Source: an optimization exercise on an open RTL-to-GDS flow (aim: small area). Production flows keep margins and buffers that such runs may drop.
RTL that was checked went through simulation tests only; none was proved equivalent to the original.
The series may have gaps, and a smaller design here may also do less where the tests do not look.
Function not checked in runs 2 to 11: the RTL went through the layout flow alone.

## flow/run.sh

```bash
#!/bin/bash
# synth_recipe.tcl (not shown) runs the flow's synth.tcl, then flattens the netlist and writes it again
# the make line also repeats each setting of config.mk as NAME=value (left out here)
make -C /OpenROAD-flow-scripts/flow DESIGN_CONFIG=/design/flow/config.mk WORK_HOME=/design/flow/orfs CLKGATE_MAP_FILE= SYNTH_SCRIPT=/design/flow/synth_recipe.tcl finish
```

## flow/config.mk

```make
export PLATFORM = sky130hd
export DESIGN_NAME = top
export DESIGN_NICKNAME = top
export VERILOG_FILES = /design/flow/design.v
export SDC_FILE = /design/flow/constraint.sdc
export NUM_CORES = 4
export LEC_CHECK = 0
export CAP_MARGIN = 20
export CORE_MARGIN = 2
export CORE_UTILIZATION = 40
export SLEW_MARGIN = 20
```

## flow/constraint.sdc

```tcl
create_clock -name core_clock -period 30.0 [get_ports {clk}]
set_input_delay 6.0000 -clock core_clock [delete_from_list [all_inputs] [get_ports {clk}]]
set_output_delay 6.0000 -clock core_clock [all_outputs]
set_load 0.01 [all_outputs]
```

## flow/design.v

```verilog
module top(
    input clk,
    input rst,
    input spi_miso,
    output uart_tx,
    output spi_clk,
    output spi_cs,
    output spi_mosi,
    output led_green,
    output led_blue
);
    reg [5:0] p;     
    reg [2:0] s;     
    reg [4:0] u;     
    wire pt   = (p == 6'd49);
    wire rise = pt & (s == 3'd3);               
    wire tick = (p == 6'd24) & (u == 5'd12);    
    wire oclk = s[2];                           
    always @(posedge clk) begin
        if (rst) begin
            p <= 6'd0;
            s <= 3'd0;
            u <= 5'd0;
        end else begin
            p <= pt ? 6'd0 : p + 6'd1;
            if (pt) begin
                s <= s + 3'd1;
                u <= (u == 5'd24) ? 5'd0 : u + 5'd1;
            end
        end
    end
    reg [6:0] m;
    reg       r1;    
    reg [3:0] b;     
    wire frame_end = tick & (b == 4'd9);
    always @(posedge clk) begin
        if (rst) begin
            m <= 7'd0;
        end else if (m < 7'd107) begin
            if (rise) m <= (m == 7'd20 && r1) ? 7'd31 : m + 7'd1;
        end else if (m == 7'd110) begin
            if (rise) m <= 7'd2;
        end else if (frame_end) begin
            m <= m + 7'd1;
        end
    end
    always @(posedge clk) begin
        if (rst)
            r1 <= 1'b1;
        else if (frame_end && m == 7'd107)
            r1 <= 1'b0;
    end
    reg        in_tr;
    reg [4:0]  j;
    reg [1:0]  tr;
    always @* begin
        in_tr = 1'b1;
        tr = 2'd0;
        j = 5'd0;
        if (m >= 7'd2 && m <= 7'd19) begin
            tr = 2'd0; j = m - 7'd2;
        end else if (m >= 7'd31 && m <= 7'd48) begin
            tr = 2'd1; j = m - 7'd31;
        end else if (m >= 7'd70 && m <= 7'd87) begin
            tr = 2'd2; j = m - 7'd70;
        end else if (m >= 7'd89 && m <= 7'd106) begin
            tr = 2'd3; j = m - 7'd89;
        end else begin
            in_tr = 1'b0;
        end
    end
    function [15:0] frame(input [1:0] t);
        case (t)
            2'd0: frame = 16'h3101;
            2'd1: frame = 16'h2D08;
            2'd2: frame = 16'hB200;
            default: frame = 16'hB300;
        endcase
    endfunction
    reg mosi;
    reg [4:0] k;
    always @* begin
        k = oclk ? j - 5'd1 : j;
        if (m <= 7'd1)
            mosi = 1'b0;
        else if (in_tr) begin
            if (oclk && j == 5'd0)
                mosi = (tr == 2'd1);             
            else if (k >= 5'd15)
                mosi = frame(tr) >> 0;
            else
                mosi = frame(tr) >> (15 - k);
        end else if (m >= 7'd20 && m <= 7'd30)
            mosi = 1'b1;
        else
            mosi = 1'b0;
    end
    assign spi_mosi = mosi;
    assign spi_cs   = ~(in_tr && j <= 5'd16);
    assign spi_clk  = ~(in_tr && j <= 5'd15 && !oclk);
    wire run = r1 | (m >= 7'd107 && m <= 7'd109);
    always @(posedge clk) begin
        if (rst)
            b <= 4'd10;
        else if (tick) begin
            if (b == 4'd10)
                b <= run ? 4'd0 : 4'd10;
            else
                b <= b + 4'd1;
        end
    end
    reg [15:0] sum;
    wire data_bit = r1 ? 1'b0 :
                    (m == 7'd107) ? (b == 4'd3 || b == 4'd5) :
                    sum[8];
    assign uart_tx = (b == 4'd1) ? 1'b0 :
                     (b >= 4'd2 && b <= 4'd9) ? data_bit : 1'b1;
    wire urot = tick && b >= 4'd2 && b <= 4'd9 && (m == 7'd108 || m == 7'd109);
    reg  [12:0] d;       
    reg  [3:0]  r;       
    reg         pend;    
    reg         blue, green;
    wire rd1  = rise && m >= 7'd78 && m <= 7'd85;     
    wire rd2  = rise && m >= 7'd97 && m <= 7'd104;    
    wire rdq  = rise && m >= 7'd100 && m <= 7'd104;   
    wire slot0 = (s == 3'd4);                         
    wire post = (m == 7'd105) && slot0 && (p < 6'd8);  
    wire       dvb = rd2 ? spi_miso : d[12];
    wire [4:0] r5  = {r, dvb};
    wire       qb  = (r5 >= 5'd10);
    wire [4:0] rn  = qb ? r5 - 5'd10 : r5;
    reg  [7:0] c;        
    reg        xpend, act;
    wire       xact = act && (c < 8'd13);
    always @(posedge clk) begin
        if (rd1)
            d <= {d[11:0], spi_miso};
        else if (rdq || post)
            d <= {d[11:0], qb};
        else if (xact)
            d <= {d[12], d[12:1]};
    end
    always @(posedge clk) begin
        if (rd2 || post)
            r <= rn[3:0];
        else if (m < 7'd97)
            r <= 4'd0;
    end
    always @(posedge clk) begin
        if (rise && m == 7'd97)
            pend <= spi_miso;
    end
    reg [129:0] ring;
    always @(posedge clk) begin
        ring <= {ring[128:0], xact ? d[0] : (ring[129] & (m != 7'd0))};
    end
    always @(posedge clk) begin
        if (rst) begin
            c <= 8'd0;
            xpend <= 1'b0;
            act <= 1'b0;
        end else begin
            if (act && c == 8'd15)
                c <= 8'd3;
            else if (c == 8'd129)
                c <= 8'd0;
            else
                c <= c + 8'd1;
            if (m == 7'd105 && slot0 && p == 6'd8)
                xpend <= 1'b1;
            else if (c == 8'd129)
                xpend <= 1'b0;
            if (xpend && c == 8'd129)
                act <= 1'b1;
            else if (c == 8'd15)
                act <= 1'b0;
        end
    end
    reg  bw, cy;
    wire nb  = xact & d[0];
    wire ob  = xact & ring[129];
    wire db  = nb ^ ob ^ bw;
    wire sb  = sum[0] ^ db ^ cy;
    always @(posedge clk) begin
        if (act) begin
            bw <= (~nb & ob) | (~(nb ^ ob) & bw);
            cy <= (sum[0] & db) | (cy & (sum[0] ^ db));
        end else begin
            bw <= 1'b0;
            cy <= 1'b0;
        end
    end
    always @(posedge clk) begin
        if (act)
            sum <= {sb, sum[15:1]};
        else if (urot)
            sum <= {sum[0], sum[15:1]};
        else if (m == 7'd0)
            sum <= {1'b0, sum[15:1]};
    end
    always @(posedge clk) begin
        if (rst) begin
            blue <= 1'b0;
            green <= 1'b0;
        end else if (m == 7'd107 && slot0) begin
            if (p == 6'd0) blue <= pend;
            if (p == 6'd1) green <= (sum >= 16'd36) && (sum <= 16'd65500);
        end
    end
    assign led_blue  = blue;
    assign led_green = green;
endmodule
```

Run 1, supply network:
Scale bar: 50 microns. Pins as bars on the die edge. Tap cells in gray.
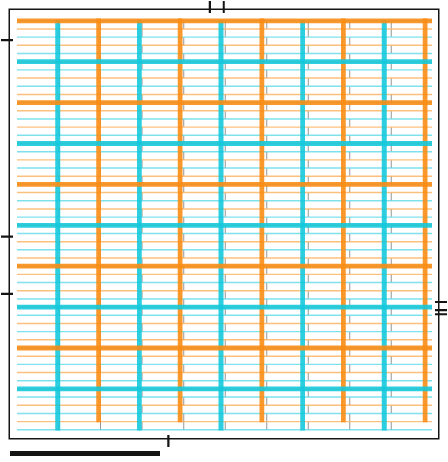
Key: orange = VDD; cyan = VSS
The core has 50 rows. 9 signal pins sit on the boundary.
Die W: 142 microns
Die Y: 142 microns
core box area: 0.0188 sq mm

Run 1, cell classes on the final placement:
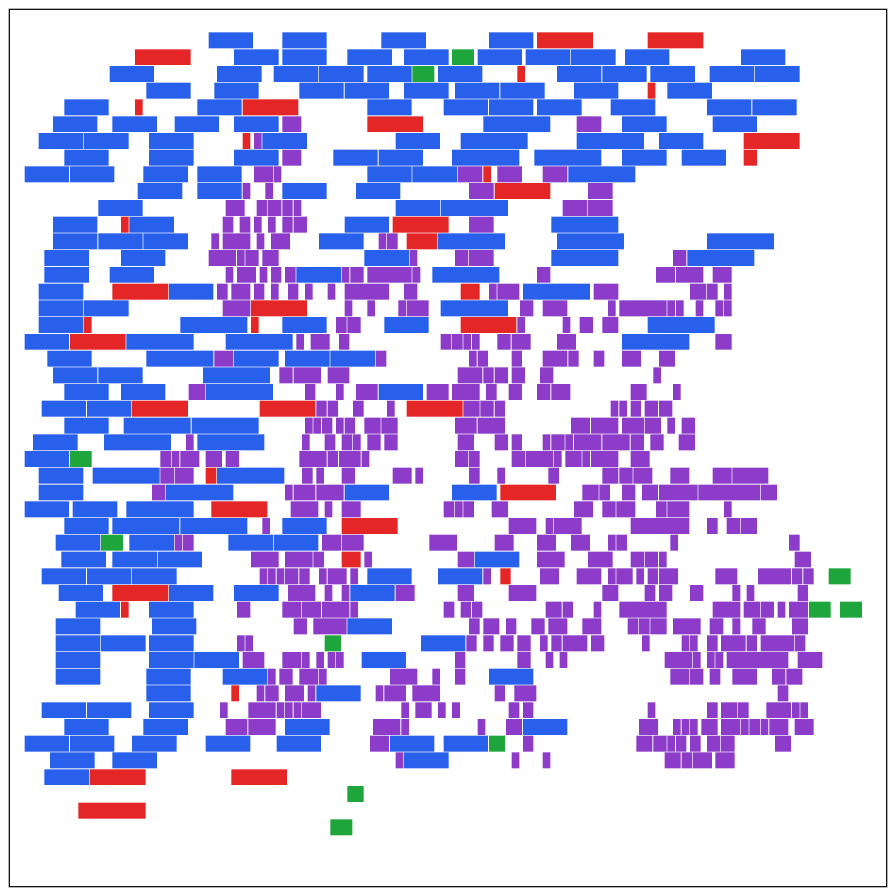
Key: blue = sequential cells [cells 204, share of their area 54%]; purple = combinational and other logic [cells 441, share of their area 37%]; green = remaining buffers and delay cells [cells 11, share of their area 1.2%]; red = clock drivers and dummy loads [cells 38, share of their area 7.8%]
row cnt: 50
sequential cell area share: 0.520
final instance area: 0.00851 sq mm

Run 1, clock network drawn from the DEF:
Scale bar: 50 microns.
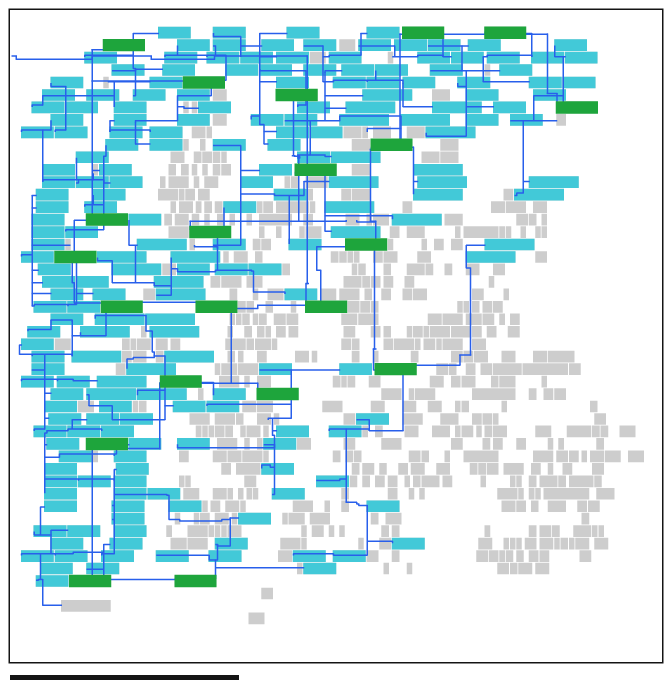
Key: cyan = flip-flops [count 204]; green = clock drivers [count 21]; blue = clock wires [length 2230 microns]
There are 22 routed clock nets.
Worst Skew: 0.0120 ns
clk latency of the worst-skew pair: 0.49 ns

Run 1, wiring by layer:
Scale bar: 50 microns. Only two layers are drawn.
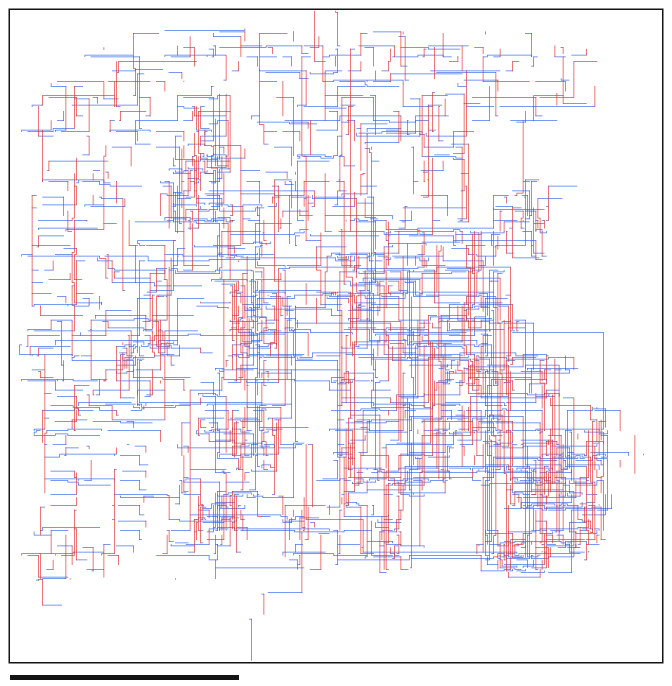
Key: blue = metal 1 [wire length 6810 microns]; red = metal 2 [wire length 6430 microns]
routed len/inst: 15.3 microns
via count: 4861
Tot GR Track Use: 0.144

==> flow_summary.ini, run 1 <==
[logic_synthesis]
synth_compound_area_frac = 0.129
ys_seq_elements = 204
synth_top_family_by_area = simple AND/OR/NAND/NOR gates
synthMuxAreaShare = 0.0296
synthSimpleGateAreaFrac = 0.149
yosysWarningCount = 1
yosysSeqAreaShare = 0.578
synthXorXnorAreaFrac = 0.0252
synth-edff-count = 34
async_flop_share = 0
yosys.area.top_type_share = 0.445
yosysMostFrequentCell = dfxtp_1
synth_ff_type = dfxtp_1
synth_top_cell_by_area = dfxtp_1
synthTopCellsByArea = dfxtp_1, edfxtp_1, ha_1

[global_routing]
grt_pass1_vias = 4863
use_met2 = 0.235
grt_start_max_net_pins = 32
antenna_found_initial = 0
top_usage_layer = met2
grt_overflow = 0

[timing]
rsz0062_at_grt = false
final_max_slew_viol_count = 0
clock.fmax_ghz = 0.0880
timing.hold.ws_ns = 0.321
setup_slack_ns = 18.64
setup-tns-final_ns = 0
finalSetupViolCount = 0
slew_headroom = 0.322

[min_path]
hp-class = reg -> reg
min_from = ring[54]$_DFF_P_
hold_depth = 0
hold_end = ring[55]$_DFF_P_

[routing]
top_layer = met4
drc = 0
wl_met1_microns = 6810
ant_nets = 0

[placed_design]
dp_cells = 890
gp_congestion = 0.864
hpwl_microns = 9520
place_area_sq_mm = 0.00787
dpl_worst_slack_ns = 19.25

[critical_path]
worst-path-buf-inv = 2
timing.critical_path.mode_cell = ha_1
crit_family = compound AO/OA/AOI/OAI gates
crit_arrival_ns = 5.36
setup.worst_path.end_class = primary output
path_cells = clkinv_1, ha_1, nand2b_1, o311ai_4, o32ai_1, or3_1, ha_1, nand2_1, o21ai_0, a221o_2, o32ai_4, o221ai_2, a2bb2oi_2, o31ai_1, a31o_1, clkdlybuf4s50_1
ff2ff_setup_slack_ns = 26.57
crit_required_ns = 24.00

[clock_tree]
cts_resized = 0
cts_tree = built
htree_levels = 1
post_cts_buffers = 0
cts_made_buffers = 21
cts-root-buf = clkbuf_16

[layout]
largest_reg_flops = 130
multi_input_area_share = 0.345
buf_share = 0.0121
multi_input_area_sq_mm = 0.00294
multi_input_comb_cells = 412
fin_cells = 928
regArea_sq_mm = 0.00442
n_all_inverters = 29
top_regs = ring: 130 flops, sum: 16 flops, d: 13 flops
area_growth_pct = 11.2
postLayoutCoreUtil = 0.453
antenna_cells = 0
largest_class = flip-flops and latches
layout_common_cells = dfxtp_1, nor2_1, nand2_1
buffers_excl_clock = 11
regMostFlops = ring

[floorplan]
dieArea_sq_mm = 0.0203

[outcome]
status = complete, no violations
Run 1, wires after detailed routing:
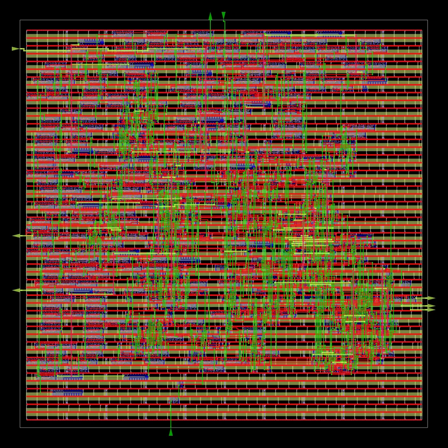

--- run 2 (changed files replaced; the others as in run 1) ---
==> flow/design.v <==
module top(
    input clk,
    input rst,
    input spi_miso,
    output uart_tx,
    output spi_clk,
    output spi_cs,
    output spi_mosi,
    output led_green,
    output led_blue
);
    reg [5:0] p;     
    reg [2:0] s;     
    reg [4:0] u;     
    wire pt   = (p == 6'd49);
    wire rise = pt & (s == 3'd3);               
    wire tick = (p == 6'd24) & (u == 5'd12);    
    wire oclk = s[2];                           
    always @(posedge clk) begin
        if (rst) begin
            p <= 6'd0;
            s <= 3'd0;
            u <= 5'd0;
        end else begin
            p <= pt ? 6'd0 : p + 6'd1;
            if (pt) begin
                s <= s + 3'd1;
                u <= (u == 5'd24) ? 5'd0 : u + 5'd1;
            end
        end
    end
    localparam PRE = 3'd0, GAP = 3'd1, UART = 3'd2,
               INIT1 = 3'd4, INIT2 = 3'd5, READ1 = 3'd6, READ2 = 3'd7;
    reg [2:0] sg;
    reg [4:0] j;
    reg       r1;    
    reg [3:0] b;     
    wire frame_end = tick & (b == 4'd9);
    always @(posedge clk) begin
        if (rst) begin
            sg <= PRE;
            j <= 5'd0;
        end else if (sg == UART) begin
            if (frame_end) begin
                if (j == 5'd2) begin sg <= PRE; j <= 5'd1; end
                else j <= j + 5'd1;
            end
        end else if (rise) begin
            j <= j + 5'd1;
            case (sg)
                PRE:   if (j == 5'd1) begin sg <= INIT1; j <= 5'd0; end
                INIT1: if (j == (r1 ? 5'd18 : 5'd28)) begin sg <= INIT2; j <= 5'd0; end
                INIT2: if (j == 5'd31) begin sg <= GAP; j <= 5'd0; end
                GAP:   if (j == 5'd6) begin sg <= READ1; j <= 5'd0; end
                READ1: if (j == 5'd18) begin sg <= READ2; j <= 5'd0; end
                READ2: if (j == 5'd17) begin sg <= UART; j <= 5'd0; end
                default: ;
            endcase
        end
    end
    always @(posedge clk) begin
        if (rst)
            r1 <= 1'b1;
        else if (frame_end && sg == UART && j == 5'd0)
            r1 <= 1'b0;
    end
    wire clr = (sg == PRE) && (j == 5'd0);      
    function [15:0] frame(input [1:0] t);
        case (t)
            2'd0: frame = 16'h3101;
            2'd1: frame = 16'h2D08;
            2'd2: frame = 16'hB200;
            default: frame = 16'hB300;
        endcase
    endfunction
    wire [1:0] tr = sg[1:0];
    wire       intr = sg[2];
    reg mosi;
    always @(posedge clk) begin
        if (rst)
            mosi <= 1'b0;
        else if (pt && s == 3'd7 && intr && j <= 5'd15)
            mosi <= frame(tr) >> (5'd15 - j);
    end
    assign spi_mosi = mosi;
    assign spi_cs   = ~(intr && j <= 5'd16);
    assign spi_clk  = ~(intr && j <= 5'd15 && !oclk);
    wire run = r1 | (sg == UART);
    always @(posedge clk) begin
        if (rst)
            b <= 4'd10;
        else if (tick) begin
            if (b == 4'd10)
                b <= run ? 4'd0 : 4'd10;
            else
                b <= b + 4'd1;
        end
    end
    reg [15:0] sum;
    wire data_bit = r1 ? 1'b0 :
                    (j == 5'd0) ? (b == 4'd3 || b == 4'd5) :
                    sum[8];
    assign uart_tx = (b == 4'd1) ? 1'b0 :
                     (b >= 4'd2 && b <= 4'd9) ? data_bit : 1'b1;
    wire urot = tick && b >= 4'd2 && b <= 4'd9 && sg == UART && j != 5'd0;
    reg  [12:0] d;       
    reg  [3:0]  r;       
    reg         pend;    
    reg         blue, green;
    wire bits = rise && j >= 5'd8 && j <= 5'd15;      
    wire rd1  = bits && sg == READ1;                  
    wire rd2  = bits && sg == READ2;                  
    wire rdq  = rd2 && j >= 5'd11;                    
    wire post = pt && sg == READ2 && j == 5'd16;      
    wire       dvb = rd2 ? spi_miso : d[12];
    wire [4:0] r5  = {r, dvb};
    wire       qb  = (r5 >= 5'd10);
    wire [4:0] rn  = qb ? r5 - 5'd10 : r5;
    reg  [7:0] c;        
    reg        xpend, act;
    wire       xact = act && (c < 8'd13);
    always @(posedge clk) begin
        if (rd1)
            d <= {d[11:0], spi_miso};
        else if (rdq || post)
            d <= {d[11:0], qb};
        else if (xact)
            d <= {d[12], d[12:1]};
    end
    always @(posedge clk) begin
        if (rd2 || post)
            r <= rn[3:0];
        else if (sg != READ2)
            r <= 4'd0;
    end
    always @(posedge clk) begin
        if (rd2 && j == 5'd8)
            pend <= spi_miso;
    end
    reg [129:0] ring;
    always @(posedge clk) begin
        ring <= {ring[128:0], xact ? d[0] : (ring[129] & ~clr)};
    end
    always @(posedge clk) begin
        if (rst) begin
            c <= 8'd0;
            xpend <= 1'b0;
            act <= 1'b0;
        end else begin
            if (act && c == 8'd15)
                c <= 8'd3;
            else if (c == 8'd129)
                c <= 8'd0;
            else
                c <= c + 8'd1;
            if (rise && sg == READ2 && j == 5'd16)
                xpend <= 1'b1;
            else if (c == 8'd129)
                xpend <= 1'b0;
            if (xpend && c == 8'd129)
                act <= 1'b1;
            else if (c == 8'd15)
                act <= 1'b0;
        end
    end
    reg  bw, cy;
    wire nb  = xact & d[0];
    wire ob  = xact & ring[129];
    wire db  = nb ^ ob ^ bw;
    wire sb  = sum[0] ^ db ^ cy;
    always @(posedge clk) begin
        if (act) begin
            bw <= (~nb & ob) | (~(nb ^ ob) & bw);
            cy <= (sum[0] & db) | (cy & (sum[0] ^ db));
        end else begin
            bw <= 1'b0;
            cy <= 1'b0;
        end
    end
    always @(posedge clk) begin
        if (act)
            sum <= {sb, sum[15:1]};
        else if (urot)
            sum <= {sum[0], sum[15:1]};
        else if (clr)
            sum <= {1'b0, sum[15:1]};
    end
    always @(posedge clk) begin
        if (rst) begin
            blue <= 1'b0;
            green <= 1'b0;
        end else if (sg == UART) begin
            blue <= pend;
            if (j == 5'd0 && p != 6'd0)
                green <= (sum >= 16'd36) && (sum <= 16'd65500);
        end
    end
    assign led_blue  = blue;
    assign led_green = green;
endmodule
==> flow/config.mk <==
export PLATFORM = sky130hd
export DESIGN_NAME = top
export DESIGN_NICKNAME = top
export VERILOG_FILES = /design/flow/design.v
export SDC_FILE = /design/flow/constraint.sdc
export NUM_CORES = 4
export LEC_CHECK = 0
export CAP_MARGIN = 20
export CORE_MARGIN = 2
export CORE_UTILIZATION = 40
export CTS_BUF_LIST = sky130_fd_sc_hd__clkbuf_4
export SLEW_MARGIN = 20
Run 2, wires after detailed routing:
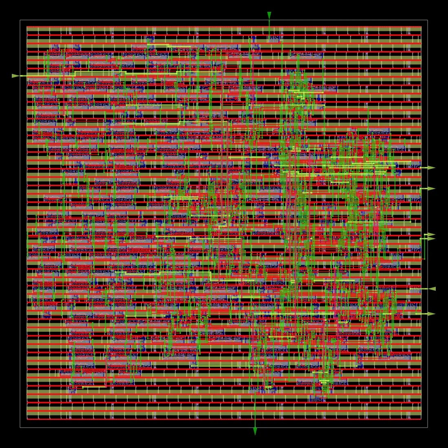
DR WL met2: 5060 microns
Tot GR Track Use: 0.138
via count: 4120
WL met1: 5430 microns
DRT Wirelength: 11600 microns

Run 2, cell classes on the final placement:
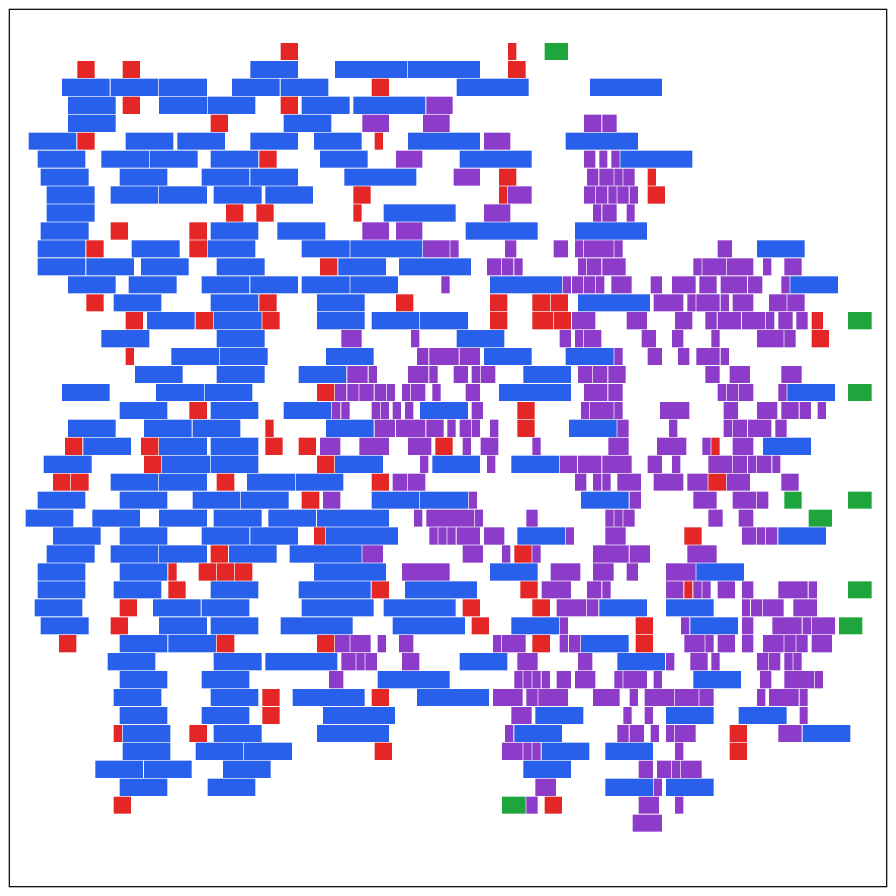
Key: purple = combinational and other logic [cells 318, share of their area 29%]; green = remaining buffers and delay cells [cells 9, share of their area 1.2%]; red = clock drivers and dummy loads [cells 92, share of their area 8.8%]; blue = sequential cells [cells 206, share of their area 61%]
post-layout util: 0.462
row cnt: 47
final instance area: 0.00758 sq mm

==> flow_summary.ini, run 2 <==
[outcome]
status = complete, no violations

[layout]
n_all_inverters = 30
area_growth_pct = 14.3
layout.nets = 612
multi_input_comb_cells = 288
buffers_excl_clock = 9
flops_and_latches = 206
regArea_sq_mm = 0.00446
largest_reg_flops = 130
multi_input_area_sq_mm = 0.00199
fin_cells = 845
buf_share = 0.0116
final_common_cell = dfxtp_1
seq_share = 0.589
regMostFlops = ring
drive_gt1_frac = 0.165
multi_input_area_share = 0.263
layout_common_cells = dfxtp_1, clkbuf_4, nor2_1
top_regs = ring: 130 flops, sum: 16 flops, d: 13 flops
antenna_cells = 0
largest_class = flip-flops and latches
clkbuf_count = 77
final-clk-cell-share = 0.0852
fillers = 1490

[timing]
setup_slack_ns = 20.87
final_max_slew_viol_count = 0
setup-tns-final_ns = 0
fin_crit_sh = 0.304
clock.fmax_ghz = 0.110
rsz0062_at_grt = false
hold_violations = 0
fin_crit_ns = 9.13
slew_headroom = 0.398
finalSetupViolCount = 0
timing.hold.ws_ns = 0.306
tightest_slew_ns = 0.901

[critical_path]
cp.depth = 8
crit_path_top_delay_cell = or4b_2
critPathKind = reg -> out
worst-path-buf-inv = 2
reg2reg_from = j[0]$_SDFFE_PP0P_
crit_family = simple AND/OR/NAND/NOR gates
critPathCapture = uart_tx
ff2ff_setup_slack_ns = 27.09
cp_max_fo = 13
path_cells = inv_1, ha_1, or4b_2, nor3_1, a21oi_1, nor2_1, o32a_1, clkdlybuf4s50_1
setup.worst_path.end_class = primary output
crit_required_ns = 24.00
crit_path_start_kind = flop
crit_arrival_ns = 3.13
r2r-end = sum[12]$_DFFE_PP_

[global_routing]
met1_usage = 0.176
grt_pass1_vias = 4158
grt_pass1_wl_microns = 19800
use_met3 = 0.0464
top_usage_layer = met2
antenna_found_initial = 0
use_met2 = 0.205
grt_overflow = 0
grt_start_max_net_pins = 24

[logic_synthesis]
synth-edff-count = 34
synth_nets = 566
synth_compound_area_frac = 0.0866
synth_top_cell_by_area = dfxtp_1
yosys.area_share.adder = 0.0457
synth_top_family_by_area = simple AND/OR/NAND/NOR gates
synthMuxAreaShare = 0.0279
netlist_top_cells_count = dfxtp_1, nor2_1, edfxtp_1, nand2_1, inv_1
netlist_area_sq_mm = 0.00663
syn_inst = 540
yosysWarningCount = 1
synthXorXnorAreaFrac = 0.0185
synthSimpleGateAreaFrac = 0.122
yosysSeqAreaShare = 0.673
synthTopCellsByArea = dfxtp_1, edfxtp_1, ha_1
ys_seq_elements = 206
async_flop_share = 0
synth_ff_type = dfxtp_1
yosysMostFrequentCell = dfxtp_1
yosys.area.top_type_share = 0.519

[clock_tree]
cts_resized = 0
cts_made_buffers = 51
htree_levels = 2
cts-root-buf = clkbuf_4
clkSlewWorstSetupHoldPaths_ns = 0.07
cts_tree = built
post_cts_buffers = 0
clk_path_buf_depth = 3

[floorplan]
num_io_pins = 9
tap_cells = 220
die_w_microns = 133
dieHeight_microns = 133
core_region_area_sq_mm = 0.0164
dieArea_sq_mm = 0.0176

[min_path]
hp-class = reg -> reg
min_from = ring[6]$_DFF_P_
hold_end = ring[7]$_DFF_P_
hold_depth = 0

[routing]
top_layer = met4
ant_nets = 0
drc = 0

[placed_design]
gp_congestion = 0.803
hpwl_microns = 7050
port_buffers = 8
place_area_sq_mm = 0.00693
dpl_worst_slack_ns = 21.56
dp_cells = 753

[run]
cap_viol_max_count = 0
Run 2, clock network drawn from the DEF:
Scale bar: 50 microns.
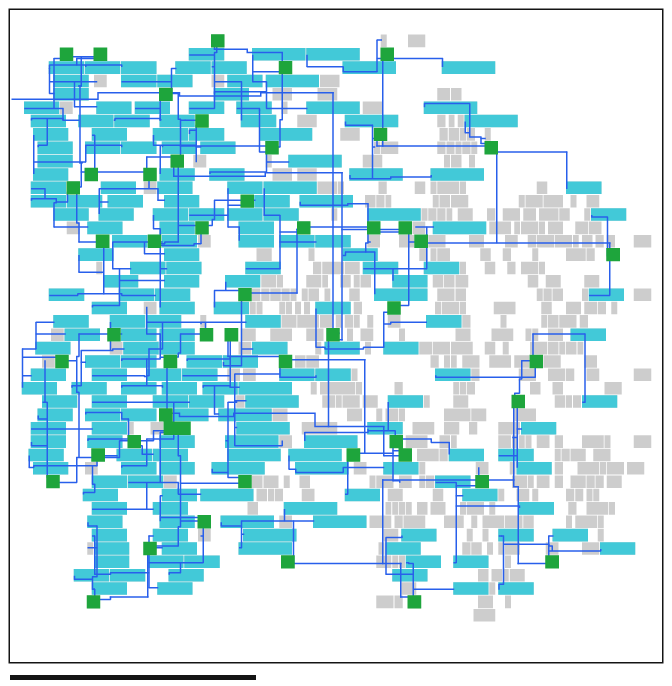
Key: cyan = flip-flops [count 206]; green = clock drivers [count 51]; blue = clock wires [length 2720 microns]
There are 52 routed clock nets.
clk latency of the worst-skew pair: 0.63 ns
Worst Skew: 0.0323 ns

Run 2, wiring by layer:
Scale bar: 50 microns. Only two layers are drawn.
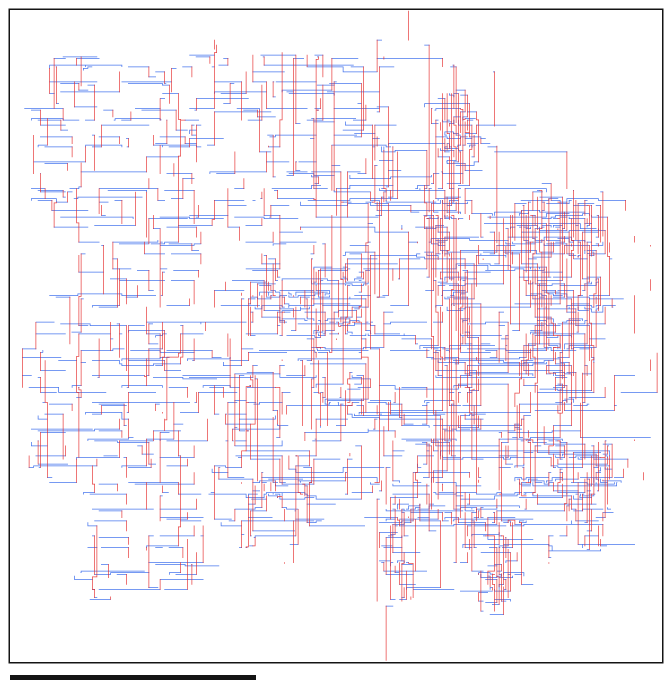
Key: blue = metal 1 [wire length 5430 microns]; red = metal 2 [wire length 5060 microns]
routed len/inst: 13.7 microns

==> run 3, diff against run 2 <==
--- a/flow/config.mk
+++ b/flow/config.mk
@@ -9,4 +9,3 @@
 export CORE_MARGIN = 2
 export CORE_UTILIZATION = 40
-export CTS_BUF_LIST = sky130_fd_sc_hd__clkbuf_4
 export SLEW_MARGIN = 20
Run 3, cell classes on the final placement:
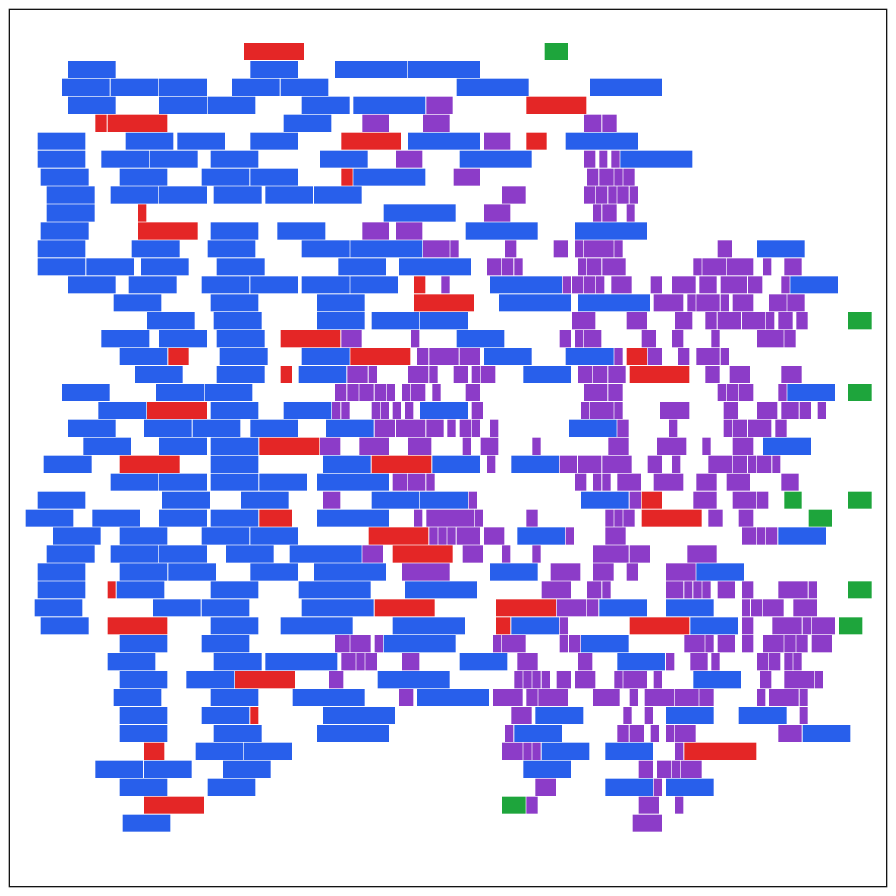
Key: blue = sequential cells [cells 206, share of their area 61%]; purple = combinational and other logic [cells 318, share of their area 29%]; green = remaining buffers and delay cells [cells 9, share of their area 1.2%]; red = clock drivers and dummy loads [cells 37, share of their area 9.2%]
sequential cell area share: 0.587
post-layout util: 0.464
core box area: 0.0164 sq mm

Run 3, wiring by layer:
Scale bar: 50 microns. Only two layers are drawn.
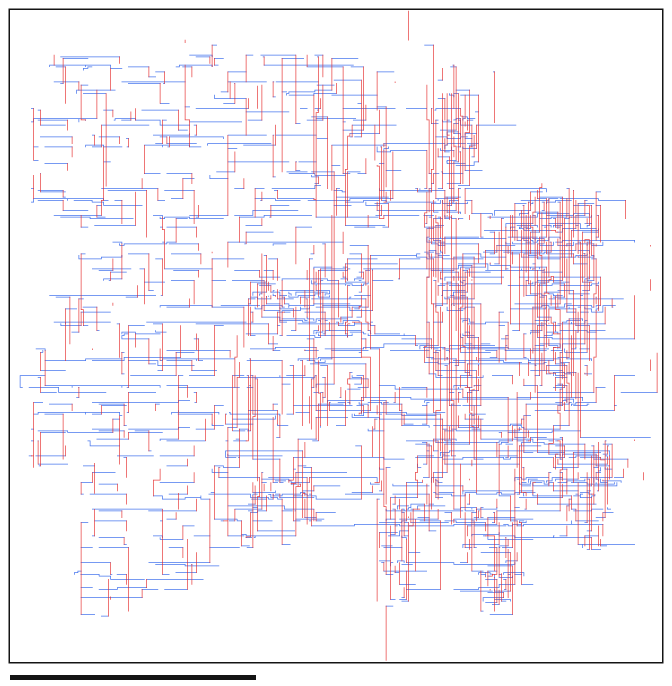
Key: red = metal 2 [wire length 4820 microns]; blue = metal 1 [wire length 5300 microns]
DRT Wirelength: 11000 microns
via count: 3912
Tot GR Track Use: 0.128

==> flow_summary.ini, run 3 <==
[layout]
multi_input_comb_cells = 288
antenna_cells = 0
top_regs = ring: 130 flops, sum: 16 flops, d: 13 flops
clkbuf_count = 26
final_area_sq_mm = 0.00761
fillers = 1457
layout_common_cells = dfxtp_1, nor2_1, edfxtp_1
n_all_inverters = 30
regMostFlops = ring
multi_input_area_share = 0.262
area_growth_pct = 14.7

[floorplan]
die_w_microns = 133
tap_cells = 220
num_io_pins = 9

[critical_path]
crit_path_top_delay_cell = or4b_2
worst-path-buf-inv = 2
path_cells = inv_1, ha_1, or4b_2, nor3_1, a21oi_1, nor2_1, o32a_1, clkdlybuf4s50_1
crit_path_start_kind = flop
crit_family = simple AND/OR/NAND/NOR gates
cp_max_fo = 13
cp.depth = 8
r2r-end = sum[14]$_DFFE_PP_
critPathCapture = uart_tx
ff2ff_setup_slack_ns = 27.10

[logic_synthesis]
ys_seq_elements = 206
async_flop_share = 0
yosys.area.top_type_share = 0.519
netlist_top_cells_count = dfxtp_1, nor2_1, edfxtp_1, nand2_1, inv_1
yosysWarningCount = 1
yosysSeqAreaShare = 0.673
synth-edff-count = 34
synthSimpleGateAreaFrac = 0.122
synth_ff_type = dfxtp_1
synthTopCellsByArea = dfxtp_1, edfxtp_1, ha_1
netlist_area_sq_mm = 0.00663

[placed_design]
gp_congestion = 0.803
port_buffers = 8

[global_routing]
grt_overflow = 0
grt_start_max_net_pins = 24
use_met2 = 0.200
top_usage_layer = met2
antenna_found_initial = 0
use_met3 = 0.0211
grt_pass1_vias = 3856

[clock_tree]
cts_made_buffers = 21
htree_levels = 1
cts_resized = 0
cts_tree = built

[min_path]
min_from = ring[28]$_DFF_P_
hp-class = reg -> reg

[run]
cap_viol_max_count = 0

[timing]
setup_slack_ns = 21.02
timing.hold.ws_ns = 0.321
setup-tns-final_ns = 0
final_max_slew_viol_count = 0
tightest_slew_ns = 0.897

[routing]
drc = 0
ant_nets = 0

[outcome]
status = complete, no violations
Run 3, clock network drawn from the DEF:
Scale bar: 50 microns.
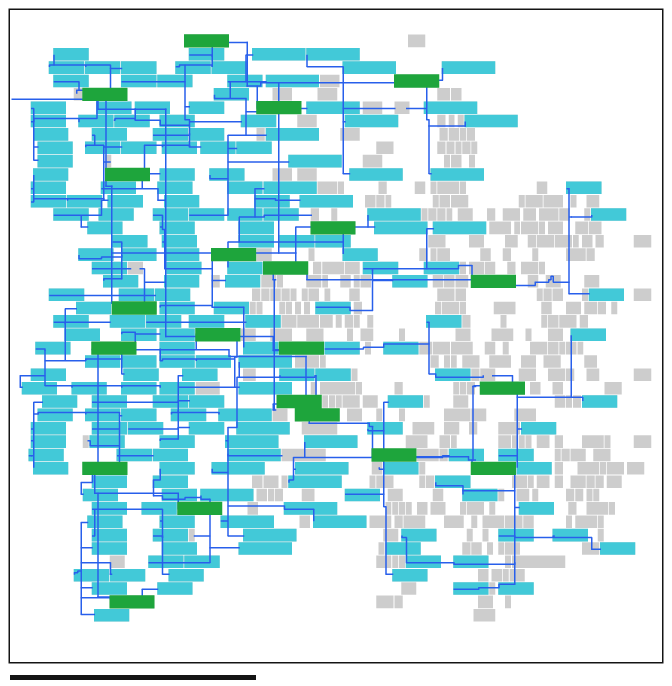
Key: green = clock drivers [count 21]; blue = clock wires [length 2180 microns]; cyan = flip-flops [count 206]
There are 22 routed clock nets.
clk latency of the worst-skew pair: 0.48 ns
Worst Skew: 0.00729 ns

Run 3, wires after detailed routing:
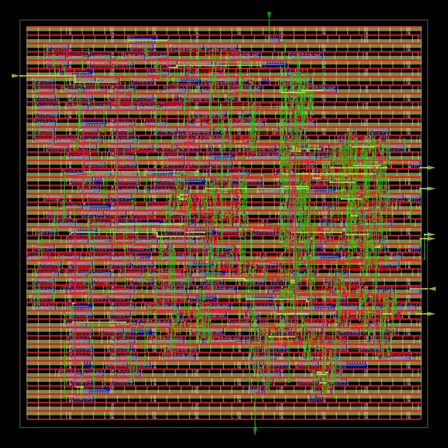
Top Metal Used: met4
routed len/inst: 13.9 microns
WL met1: 5300 microns
met3 WL: 470 microns
DR WL met2: 4820 microns

==> run 4, diff against run 3 <==
--- a/flow/config.mk
+++ b/flow/config.mk
@@ -9,3 +9,4 @@
 export CORE_MARGIN = 2
 export CORE_UTILIZATION = 40
+export CTS_BUF_LIST = sky130_fd_sc_hd__clkbuf_8
 export SLEW_MARGIN = 20
Run 4, clock network drawn from the DEF:
Scale bar: 50 microns.
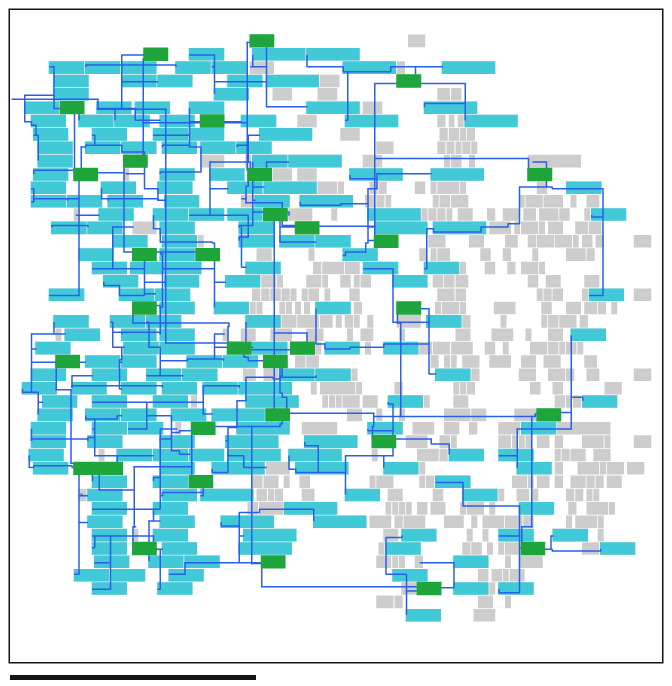
Key: cyan = flip-flops [count 206]; green = clock drivers [count 31]; blue = clock wires [length 2370 microns]
There are 32 routed clock nets.
Worst Skew: 0.0263 ns
clk latency of the worst-skew pair: 0.54 ns

Run 4, supply network:
Scale bar: 50 microns. Pins as bars on the die edge. Tap cells in gray.
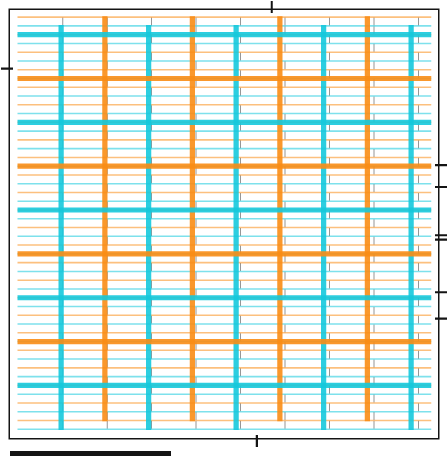
Key: cyan = VSS; orange = VDD
9 straps on met4. 9 straps on met5. The core has 47 rows. 9 signal pins sit on the boundary.
Die W: 133 microns
Die Y: 133 microns

==> flow_summary.ini, run 4 <==
[clock_tree]
cts_tree = built
cts_resized = 0
post_cts_buffers = 0
cts.sinks = 206
cts-root-buf = clkbuf_8
clk_path_buf_depth = 3
hold_buffers = 0
cts_made_buffers = 31
clkSlewWorstSetupHoldPaths_ns = 0.06
htree_levels = 1

[floorplan]
dieArea_sq_mm = 0.0176
tap_cells = 220
fp-row-count = 47
num_io_pins = 9
core_region_area_sq_mm = 0.0164
start_util = 0.404

[critical_path]
r2r-end = sum[11]$_DFFE_PP_
path_cells = inv_1, ha_1, or4b_2, nor3_1, a21oi_1, nor2_1, o32a_1, clkdlybuf4s50_1
critPathLaunch = j[0]$_SDFFE_PP0P_
cp.depth = 8
critPathKind = reg -> out
crit_arrival_ns = 3.05
cp_slowest_stage_delay_ns = 0.66
crit_required_ns = 24.00
setup.worst_path.end_class = primary output
reg2reg_from = j[0]$_SDFFE_PP0P_
critPathCapture = uart_tx
crit_path_start_kind = flop
reg2regPathDepth = 5
crit_path_top_delay_cell = or4b_2
ff2ff_setup_slack_ns = 27.08
worst-path-buf-inv = 2
crit_family = simple AND/OR/NAND/NOR gates
cp_max_fo = 13

[global_routing]
use_met3 = 0.0272
top_usage_layer = met2
grt_use_total = 0.132
grt_start_max_net_pins = 24
met1_usage = 0.175
grt_pass1_wl_microns = 19300
grt_pass1_vias = 3983
use_met2 = 0.204
grt_overflow = 0
antenna_found_initial = 0

[layout]
n_all_inverters = 30
multi_input_area_sq_mm = 0.00199
regMostFlops = ring
largest_class = flip-flops and latches
layout.nets = 592
area_growth_pct = 14.6
multi_input_area_share = 0.262
regArea_sq_mm = 0.00446
final-clk-cell-share = 0.0876
layout_common_cells = dfxtp_1, nor2_1, inv_1
buf_share = 0.0115
flops_and_latches = 206
final_common_cell = dfxtp_1
top_regs = ring: 130 flops, sum: 16 flops, d: 13 flops
fillers = 1468
buffers_excl_clock = 9
clkbuf_count = 39
antenna_cells = 0
drive_gt1_frac = 0.115
largest_reg_flops = 130
multi_input_comb_cells = 288
fin_cells = 810

[routing]
vias = 3988
wl_per_cell_microns = 13.8
ant_nets = 0
wl_met3_microns = 455
vias_per_cell = 4.92
met2_length_microns = 4980
drt_iter0_markers = 191
top_layer = met4
drc = 0
drt_first_pass_iters = 4

[min_path]
hold_depth = 0
min_from = ring[59]$_DFF_P_
hp-class = reg -> reg
hold_end = ring[60]$_DFF_P_

[placed_design]
dp_cells = 753
hpwl_microns = 7050
port_buffers = 8
gp_congestion = 0.803
place_area_sq_mm = 0.00693
dpl_worst_slack_ns = 21.56

[logic_synthesis]
yosys.area_share.adder = 0.0457
synth_top_cell_by_area = dfxtp_1
yosysSeqAreaShare = 0.673
synth_ff_type = dfxtp_1
synthXorXnorAreaFrac = 0.0185
synth_compound_area_frac = 0.0866
ys_seq_elements = 206
synthSimpleGateAreaFrac = 0.122
synth_nets = 566
ys_types = 64
synth-edff-count = 34
netlist_top_cells_count = dfxtp_1, nor2_1, edfxtp_1, nand2_1, inv_1
yosys.area.top_type_share = 0.519
syn_avg_cell_area_sq_um = 12.3
netlist_area_sq_mm = 0.00663
synthMuxAreaShare = 0.0279
synth_top_family_by_area = simple AND/OR/NAND/NOR gates
synthTopCellsByArea = dfxtp_1, edfxtp_1, ha_1
yosysWarningCount = 1
yosysMostFrequentCell = dfxtp_1
async_flop_share = 0
syn_inst = 540

[timing]
setup_slack_ns = 20.95
timing.hold.ws_ns = 0.318
finalSetupViolCount = 0
hold_violations = 0
fin_crit_ns = 9.05
setup-tns-final_ns = 0
tightest_slew_ns = 0.902
final_max_slew_viol_count = 0
fin_crit_sh = 0.302
slew_headroom = 0.397
clock.fmax_ghz = 0.110
rsz0062_at_grt = false

[run]
cap_viol_max_count = 0

[outcome]
status = complete, no violations
Run 4, cell classes on the final placement:
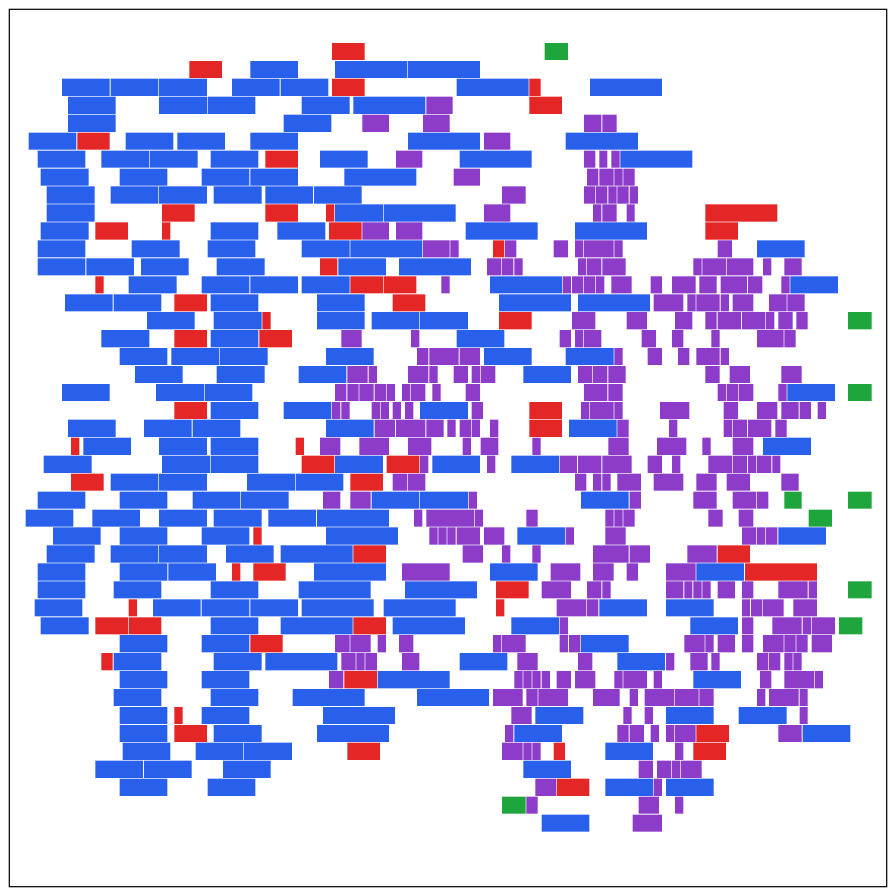
Key: green = remaining buffers and delay cells [cells 9, share of their area 1.2%]; purple = combinational and other logic [cells 318, share of their area 29%]; red = clock drivers and dummy loads [cells 57, share of their area 9.1%]; blue = sequential cells [cells 206, share of their area 61%]
sequential cell area share: 0.587
post-layout util: 0.463
final instance area: 0.00760 sq mm

Run 4, wires after detailed routing:
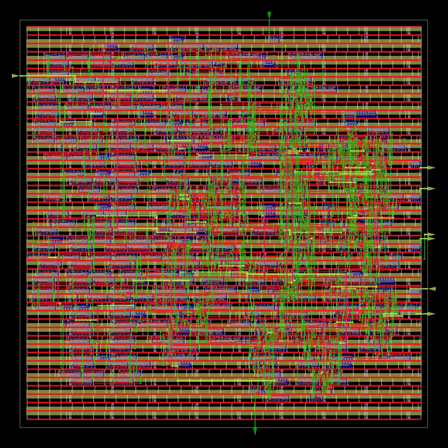
DRT Wirelength: 11200 microns
WL met1: 5350 microns

Run 4, wiring by layer:
Scale bar: 50 microns. Only two layers are drawn.
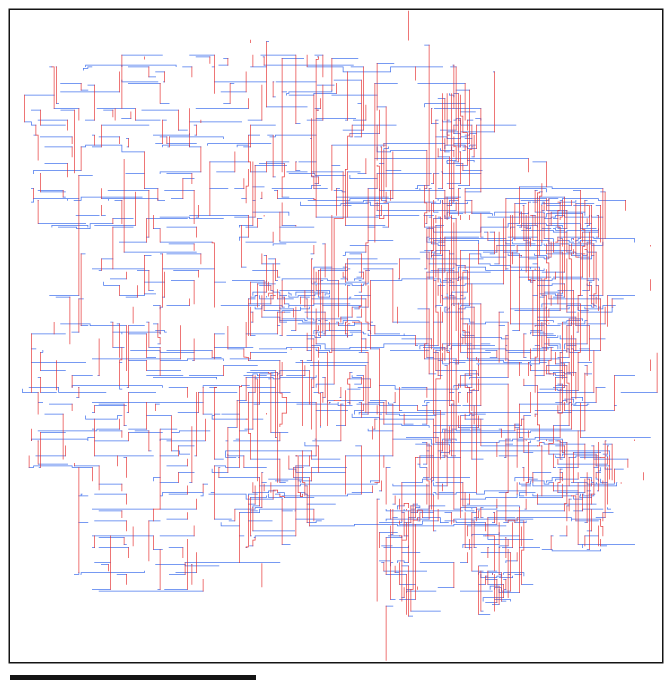

==> run 5, diff against run 4 <==
--- a/flow/config.mk
+++ b/flow/config.mk
@@ -9,4 +9,5 @@
 export CORE_MARGIN = 2
 export CORE_UTILIZATION = 40
-export CTS_BUF_LIST = sky130_fd_sc_hd__clkbuf_8
+export CTS_CLUSTER_DIAMETER = 100
+export CTS_CLUSTER_SIZE = 20
 export SLEW_MARGIN = 20
Run 5, wiring by layer:
Scale bar: 50 microns. Only two layers are drawn.
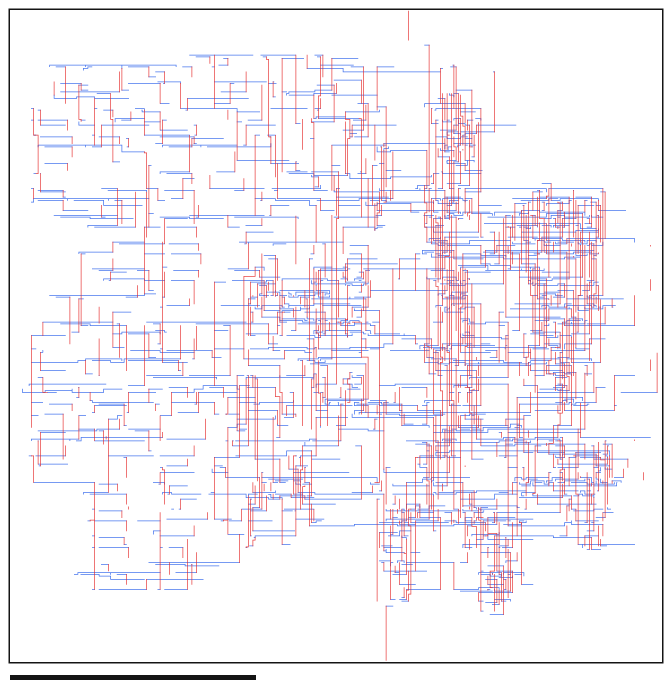
Key: blue = metal 1 [wire length 5340 microns]; red = metal 2 [wire length 4800 microns]
Tot GR Track Use: 0.126
routed len/inst: 13.9 microns
DRT Wirelength: 10800 microns
via count: 3849

Run 5, clock network drawn from the DEF:
Scale bar: 50 microns.
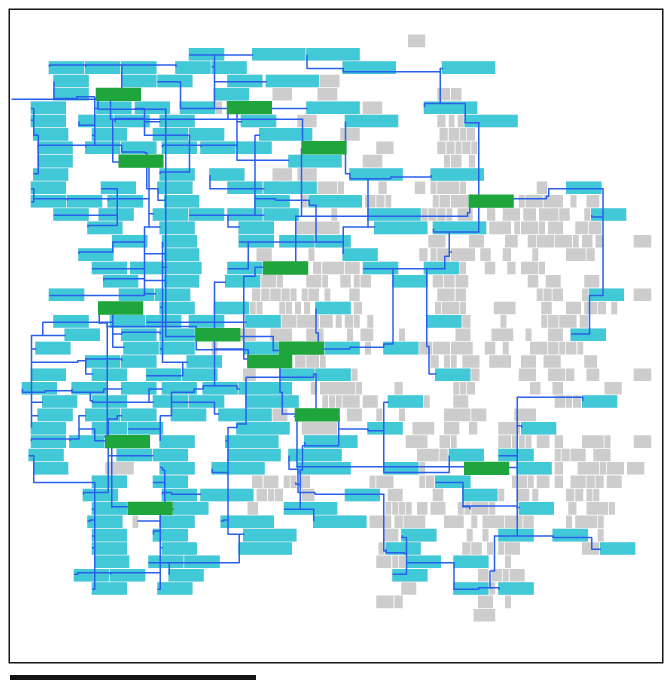
Key: cyan = flip-flops [count 206]; green = clock drivers [count 14]; blue = clock wires [length 2050 microns]
There are 15 routed clock nets.

==> flow_summary.ini, run 5 <==
[layout]
antenna_cells = 0
largest_class = flip-flops and latches
top_regs = ring: 130 flops, sum: 16 flops, d: 13 flops
multi_input_comb_cells = 288
largest_reg_flops = 130
n_all_inverters = 30
multi_input_area_sq_mm = 0.00199
multi_input_area_share = 0.271
final_common_cell = dfxtp_1
fillers = 1479
final_area_sq_mm = 0.00736
drive_gt1_frac = 0.0701
fin_cells = 776
area_growth_pct = 11.0
regArea_sq_mm = 0.00446
buf_share = 0.0119

[timing]
clock.fmax_ghz = 0.112
slew_headroom = 0.394
hold_violations = 0
timing.hold.ws_ns = 0.316
skew_ns = 0.0131
rsz0062_at_grt = false
setup_slack_ns = 21.03
fin_crit_sh = 0.299
setup-tns-final_ns = 0
fin_crit_ns = 8.97

[critical_path]
worst-path-buf-inv = 2
crit_path_top_delay_cell = or4b_2
crit_required_ns = 24.00
reg2regPathDepth = 5
cp.depth = 8
setup.worst_path.end_class = primary output
crit_arrival_ns = 2.97
critPathCapture = uart_tx
critPathLaunch = j[0]$_SDFFE_PP0P_

[logic_synthesis]
synthTopCellsByArea = dfxtp_1, edfxtp_1, ha_1
async_flop_share = 0
netlist_top_cells_count = dfxtp_1, nor2_1, edfxtp_1, nand2_1, inv_1
netlist_area_sq_mm = 0.00663
yosysWarningCount = 1
ys_seq_elements = 206
yosys.area.top_type_share = 0.519
syn_avg_cell_area_sq_um = 12.3
synthMuxAreaShare = 0.0279
syn_inst = 540
synth_nets = 566
synth_compound_area_frac = 0.0866
yosysSeqAreaShare = 0.673
synth_top_cell_by_area = dfxtp_1
yosys.area_share.adder = 0.0457
synth-edff-count = 34
yosysMostFrequentCell = dfxtp_1

[floorplan]
num_io_pins = 9
tap_cells = 220
start_util = 0.404
die_w_microns = 133
core_region_area_sq_mm = 0.0164

[clock_tree]
cts.sinks = 206
cts_resized = 0
hold_buffers = 0
htree_levels = 1
cts_made_buffers = 14
clkSlewWorstSetupHoldPaths_ns = 0.09
post_cts_buffers = 0
clock_latency_ns = 0.45
cts_tree = built

[placed_design]
dp_cells = 753
port_buffers = 8
place_area_sq_mm = 0.00693
hpwl_microns = 7050
gp_congestion = 0.803

[routing]
vias_per_cell = 4.96
drc = 0
drt_first_pass_iters = 4

[outcome]
status = complete, no violations

[global_routing]
use_met2 = 0.200
use_met3 = 0.0184

[min_path]
hp-class = reg -> reg
min_from = ring[14]$_DFF_P_
Run 5, cell classes on the final placement:
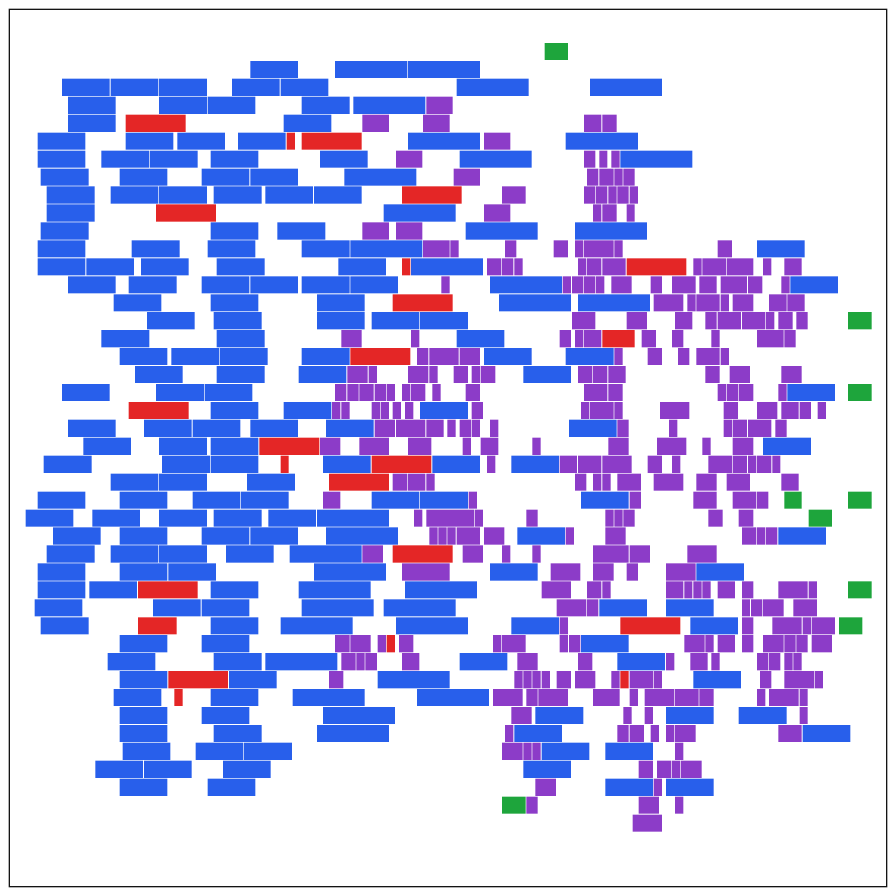
Key: green = remaining buffers and delay cells [cells 9, share of their area 1.2%]; purple = combinational and other logic [cells 318, share of their area 30%]; red = clock drivers and dummy loads [cells 23, share of their area 6.0%]; blue = sequential cells [cells 206, share of their area 63%]
sequential cell area share: 0.606
post-layout util: 0.449

Run 5, wires after detailed routing:
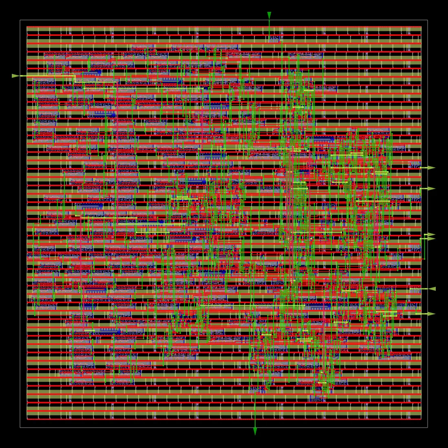
met3 WL: 350 microns
WL met1: 5340 microns

==> run 6, diff against run 5 <==
--- a/flow/config.mk
+++ b/flow/config.mk
@@ -9,5 +9,5 @@
 export CORE_MARGIN = 2
 export CORE_UTILIZATION = 40
-export CTS_CLUSTER_DIAMETER = 100
-export CTS_CLUSTER_SIZE = 20
+export CTS_CLUSTER_DIAMETER = 150
+export CTS_CLUSTER_SIZE = 25
 export SLEW_MARGIN = 20
Run 6, wires after detailed routing:
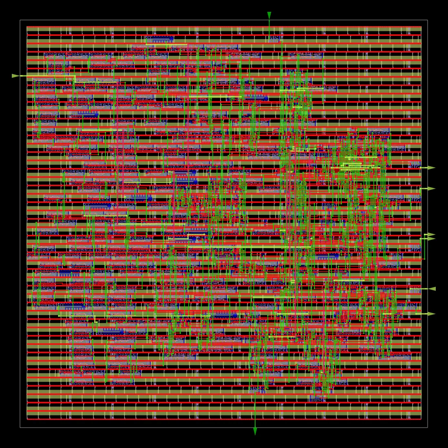
WL met1: 5290 microns
via count: 3837
routed len/inst: 14.0 microns
met3 WL: 380 microns

Run 6, cell classes on the final placement:
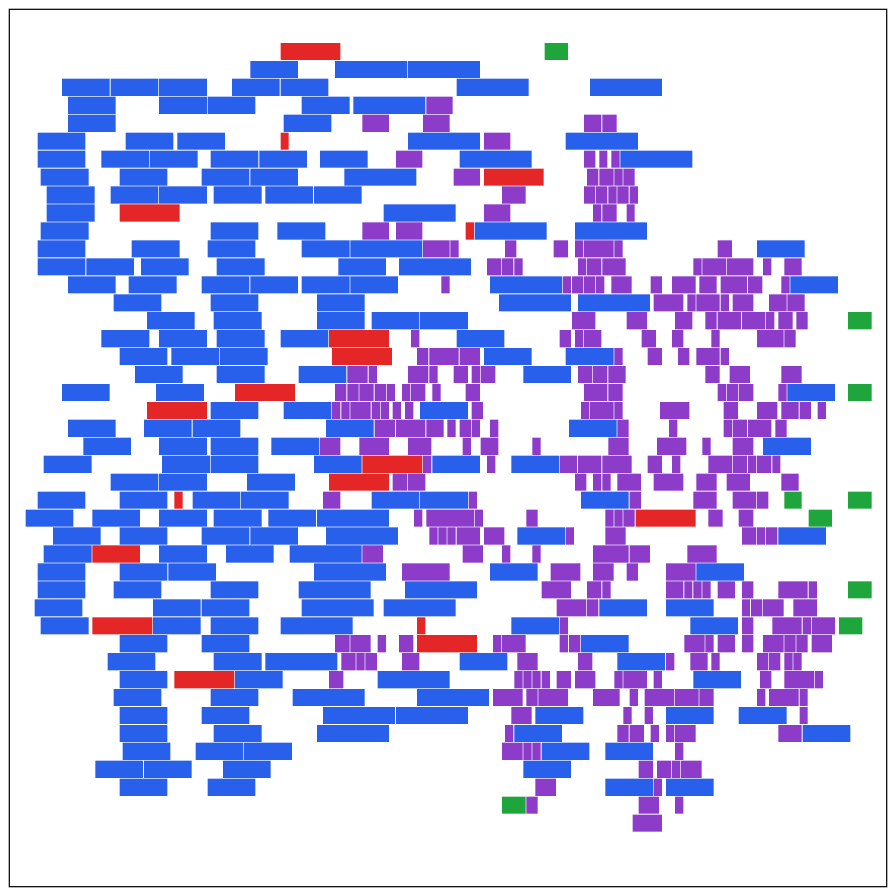
Key: green = remaining buffers and delay cells [cells 9, share of their area 1.2%]; purple = combinational and other logic [cells 318, share of their area 30%]; blue = sequential cells [cells 206, share of their area 64%]; red = clock drivers and dummy loads [cells 18, share of their area 5.1%]
final instance area: 0.00729 sq mm
sequential cell area share: 0.612

Run 6, wiring by layer:
Scale bar: 50 microns. Only two layers are drawn.
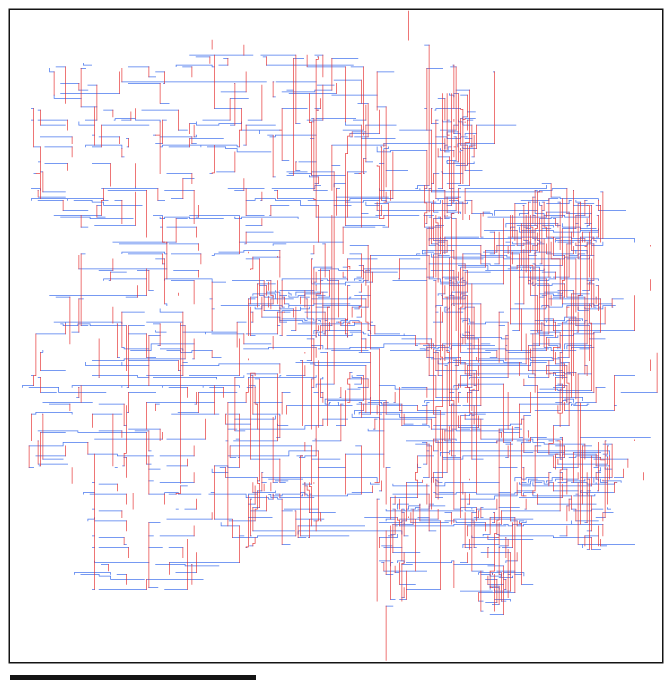
Key: blue = metal 1 [wire length 5290 microns]; red = metal 2 [wire length 4770 microns]
Tot GR Track Use: 0.126
DRT Wirelength: 10800 microns

Run 6, clock network drawn from the DEF:
Scale bar: 50 microns.
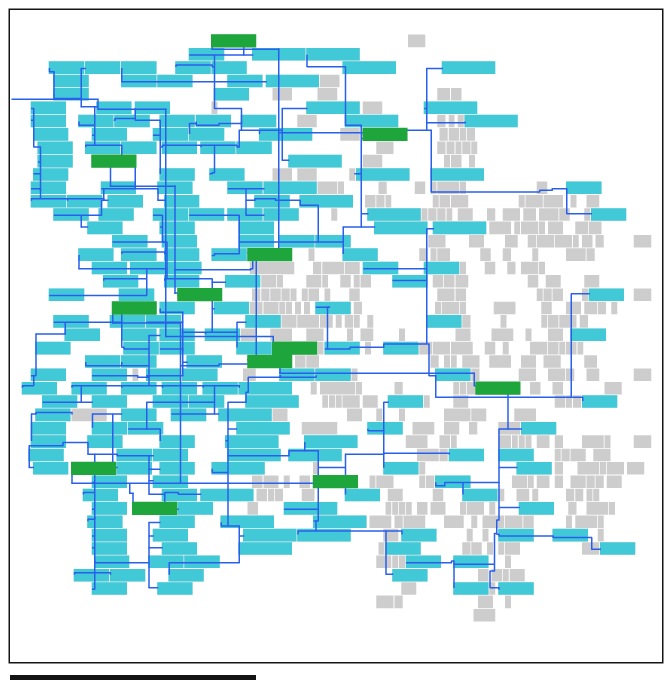
Key: blue = clock wires [length 2000 microns]; green = clock drivers [count 12]; cyan = flip-flops [count 206]
There are 13 routed clock nets.
clk latency of the worst-skew pair: 0.45 ns
Worst Skew: 0.0195 ns

==> flow_summary.ini, run 6 <==
[routing]
drt_iter0_markers = 176
drc = 0
vias_per_cell = 4.98
ant_nets = 0
drt_first_pass_iters = 4

[critical_path]
ff2ff_setup_slack_ns = 27.07
crit_path_top_delay_cell = or4b_2
reg2regPathDepth = 5
critPathLaunch = j[0]$_SDFFE_PP0P_
crit_required_ns = 24.00
cp_slowest_stage_delay_ns = 0.66
setup.worst_path.end_class = primary output
crit_arrival_ns = 2.99
critPathCapture = uart_tx
cp.depth = 8
worst-path-buf-inv = 2
crit_family = simple AND/OR/NAND/NOR gates

[global_routing]
use_met2 = 0.200
use_met3 = 0.0199
grt_pass1_vias = 3744

[logic_synthesis]
synthXorXnorAreaFrac = 0.0185
yosysSeqAreaShare = 0.673
synth_top_cell_by_area = dfxtp_1
yosys.area_share.adder = 0.0457
synthTopCellsByArea = dfxtp_1, edfxtp_1, ha_1
syn_avg_cell_area_sq_um = 12.3
yosysWarningCount = 1
yosysMostFrequentCell = dfxtp_1
netlist_area_sq_mm = 0.00663
synth-edff-count = 34
async_flop_share = 0
synthMuxAreaShare = 0.0279
synth_compound_area_frac = 0.0866
ys_seq_elements = 206
syn_inst = 540
yosys.area.top_type_share = 0.519
synth_nets = 566
netlist_top_cells_count = dfxtp_1, nor2_1, edfxtp_1, nand2_1, inv_1

[layout]
layout.nets = 573
largest_reg_flops = 130
drive_gt1_frac = 0.0653
top_regs = ring: 130 flops, sum: 16 flops, d: 13 flops
fin_cells = 771
largest_class = flip-flops and latches
regArea_sq_mm = 0.00446
regMostFlops = ring
antenna_cells = 0
fillers = 1473
area_growth_pct = 9.98
flops_and_latches = 206
n_all_inverters = 30
postLayoutCoreUtil = 0.445
multi_input_area_sq_mm = 0.00199
final_common_cell = dfxtp_1
multi_input_comb_cells = 288
multi_input_area_share = 0.273
buf_share = 0.0120

[clock_tree]
post_cts_buffers = 0
cts_tree = built
clkSlewWorstSetupHoldPaths_ns = 0.10
cts_made_buffers = 12
hold_buffers = 0
cts.sinks = 206
cts_resized = 0
htree_levels = 1

[timing]
slew_headroom = 0.391
timing.hold.ws_ns = 0.307
fin_crit_ns = 8.99
final_max_slew_viol_count = 0
hold_violations = 0
setup_slack_ns = 21.01
clock.fmax_ghz = 0.111
rsz0062_at_grt = false
fin_crit_sh = 0.300
setup-tns-final_ns = 0

[floorplan]
start_util = 0.404
core_region_area_sq_mm = 0.0164
num_io_pins = 9
die_w_microns = 133
tap_cells = 220

[outcome]
status = complete, no violations

[min_path]
hp-class = reg -> reg
min_from = ring[14]$_DFF_P_

[placed_design]
hpwl_microns = 7050
gp_congestion = 0.803
dp_cells = 753
place_area_sq_mm = 0.00693
port_buffers = 8

[run]
cap_viol_max_count = 0
==> run 7, diff against run 6 <==
--- a/flow/config.mk
+++ b/flow/config.mk
@@ -10,4 +10,4 @@
 export CORE_UTILIZATION = 40
 export CTS_CLUSTER_DIAMETER = 150
-export CTS_CLUSTER_SIZE = 25
+export CTS_CLUSTER_SIZE = 30
 export SLEW_MARGIN = 20
Run 7, clock network drawn from the DEF:
Scale bar: 50 microns.
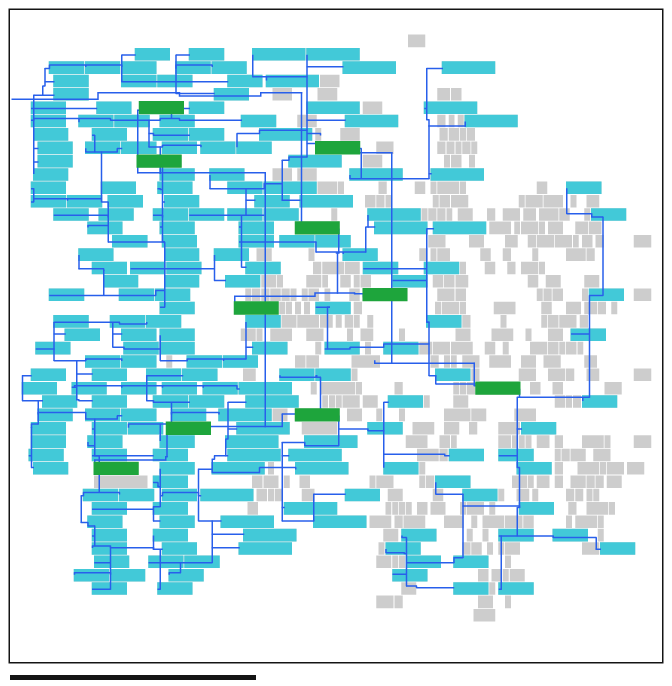
Key: cyan = flip-flops [count 206]; green = clock drivers [count 10]; blue = clock wires [length 1900 microns]
There are 11 routed clock nets.
Worst Skew: 0.0141 ns
clk latency of the worst-skew pair: 0.46 ns

Run 7, wires after detailed routing:
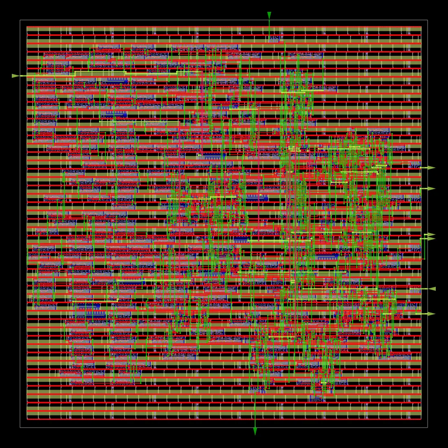
DRT Wirelength: 10600 microns
via count: 3788

==> flow_summary.ini, run 7 <==
[layout]
multi_input_comb_cells = 288
antenna_cells = 0
largest_class = flip-flops and latches
final_area_sq_mm = 0.00724
top_regs = ring: 130 flops, sum: 16 flops, d: 13 flops
area_growth_pct = 9.19
multi_input_area_share = 0.275
largest_reg_flops = 130
layout.nets = 571
multi_input_area_sq_mm = 0.00199
buf_share = 0.0121
fillers = 1493
regMostFlops = ring
final_common_cell = dfxtp_1
fin_cells = 768
flops_and_latches = 206
regArea_sq_mm = 0.00446
n_all_inverters = 30
drive_gt1_frac = 0.0620

[routing]
drt_iter0_markers = 193
wl_met3_microns = 396
vias_per_cell = 4.93
ant_nets = 0
wl_met1_microns = 5170
drt_first_pass_iters = 4
top_layer = met4

[critical_path]
crit_family = simple AND/OR/NAND/NOR gates
crit_arrival_ns = 2.99
crit_required_ns = 24.00
critPathCapture = uart_tx
setup.worst_path.end_class = primary output
ff2ff_setup_slack_ns = 27.09
cp.depth = 8
critPathLaunch = j[0]$_SDFFE_PP0P_
cp_max_fo = 13
crit_path_start_kind = flop
crit_path_top_delay_cell = or4b_2
worst-path-buf-inv = 2
reg2regPathDepth = 5

[logic_synthesis]
netlist_top_cells_count = dfxtp_1, nor2_1, edfxtp_1, nand2_1, inv_1
netlist_area_sq_mm = 0.00663
synth_nets = 566
synthXorXnorAreaFrac = 0.0185
ys_seq_elements = 206
syn_avg_cell_area_sq_um = 12.3
yosys.area_share.adder = 0.0457
yosysWarningCount = 1
synthTopCellsByArea = dfxtp_1, edfxtp_1, ha_1
yosys.area.top_type_share = 0.519
synth_compound_area_frac = 0.0866
synth-edff-count = 34
async_flop_share = 0
synth_top_cell_by_area = dfxtp_1
syn_inst = 540
yosysMostFrequentCell = dfxtp_1
synthMuxAreaShare = 0.0279
yosysSeqAreaShare = 0.673

[timing]
final_max_slew_viol_count = 0
timing.hold.ws_ns = 0.321
setup-tns-final_ns = 0
fin_crit_sh = 0.300
slew_headroom = 0.408
fin_crit_ns = 8.99
setup_slack_ns = 21.01
rsz0062_at_grt = false
clock.fmax_ghz = 0.111
hold_violations = 0

[clock_tree]
htree_levels = 1
cts.sinks = 206
cts_resized = 0
cts_tree = built
hold_buffers = 0
clkSlewWorstSetupHoldPaths_ns = 0.12
cts_made_buffers = 10

[placed_design]
dp_cells = 753
port_buffers = 8
gp_congestion = 0.803
hpwl_microns = 7050
place_area_sq_mm = 0.00693

[min_path]
hp-class = reg -> reg
min_from = ring[21]$_DFF_P_

[outcome]
status = complete, no violations

[floorplan]
core_region_area_sq_mm = 0.0164
die_w_microns = 133
fp-row-count = 47
tap_cells = 220
num_io_pins = 9
start_util = 0.404

[global_routing]
grt_start_max_net_pins = 32
use_met3 = 0.0199
use_met2 = 0.198
grt_pass1_vias = 3700

[run]
cap_viol_max_count = 0
Run 7, cell classes on the final placement:
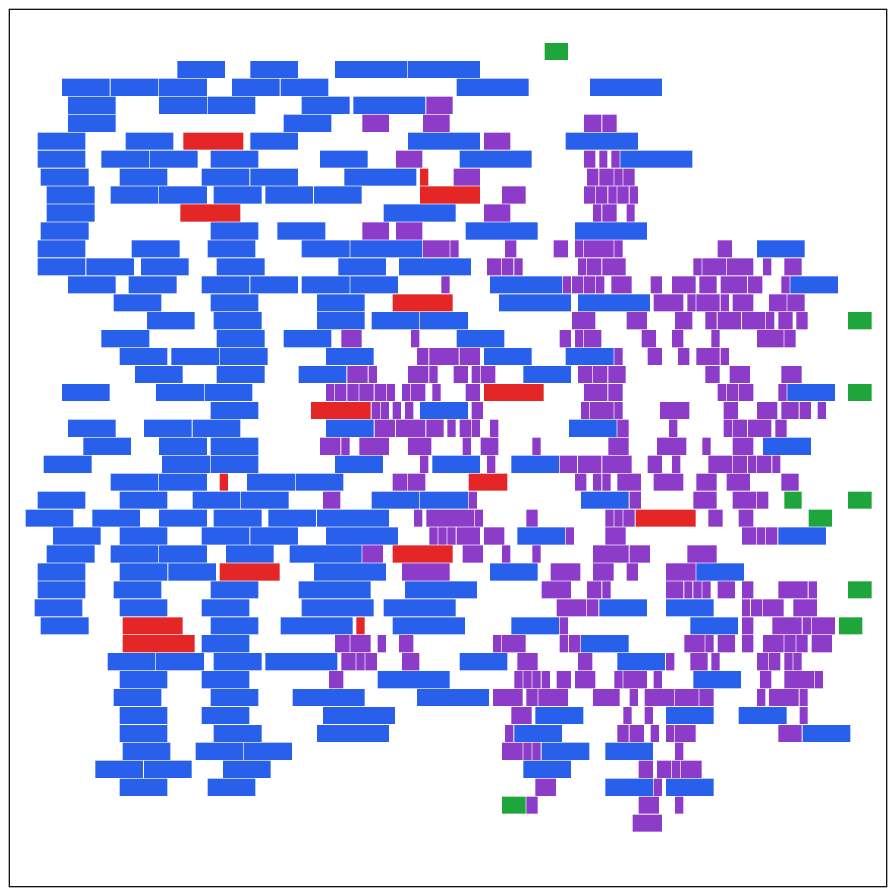
Key: green = remaining buffers and delay cells [cells 9, share of their area 1.3%]; red = clock drivers and dummy loads [cells 15, share of their area 4.4%]; blue = sequential cells [cells 206, share of their area 64%]; purple = combinational and other logic [cells 318, share of their area 30%]
sequential cell area share: 0.616
post-layout util: 0.441

Run 7, wiring by layer:
Scale bar: 50 microns. Only two layers are drawn.
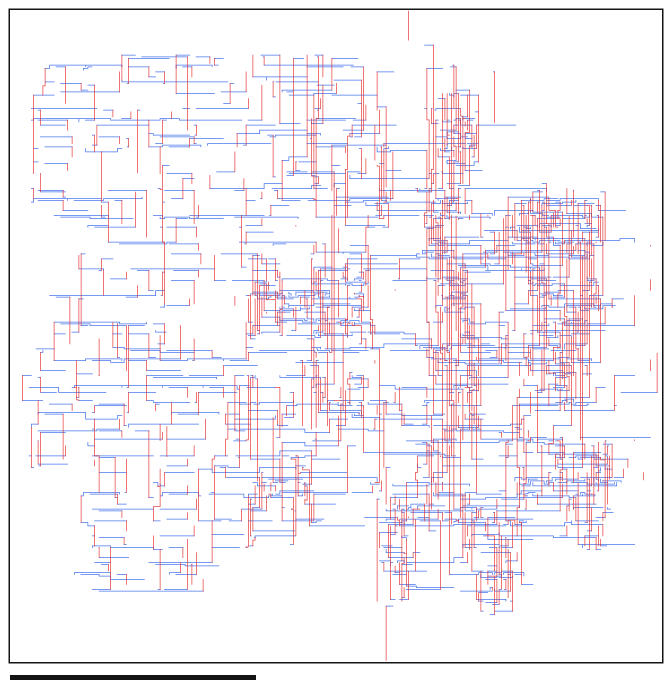
Key: blue = metal 1 [wire length 5170 microns]; red = metal 2 [wire length 4780 microns]
routed len/inst: 13.8 microns
Tot GR Track Use: 0.124

==> run 8, diff against run 7 <==
--- a/flow/config.mk
+++ b/flow/config.mk
@@ -8,5 +8,5 @@
 export CAP_MARGIN = 20
 export CORE_MARGIN = 2
-export CORE_UTILIZATION = 40
+export CORE_UTILIZATION = 60
 export CTS_CLUSTER_DIAMETER = 150
 export CTS_CLUSTER_SIZE = 30
Run 8, cell classes on the final placement:
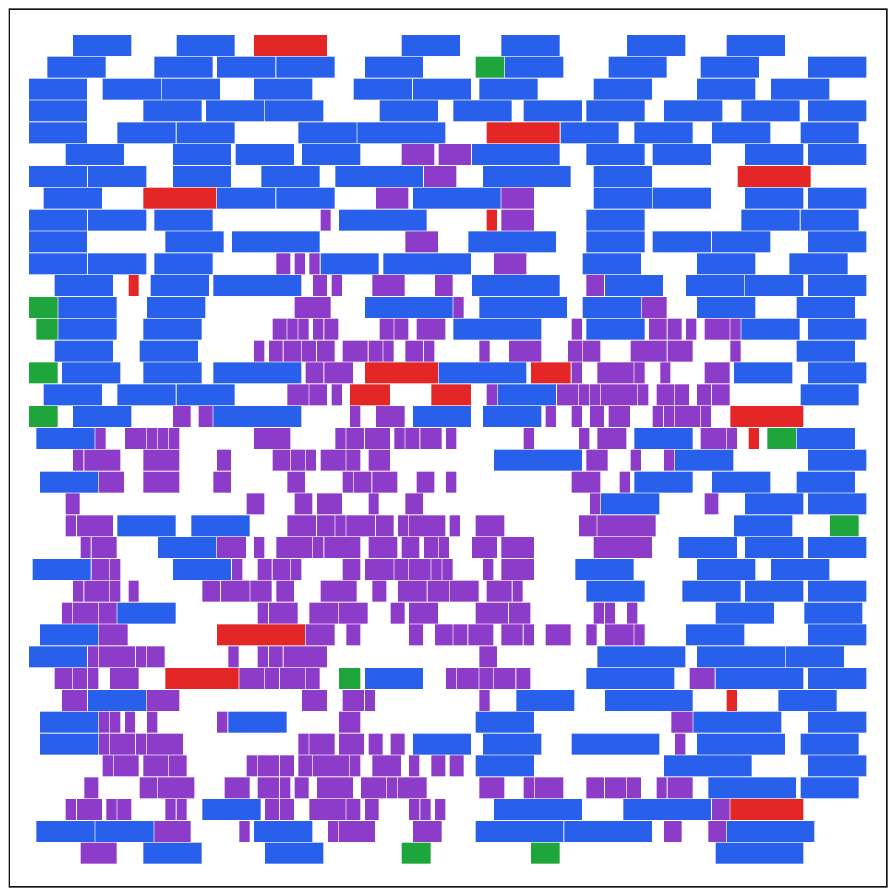
Key: red = clock drivers and dummy loads [cells 16, share of their area 4.1%]; green = remaining buffers and delay cells [cells 10, share of their area 1.4%]; blue = sequential cells [cells 206, share of their area 64%]; purple = combinational and other logic [cells 318, share of their area 30%]
row cnt: 38
post-layout util: 0.660
final instance area: 0.00713 sq mm
sequential cell area share: 0.626
core box area: 0.0108 sq mm

Run 8, wiring by layer:
Scale bar: 20 microns. Only two layers are drawn.
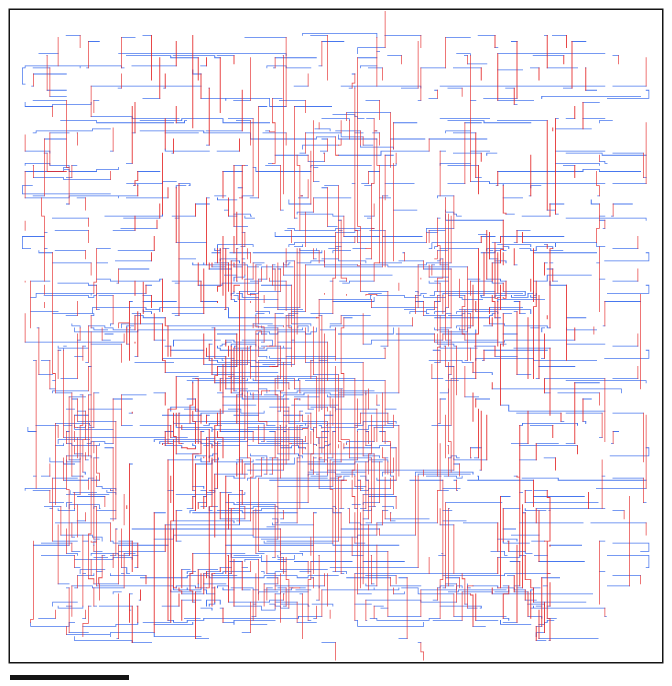
Key: red = metal 2 [wire length 4510 microns]; blue = metal 1 [wire length 5180 microns]
routed len/inst: 14.9 microns
Tot GR Track Use: 0.178
via count: 3819

Run 8, clock network drawn from the DEF:
Scale bar: 20 microns.
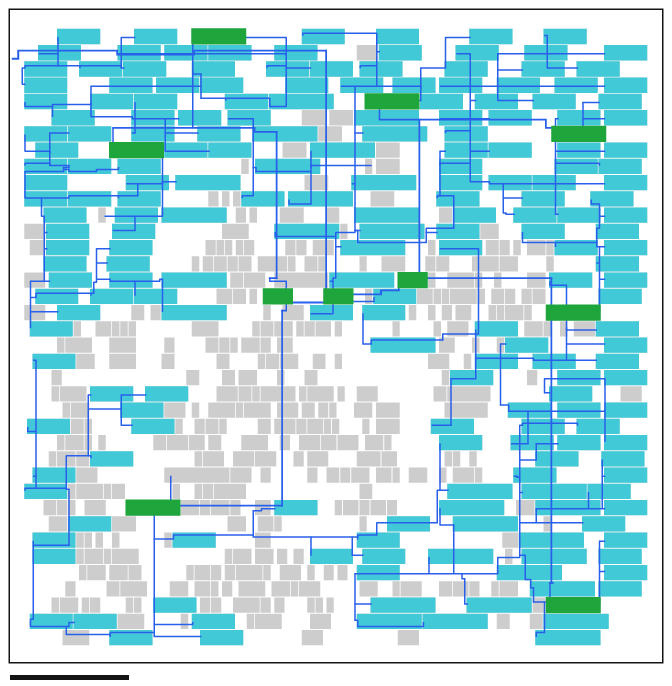
Key: cyan = flip-flops [count 206]; green = clock drivers [count 10]; blue = clock wires [length 1860 microns]
Position of the flops: spread over the die. There are 11 routed clock nets.
Worst Skew: 0.0147 ns
clk latency of the worst-skew pair: 0.49 ns

Run 8, supply network:
Scale bar: 20 microns. Pins as bars on the die edge. Tap cells in gray.
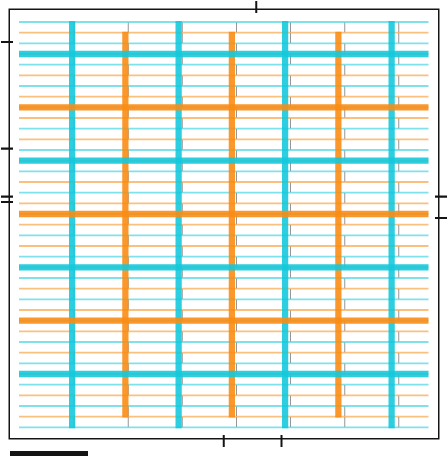
Key: cyan = VSS; orange = VDD
9 signal pins sit on the boundary. The core has 38 rows.
Die Y: 109 microns
Die W: 109 microns

==> flow_summary.ini, run 8 <==
[critical_path]
worst-path-buf-inv = 2
crit_required_ns = 24.00
crit_path_top_delay_cell = or4b_2
crit_family = simple AND/OR/NAND/NOR gates
ff2ff_setup_slack_ns = 27.08
cp_max_fo = 13
crit_path_start_kind = flop
critPathCapture = uart_tx

[layout]
drive_gt1_frac = 0.0636
final_common_cell = dfxtp_1
largest_class = flip-flops and latches
multi_input_comb_cells = 288
n_all_inverters = 30
largest_reg_flops = 130
multi_input_area_share = 0.280
regMostFlops = ring
buf_share = 0.0133
flops_and_latches = 206
multi_input_area_sq_mm = 0.00199

[logic_synthesis]
netlist_top_cells_count = dfxtp_1, nor2_1, edfxtp_1, nand2_1, inv_1
ys_seq_elements = 206
synth_compound_area_frac = 0.0866
synthXorXnorAreaFrac = 0.0185
synth-edff-count = 34
synth_nets = 566
netlist_area_sq_mm = 0.00663
yosysMostFrequentCell = dfxtp_1
synthTopCellsByArea = dfxtp_1, edfxtp_1, ha_1
synthMuxAreaShare = 0.0279
async_flop_share = 0
yosys.area_share.adder = 0.0457
yosysSeqAreaShare = 0.673
yosysWarningCount = 1

[timing]
rsz0062_at_grt = false
setup_slack_ns = 21.03
setup-tns-final_ns = 0
timing.hold.ws_ns = 0.331
hold_violations = 0
final_max_slew_viol_count = 0
slew_headroom = 0.595
fin_crit_sh = 0.299

[global_routing]
grt_pass1_vias = 3543
use_met3 = 0.0269

[routing]
vias_per_cell = 5.53
ant_nets = 0
drt_wl_total_microns = 10300
wl_met3_microns = 360
drt_first_pass_iters = 5
drt_iter0_markers = 230
top_layer = met4

[floorplan]
start_util = 0.615
num_io_pins = 9

[placed_design]
gp_congestion = 0.885
dp_cells = 674
port_buffers = 8
hpwl_microns = 6750
place_area_sq_mm = 0.00684

[clock_tree]
cts_resized = 0
cts.sinks = 206
htree_levels = 1
clkSlewWorstSetupHoldPaths_ns = 0.11
cts_tree = built

[run]
cap_viol_max_count = 0

[min_path]
min_from = ring[97]$_DFF_P_

[outcome]
status = complete, no violations
Run 8, wires after detailed routing:
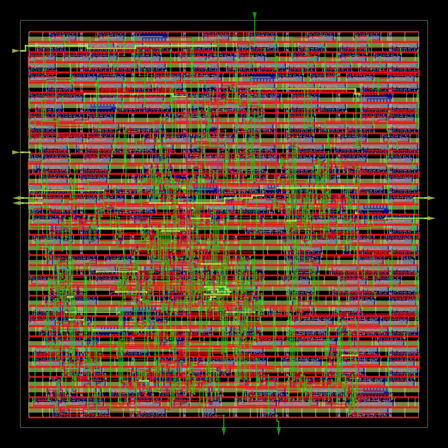

==> run 9, diff against run 8 <==
--- a/flow/design.v
+++ b/flow/design.v
@@ -13,19 +13,23 @@
     reg [2:0] s;     
     reg [4:0] u;     
-    wire pt   = (p == 6'd49);
+    localparam [5:0] P24 = 6'd48, P49 = 6'd9;    
+    localparam [4:0] U12 = 5'd5,  U24 = 5'd20;   
+    wire pt   = (p == P49);
     wire rise = pt & (s == 3'd3);               
-    wire tick = (p == 6'd24) & (u == 5'd12);    
+    wire tick = (p == P24) & (u == U12);        
     wire oclk = s[2];                           
     always @(posedge clk) begin
-        if (rst) begin
+        if (rst || pt)
             p <= 6'd0;
+        else
+            p <= {p[4:0], ~(p[5] ^ p[4])};
+    end
+    always @(posedge clk) begin
+        if (rst) begin
             s <= 3'd0;
             u <= 5'd0;
-        end else begin
-            p <= pt ? 6'd0 : p + 6'd1;
-            if (pt) begin
-                s <= s + 3'd1;
-                u <= (u == 5'd24) ? 5'd0 : u + 5'd1;
-            end
+        end else if (pt) begin
+            s <= s + 3'd1;
+            u <= (u == U24) ? 5'd0 : {u[3:0], ~(u[4] ^ u[2])};
         end
     end
@@ -40,21 +44,28 @@
         if (rst) begin
             sg <= PRE;
-            j <= 5'd0;
+            j <= 5'd30;
         end else if (sg == UART) begin
             if (frame_end) begin
-                if (j == 5'd2) begin sg <= PRE; j <= 5'd1; end
+                if (j == 5'd2) begin sg <= PRE; j <= 5'd31; end
                 else j <= j + 5'd1;
             end
         end else if (rise) begin
-            j <= j + 5'd1;
-            case (sg)
-                PRE:   if (j == 5'd1) begin sg <= INIT1; j <= 5'd0; end
-                INIT1: if (j == (r1 ? 5'd18 : 5'd28)) begin sg <= INIT2; j <= 5'd0; end
-                INIT2: if (j == 5'd31) begin sg <= GAP; j <= 5'd0; end
-                GAP:   if (j == 5'd6) begin sg <= READ1; j <= 5'd0; end
-                READ1: if (j == 5'd18) begin sg <= READ2; j <= 5'd0; end
-                READ2: if (j == 5'd17) begin sg <= UART; j <= 5'd0; end
-                default: ;
-            endcase
+            if (j == 5'd17 && sg[2]) begin
+                case (sg)
+                    INIT1:   j <= r1 ? 5'd31 : 5'd21;
+                    INIT2:   begin sg <= GAP; j <= 5'd11; end
+                    READ1:   j <= 5'd31;
+                    default: begin sg <= UART; j <= 5'd0; end
+                endcase
+            end else begin
+                j <= j + 5'd1;
+                if (j == 5'd31)
+                    case (sg)
+                        PRE:     sg <= INIT1;
+                        INIT1:   sg <= INIT2;
+                        GAP:     sg <= READ1;
+                        default: sg <= READ2;
+                    endcase
+            end
         end
     end
@@ -65,5 +76,5 @@
             r1 <= 1'b0;
     end
-    wire clr = (sg == PRE) && (j == 5'd0);      
+    wire clr = (sg == PRE) && (j == 5'd30);     
     function [15:0] frame(input [1:0] t);
         case (t)
Run 9, wires after detailed routing:
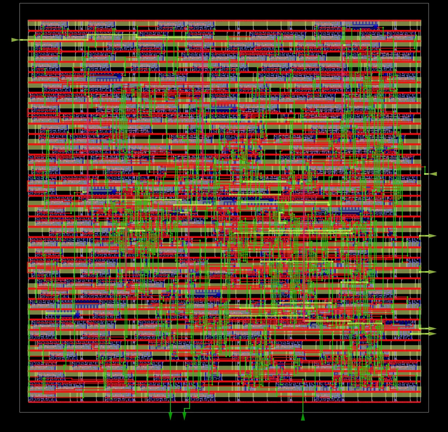
WL met1: 5000 microns
Tot GR Track Use: 0.183
via count: 3678

Run 9, cell classes on the final placement:
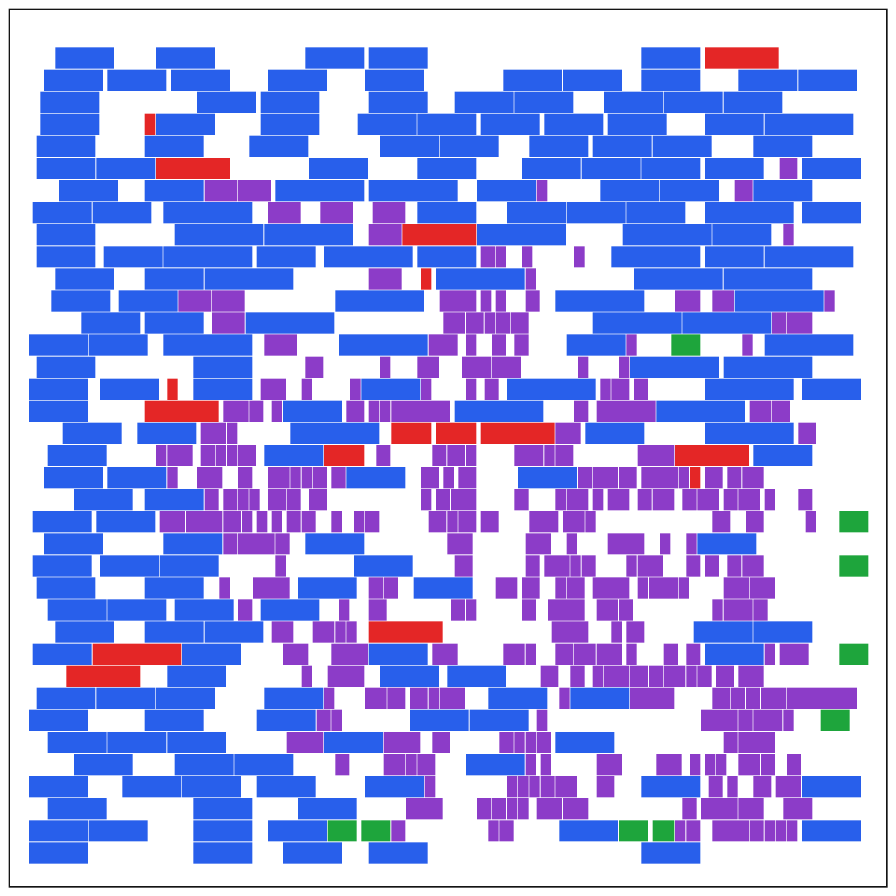
Key: blue = sequential cells [cells 206, share of their area 66%]; purple = combinational and other logic [cells 303, share of their area 29%]; green = remaining buffers and delay cells [cells 9, share of their area 1.3%]; red = clock drivers and dummy loads [cells 16, share of their area 4.2%]
sequential cell area share: 0.643
final instance area: 0.00695 sq mm
core box area: 0.0104 sq mm
row cnt: 37
post-layout util: 0.667

Run 9, clock network drawn from the DEF:
Scale bar: 20 microns.
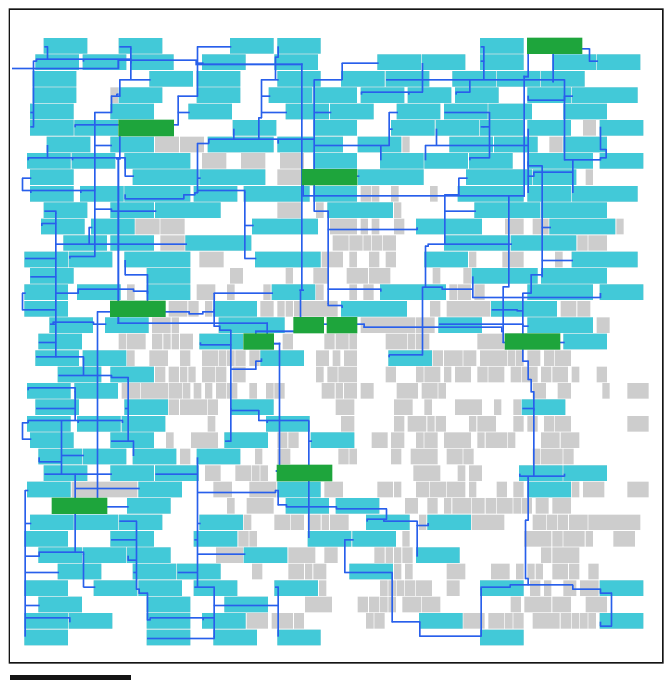
Key: green = clock drivers [count 10]; cyan = flip-flops [count 206]; blue = clock wires [length 1770 microns]
There are 11 routed clock nets.
clk latency of the worst-skew pair: 0.48 ns
Worst Skew: 0.0169 ns

Run 9, wiring by layer:
Scale bar: 20 microns. Only two layers are drawn.
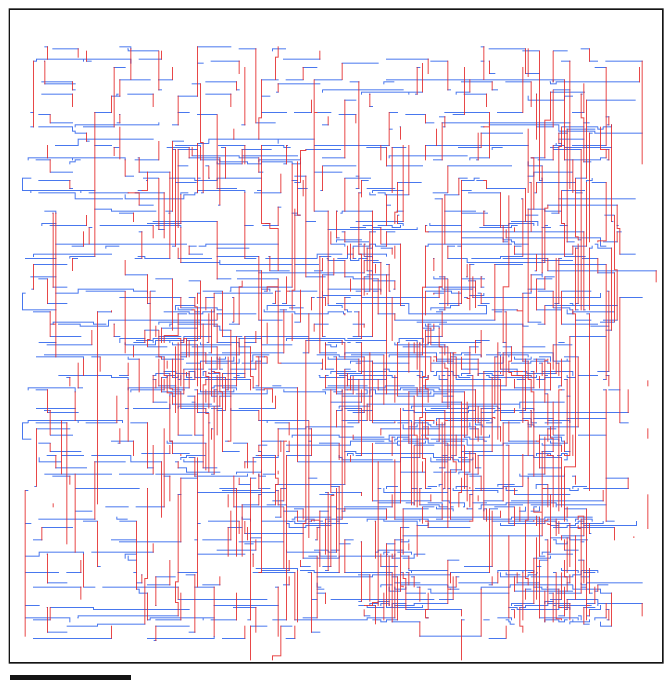
Key: blue = metal 1 [wire length 5000 microns]; red = metal 2 [wire length 4530 microns]
DRT Wirelength: 10000 microns
routed len/inst: 15.0 microns

==> flow_summary.ini, run 9 <==
[layout]
largest_class = flip-flops and latches
regArea_sq_mm = 0.00446
multi_input_area_share = 0.267
layout.nets = 553
buf_share = 0.0126
layout_common_cells = dfxtp_1, nand2_1, edfxtp_1
antenna_cells = 0
drive_gt1_frac = 0.0581
regMostFlops = ring
fin_cells = 670
fillers = 776
final-clk-cell-share = 0.0412
clkbuf_count = 15
multi_input_comb_cells = 280
flops_and_latches = 206
n_all_inverters = 23
final_common_cell = dfxtp_1
multi_input_area_sq_mm = 0.00185
largest_reg_flops = 130
area_growth_pct = 7.18
buffers_excl_clock = 9

[logic_synthesis]
netlist_area_sq_mm = 0.00648
synth_nets = 551
ys_seq_elements = 206
synthTopCellsByArea = dfxtp_1, edfxtp_1, ha_1
async_flop_share = 0
synthSimpleGateAreaFrac = 0.125
synth_compound_area_frac = 0.0838
synth_ff_type = dfxtp_1
synth-edff-count = 34
yosysMostFrequentCell = dfxtp_1
yosysWarningCount = 1
synth_top_family_by_area = simple AND/OR/NAND/NOR gates
yosysSeqAreaShare = 0.689
synthMuxAreaShare = 0.0253
synth_top_cell_by_area = dfxtp_1
yosys.area.top_type_share = 0.531
netlist_top_cells_count = dfxtp_1, nand2_1, edfxtp_1, nor2_1, a21oi_1
syn_inst = 528
yosys.area_share.adder = 0.0409
synthXorXnorAreaFrac = 0.0108

[placed_design]
place_area_sq_mm = 0.00666
dp_cells = 654
gp_congestion = 0.873
port_buffers = 8
hpwl_microns = 6580
dpl_worst_slack_ns = 21.58

[floorplan]
dieArea_sq_mm = 0.0116
tap_cells = 136
dieHeight_microns = 108
num_io_pins = 9
die_w_microns = 108
start_util = 0.622

[critical_path]
crit_required_ns = 24.00
crit_path_start_kind = flop
critPathCapture = uart_tx
cp_max_fo = 10
ff2ff_setup_slack_ns = 27.07
crit_family = simple AND/OR/NAND/NOR gates
crit_arrival_ns = 2.97
critPathLaunch = j[0]$_SDFFE_PP0P_
crit_path_top_delay_cell = or4b_1
reg2reg_from = j[0]$_SDFFE_PP0P_
r2r-end = d[7]$_DFFE_PP_
worst-path-buf-inv = 2
critPathKind = reg -> out
setup.worst_path.end_class = primary output
cp.depth = 8
path_cells = inv_1, ha_1, or4b_1, nor3_1, a21oi_1, o21ai_0, o31a_1, clkdlybuf4s50_1
cp_slowest_stage_delay_ns = 0.54

[clock_tree]
cts.sinks = 206
cts_resized = 0
cts_made_buffers = 10
htree_levels = 1
cts-root-buf = clkbuf_8
post_cts_buffers = 0
hold_buffers = 0
clkSlewWorstSetupHoldPaths_ns = 0.10
cts_tree = built

[routing]
vias_per_cell = 5.49
met2_length_microns = 4530
ant_nets = 0
wl_met3_microns = 352
top_layer = met4
drc = 0
drt_first_pass_iters = 4
drt_iter0_markers = 220

[global_routing]
use_met3 = 0.0271
grt_pass1_wl_microns = 17100
grt_pass1_vias = 3508
met1_usage = 0.270
antenna_found_initial = 0
top_usage_layer = met2
grt_overflow = 0
use_met2 = 0.288
grt_start_max_net_pins = 41

[outcome]
status = complete, no violations

[timing]
setup_slack_ns = 21.03
setup-tns-final_ns = 0
fin_crit_sh = 0.299
timing.hold.ws_ns = 0.322
final_max_slew_viol_count = 0
rsz0062_at_grt = false
clock.fmax_ghz = 0.112
finalSetupViolCount = 0
slew_headroom = 0.490
fin_crit_ns = 8.97
hold_violations = 0

[run]
cap_viol_max_count = 0

[min_path]
hold_depth = 0
min_from = ring[30]$_DFF_P_
hp-class = reg -> reg
Run 9, supply network:
Scale bar: 20 microns. Pins as bars on the die edge. Tap cells in gray.
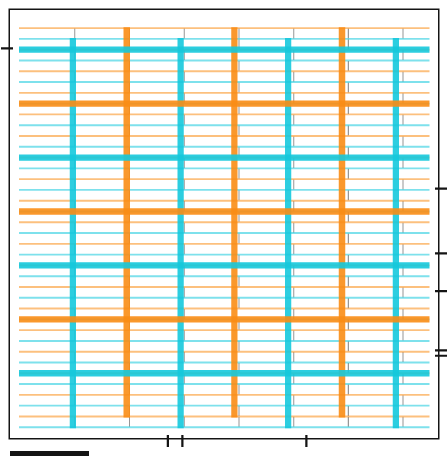

==> run 10, diff against run 9 <==
--- a/flow/config.mk
+++ b/flow/config.mk
@@ -8,6 +8,6 @@
 export CAP_MARGIN = 20
 export CORE_MARGIN = 2
-export CORE_UTILIZATION = 60
-export CTS_CLUSTER_DIAMETER = 150
+export CORE_UTILIZATION = 70
+export CTS_CLUSTER_DIAMETER = 100
 export CTS_CLUSTER_SIZE = 30
 export SLEW_MARGIN = 20
Run 10, supply network:
Scale bar: 20 microns. Pins as bars on the die edge. Tap cells in gray.
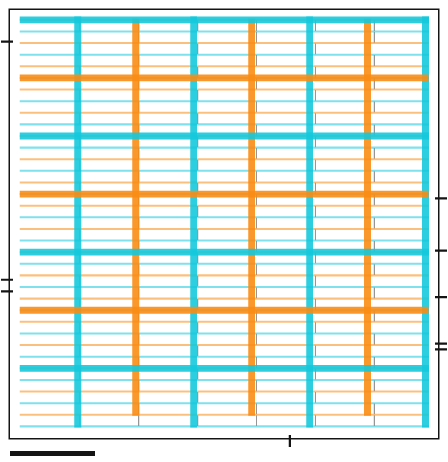
Key: cyan = VSS; orange = VDD
The core has 35 rows. 7 straps on met5. 9 signal pins sit on the boundary. 36 met1 rails follow the rows. 111 tap cells.
core box area: 0.00911 sq mm

Run 10, wiring by layer:
Scale bar: 20 microns. Only two layers are drawn.
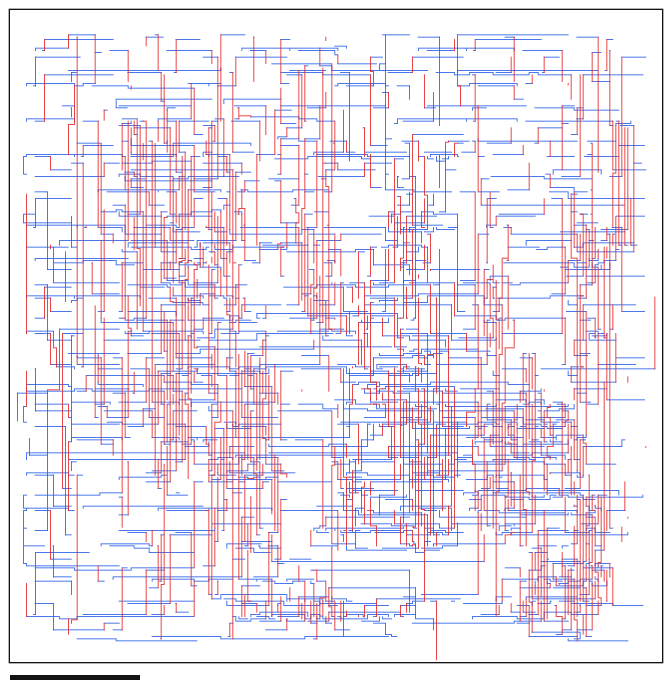
Key: red = metal 2 [wire length 5410 microns]; blue = metal 1 [wire length 5260 microns]
Tot GR Track Use: 0.240
DRT Wirelength: 11400 microns
routed len/inst: 17.7 microns
via count: 3715

Run 10, wires after detailed routing:
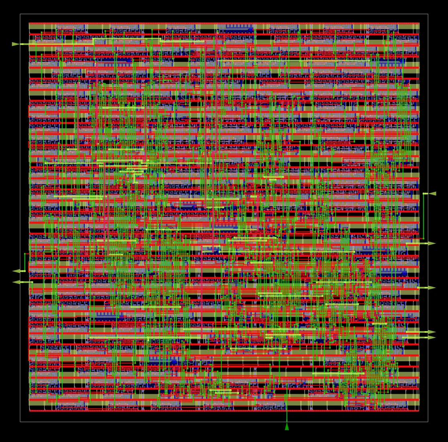
met3 WL: 512 microns
DR WL met2: 5410 microns

Run 10, clock network drawn from the DEF:
Scale bar: 20 microns.
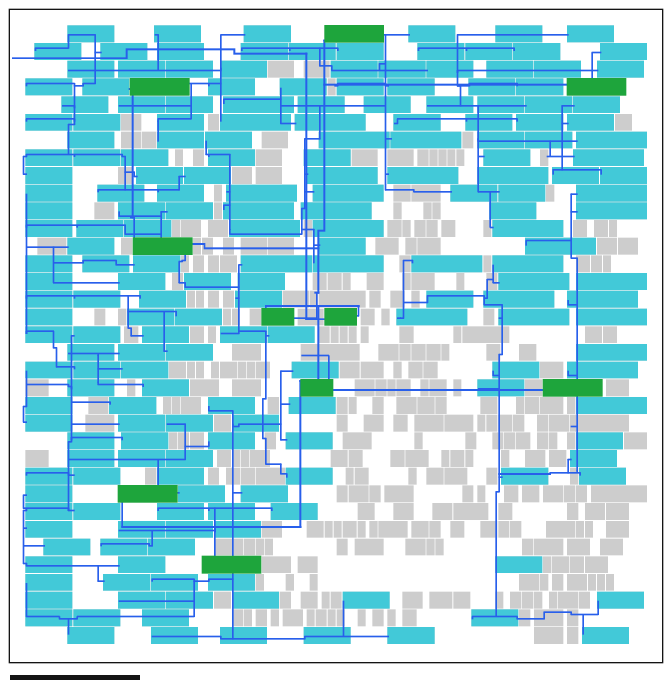
Key: green = clock drivers [count 10]; blue = clock wires [length 1720 microns]; cyan = flip-flops [count 206]
There are 11 routed clock nets. Position of the flops: spread over the die.
clk latency of the worst-skew pair: 0.49 ns
Worst Skew: 0.0206 ns

==> flow_summary.ini, run 10 <==
[timing]
slew_headroom = 0.511
rsz0062_at_grt = false
timing.hold.ws_ns = 0.330
fin_crit_ns = 9.04
fin_crit_sh = 0.301
finalSetupViolCount = 0
final_max_slew_viol_count = 0
setup_slack_ns = 20.96
hold_violations = 0
clock.fmax_ghz = 0.111
setup-tns-final_ns = 0

[critical_path]
crit_family = simple AND/OR/NAND/NOR gates
cp_slowest_stage_delay_ns = 0.56
critPathKind = reg -> out
critPathCapture = uart_tx
r2r-end = d[6]$_DFFE_PP_
crit_arrival_ns = 3.04
path_cells = inv_1, ha_1, or4b_1, nor3_1, a21oi_1, o21ai_0, o31a_1, clkdlybuf4s50_1
crit_required_ns = 24.00
crit_path_start_kind = flop
crit_path_top_delay_cell = or4b_1
reg2regPathDepth = 7
reg2reg_from = j[0]$_SDFFE_PP0P_
cp_max_fo = 10
critPathLaunch = j[0]$_SDFFE_PP0P_
ff2ff_setup_slack_ns = 27.12
cp.depth = 8
setup.worst_path.end_class = primary output

[layout]
largest_class = flip-flops and latches
n_all_inverters = 23
drive_gt1_frac = 0.0583
multi_input_area_sq_mm = 0.00185
flops_and_latches = 206
fin_cells = 643
final_area_sq_mm = 0.00690
seq_share = 0.647
final-clk-cell-share = 0.0397
postLayoutCoreUtil = 0.758
area_growth_pct = 6.51
multi_input_comb_cells = 280
antenna_cells = 0
largest_reg_flops = 130
regMostFlops = ring
buffers_excl_clock = 9
layout_common_cells = dfxtp_1, nand2_1, edfxtp_1
buf_share = 0.0127
layout.nets = 553
fillers = 569
multi_input_area_share = 0.268
regArea_sq_mm = 0.00446

[clock_tree]
cts_resized = 0
cts-root-buf = clkbuf_8
post_cts_buffers = 0
hold_buffers = 0
cts_made_buffers = 10
cts_tree = built
clkSlewWorstSetupHoldPaths_ns = 0.11

[logic_synthesis]
yosysSeqAreaShare = 0.689
synth_compound_area_frac = 0.0838
synthTopCellsByArea = dfxtp_1, edfxtp_1, ha_1
synth_ff_type = dfxtp_1
syn_inst = 528
synthMuxAreaShare = 0.0253
synthXorXnorAreaFrac = 0.0108
yosys.area_share.adder = 0.0409
synth_top_cell_by_area = dfxtp_1
netlist_area_sq_mm = 0.00648
netlist_top_cells_count = dfxtp_1, nand2_1, edfxtp_1, nor2_1, a21oi_1
yosysMostFrequentCell = dfxtp_1
yosysWarningCount = 1
synth_top_family_by_area = simple AND/OR/NAND/NOR gates
synth_nets = 551

[placed_design]
place_area_sq_mm = 0.00663
port_buffers = 8
dp_cells = 629
gp_congestion = 0.863
dpl_worst_slack_ns = 21.50

[routing]
drt_iter0_markers = 134
top_layer = met4
vias_per_cell = 5.78
wl_met1_microns = 5260
drt_first_pass_iters = 4
drc = 0
ant_nets = 0

[min_path]
min_from = ring[46]$_DFF_P_
hold_depth = 0
hp-class = reg -> reg

[global_routing]
use_met2 = 0.403
top_usage_layer = met2
use_met3 = 0.0453
antenna_found_initial = 0
grt_pass1_vias = 3742
grt_overflow = 0

[floorplan]
dieArea_sq_mm = 0.0100
dieHeight_microns = 100
die_w_microns = 100
tap_cells = 111
fp-row-count = 35
start_util = 0.712
num_io_pins = 9

[run]
cap_viol_max_count = 0

[outcome]
status = complete, no violations
Run 10, cell classes on the final placement:
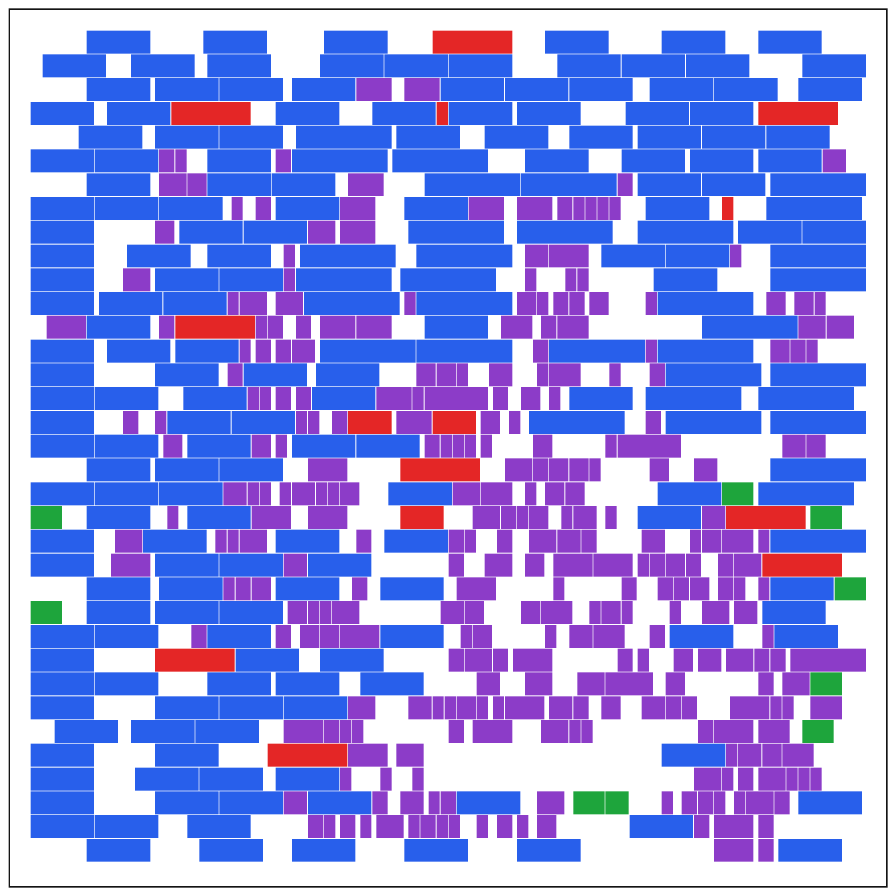

==> run 11, diff against run 10 <==
--- a/flow/design.v
+++ b/flow/design.v
@@ -116,16 +116,16 @@
     wire urot = tick && b >= 4'd2 && b <= 4'd9 && sg == UART && j != 5'd0;
     reg  [12:0] d;       
-    reg  [3:0]  r;       
+    reg  [2:0]  r;       
     reg         pend;    
     reg         blue, green;
     wire bits = rise && j >= 5'd8 && j <= 5'd15;      
-    wire rd1  = bits && sg == READ1;                  
+    wire rd1  = bits && sg == READ1 && j != 5'd15;    
     wire rd2  = bits && sg == READ2;                  
-    wire rdq  = rd2 && j >= 5'd11;                    
-    wire post = pt && sg == READ2 && j == 5'd16;      
+    wire rdq  = rd2 && j >= 5'd10;                    
+    wire post = pt && sg == READ2 && j == 5'd16 && s != 3'd3;  
     wire       dvb = rd2 ? spi_miso : d[12];
-    wire [4:0] r5  = {r, dvb};
-    wire       qb  = (r5 >= 5'd10);
-    wire [4:0] rn  = qb ? r5 - 5'd10 : r5;
+    wire [3:0] r4  = {r, dvb};
+    wire       qb  = (r4 >= 4'd5);
+    wire [3:0] rn  = qb ? r4 - 4'd5 : r4;
     reg  [7:0] c;        
     reg        xpend, act;
@@ -141,7 +141,7 @@
     always @(posedge clk) begin
         if (rd2 || post)
-            r <= rn[3:0];
+            r <= rn[2:0];
         else if (sg != READ2)
-            r <= 4'd0;
+            r <= 3'd0;
     end
     always @(posedge clk) begin
Run 11, cell classes on the final placement:
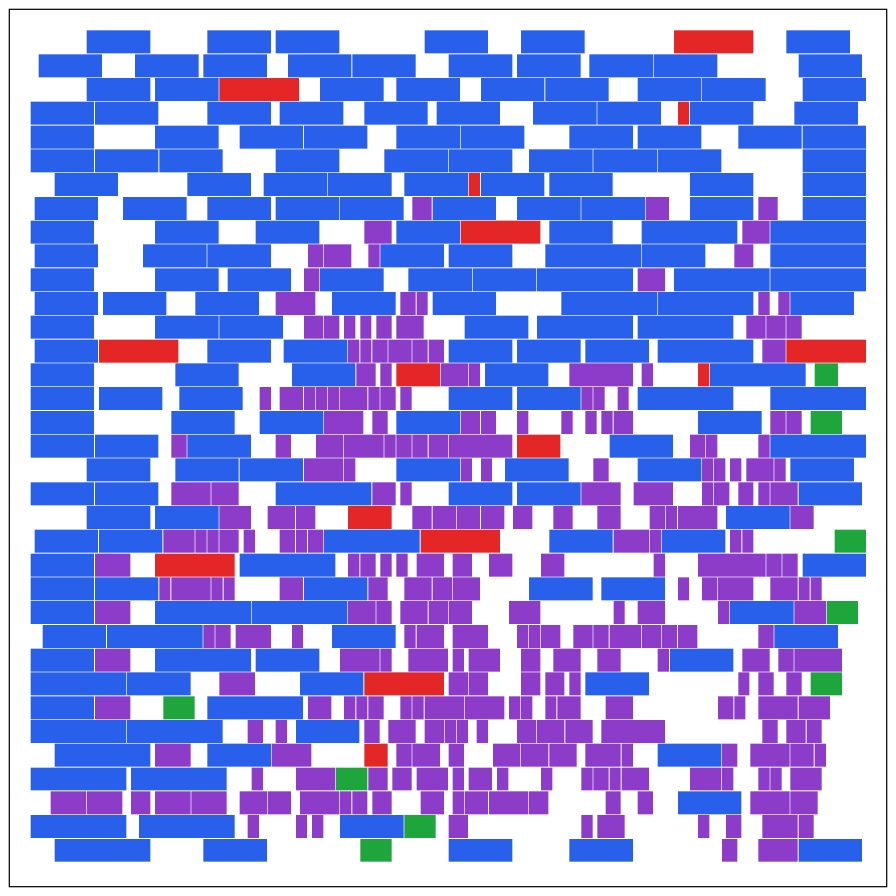
Key: purple = combinational and other logic [cells 295, share of their area 29%]; blue = sequential cells [cells 205, share of their area 66%]; green = remaining buffers and delay cells [cells 9, share of their area 1.3%]; red = clock drivers and dummy loads [cells 15, share of their area 3.9%]
sequential cell area share: 0.644
row cnt: 35
post-layout util: 0.756
final instance area: 0.00688 sq mm

Run 11, wires after detailed routing:
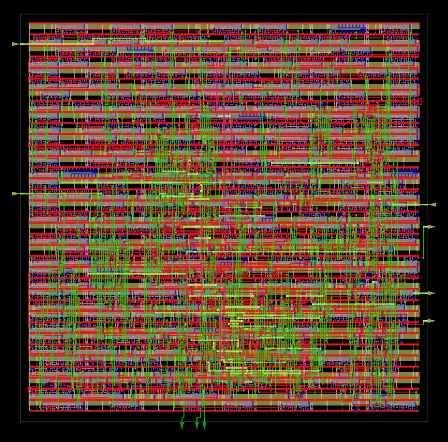
Tot GR Track Use: 0.223
DRT Wirelength: 10800 microns
WL met1: 5030 microns

Run 11, clock network drawn from the DEF:
Scale bar: 20 microns.
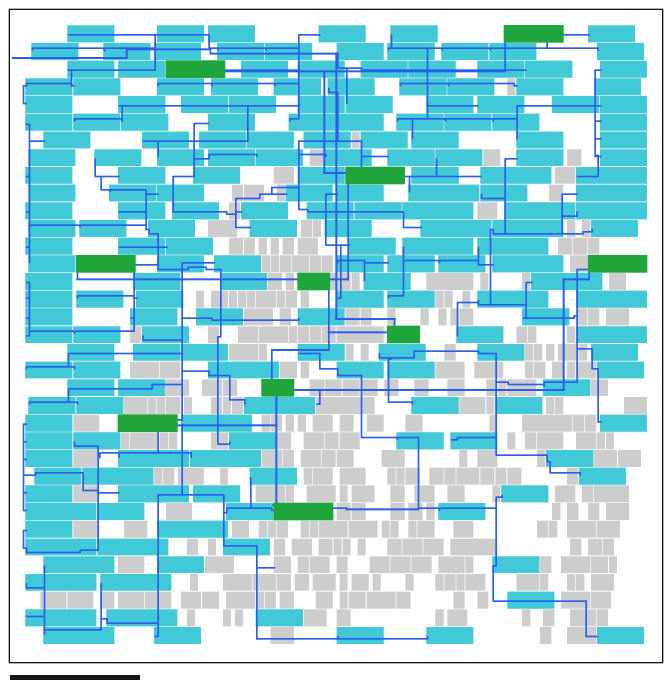
Key: cyan = flip-flops [count 205]; blue = clock wires [length 1880 microns]; green = clock drivers [count 10]
Position of the flops: spread over the die.
Worst Skew: 0.0148 ns

Run 11, wiring by layer:
Scale bar: 20 microns. Only two layers are drawn.
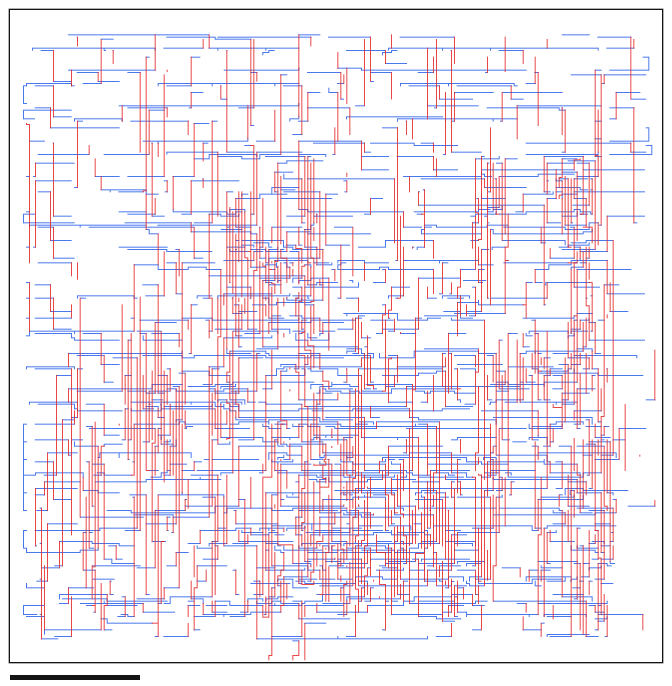
Key: red = metal 2 [wire length 4960 microns]; blue = metal 1 [wire length 5030 microns]
routed len/inst: 17.0 microns
via count: 3691

==> flow_summary.ini, run 11 <==
[critical_path]
crit_family = simple AND/OR/NAND/NOR gates
crit_path_start_kind = flop
critPathKind = reg -> out
cp_max_fo = 9
ff2ff_setup_slack_ns = 27.04
crit_arrival_ns = 3.16
setup.worst_path.end_class = primary output
cp_slowest_stage_delay_ns = 0.69
reg2regPathDepth = 11
critPathCapture = uart_tx

[layout]
multi_input_area_sq_mm = 0.00188
drive_gt1_frac = 0.0802
largest_class = flip-flops and latches
regArea_sq_mm = 0.00443
antenna_cells = 0
buffers_excl_clock = 9
buf_share = 0.0127

[routing]
drt_first_pass_iters = 5
top_layer = met4
drc = 0
met2_length_microns = 4960
drt_iter0_markers = 295

[floorplan]
tap_cells = 111
dieArea_sq_mm = 0.0100
num_io_pins = 9
die_w_microns = 100

[min_path]
min_from = ring[56]$_DFF_P_
hp-class = reg -> reg

[clock_tree]
clkSlewWorstSetupHoldPaths_ns = 0.11
cts_tree = built
post_cts_buffers = 0
clock_latency_ns = 0.49

[logic_synthesis]
synth_nets = 543
netlist_area_sq_mm = 0.00648
yosys.area_share.adder = 0.0429
synth_top_family_by_area = simple AND/OR/NAND/NOR gates
syn_inst = 519
synth_top_cell_by_area = dfxtp_1
synthXorXnorAreaFrac = 0.0122
yosysSeqAreaShare = 0.684
yosysWarningCount = 1

[outcome]
status = complete, no violations

[timing]
setup-tns-final_ns = 0
final_max_slew_viol_count = 0
rsz0062_at_grt = false

[placed_design]
dp_cells = 620
place_area_sq_mm = 0.00662

[global_routing]
antenna_found_initial = 0

-- port drivers added, routing unchanged --
No port has a modelled driver above. Below, the same layouts with a new extraction and two added sets of constraints. Step 1: set_driving_cell puts a clkbuf_16 on clk and a buf_2 on each other input, an assumption about the parent block. Step 2 times the ports against the registers' clock, not the clock port: input delays grow and output delays shrink by t, the midpoint of the rising clock arrivals with the driver on. a / b / c = ideal / step 1 / step 2; a / b = the first two.
| run | t (ns) | setup slack, ns | worst hold slack (ns) | worst setup path after step 2 | slew at the worst register clock pin (ns) |
|---|---|---|---|---|---|
| run 1 | 0.522 | 18.636 / 18.595 / 19.117 | 0.321 / 0.321 / 0.321 | register to output | 0.06 / 0.06 |
| run 2 | 0.651 | 20.875 / 20.840 / 21.491 | 0.306 / 0.306 / 0.306 | register to output | 0.07 / 0.07 |
| run 3 | 0.508 | 21.022 / 20.983 / 21.491 | 0.321 / 0.321 / 0.321 | register to output | 0.07 / 0.07 |
| run 4 | 0.566 | 20.950 / 20.914 / 21.480 | 0.318 / 0.318 / 0.318 | register to output | 0.07 / 0.07 |
| run 5 | 0.484 | 21.033 / 20.994 / 21.478 | 0.316 / 0.316 / 0.316 | register to output | 0.09 / 0.09 |
| run 6 | 0.486 | 21.014 / 20.975 / 21.462 | 0.307 / 0.307 / 0.307 | register to output | 0.10 / 0.10 |
| run 7 | 0.494 | 21.011 / 20.975 / 21.469 | 0.321 / 0.321 / 0.321 | register to output | 0.12 / 0.12 |
| run 8 | 0.510 | 21.026 / 20.994 / 21.504 | 0.331 / 0.331 / 0.331 | register to output | 0.11 / 0.11 |
| run 9 | 0.500 | 21.034 / 21.001 / 21.502 | 0.322 / 0.322 / 0.322 | register to output | 0.12 / 0.12 |
| run 10 | 0.508 | 20.956 / 20.922 / 21.430 | 0.330 / 0.330 / 0.330 | register to output | 0.11 / 0.11 |
| run 11 | 0.515 | 20.837 / 20.803 / 21.318 | 0.331 / 0.331 / 0.331 | register to output | 0.11 / 0.11 |
After both steps setup and hold are still met in every run listed.
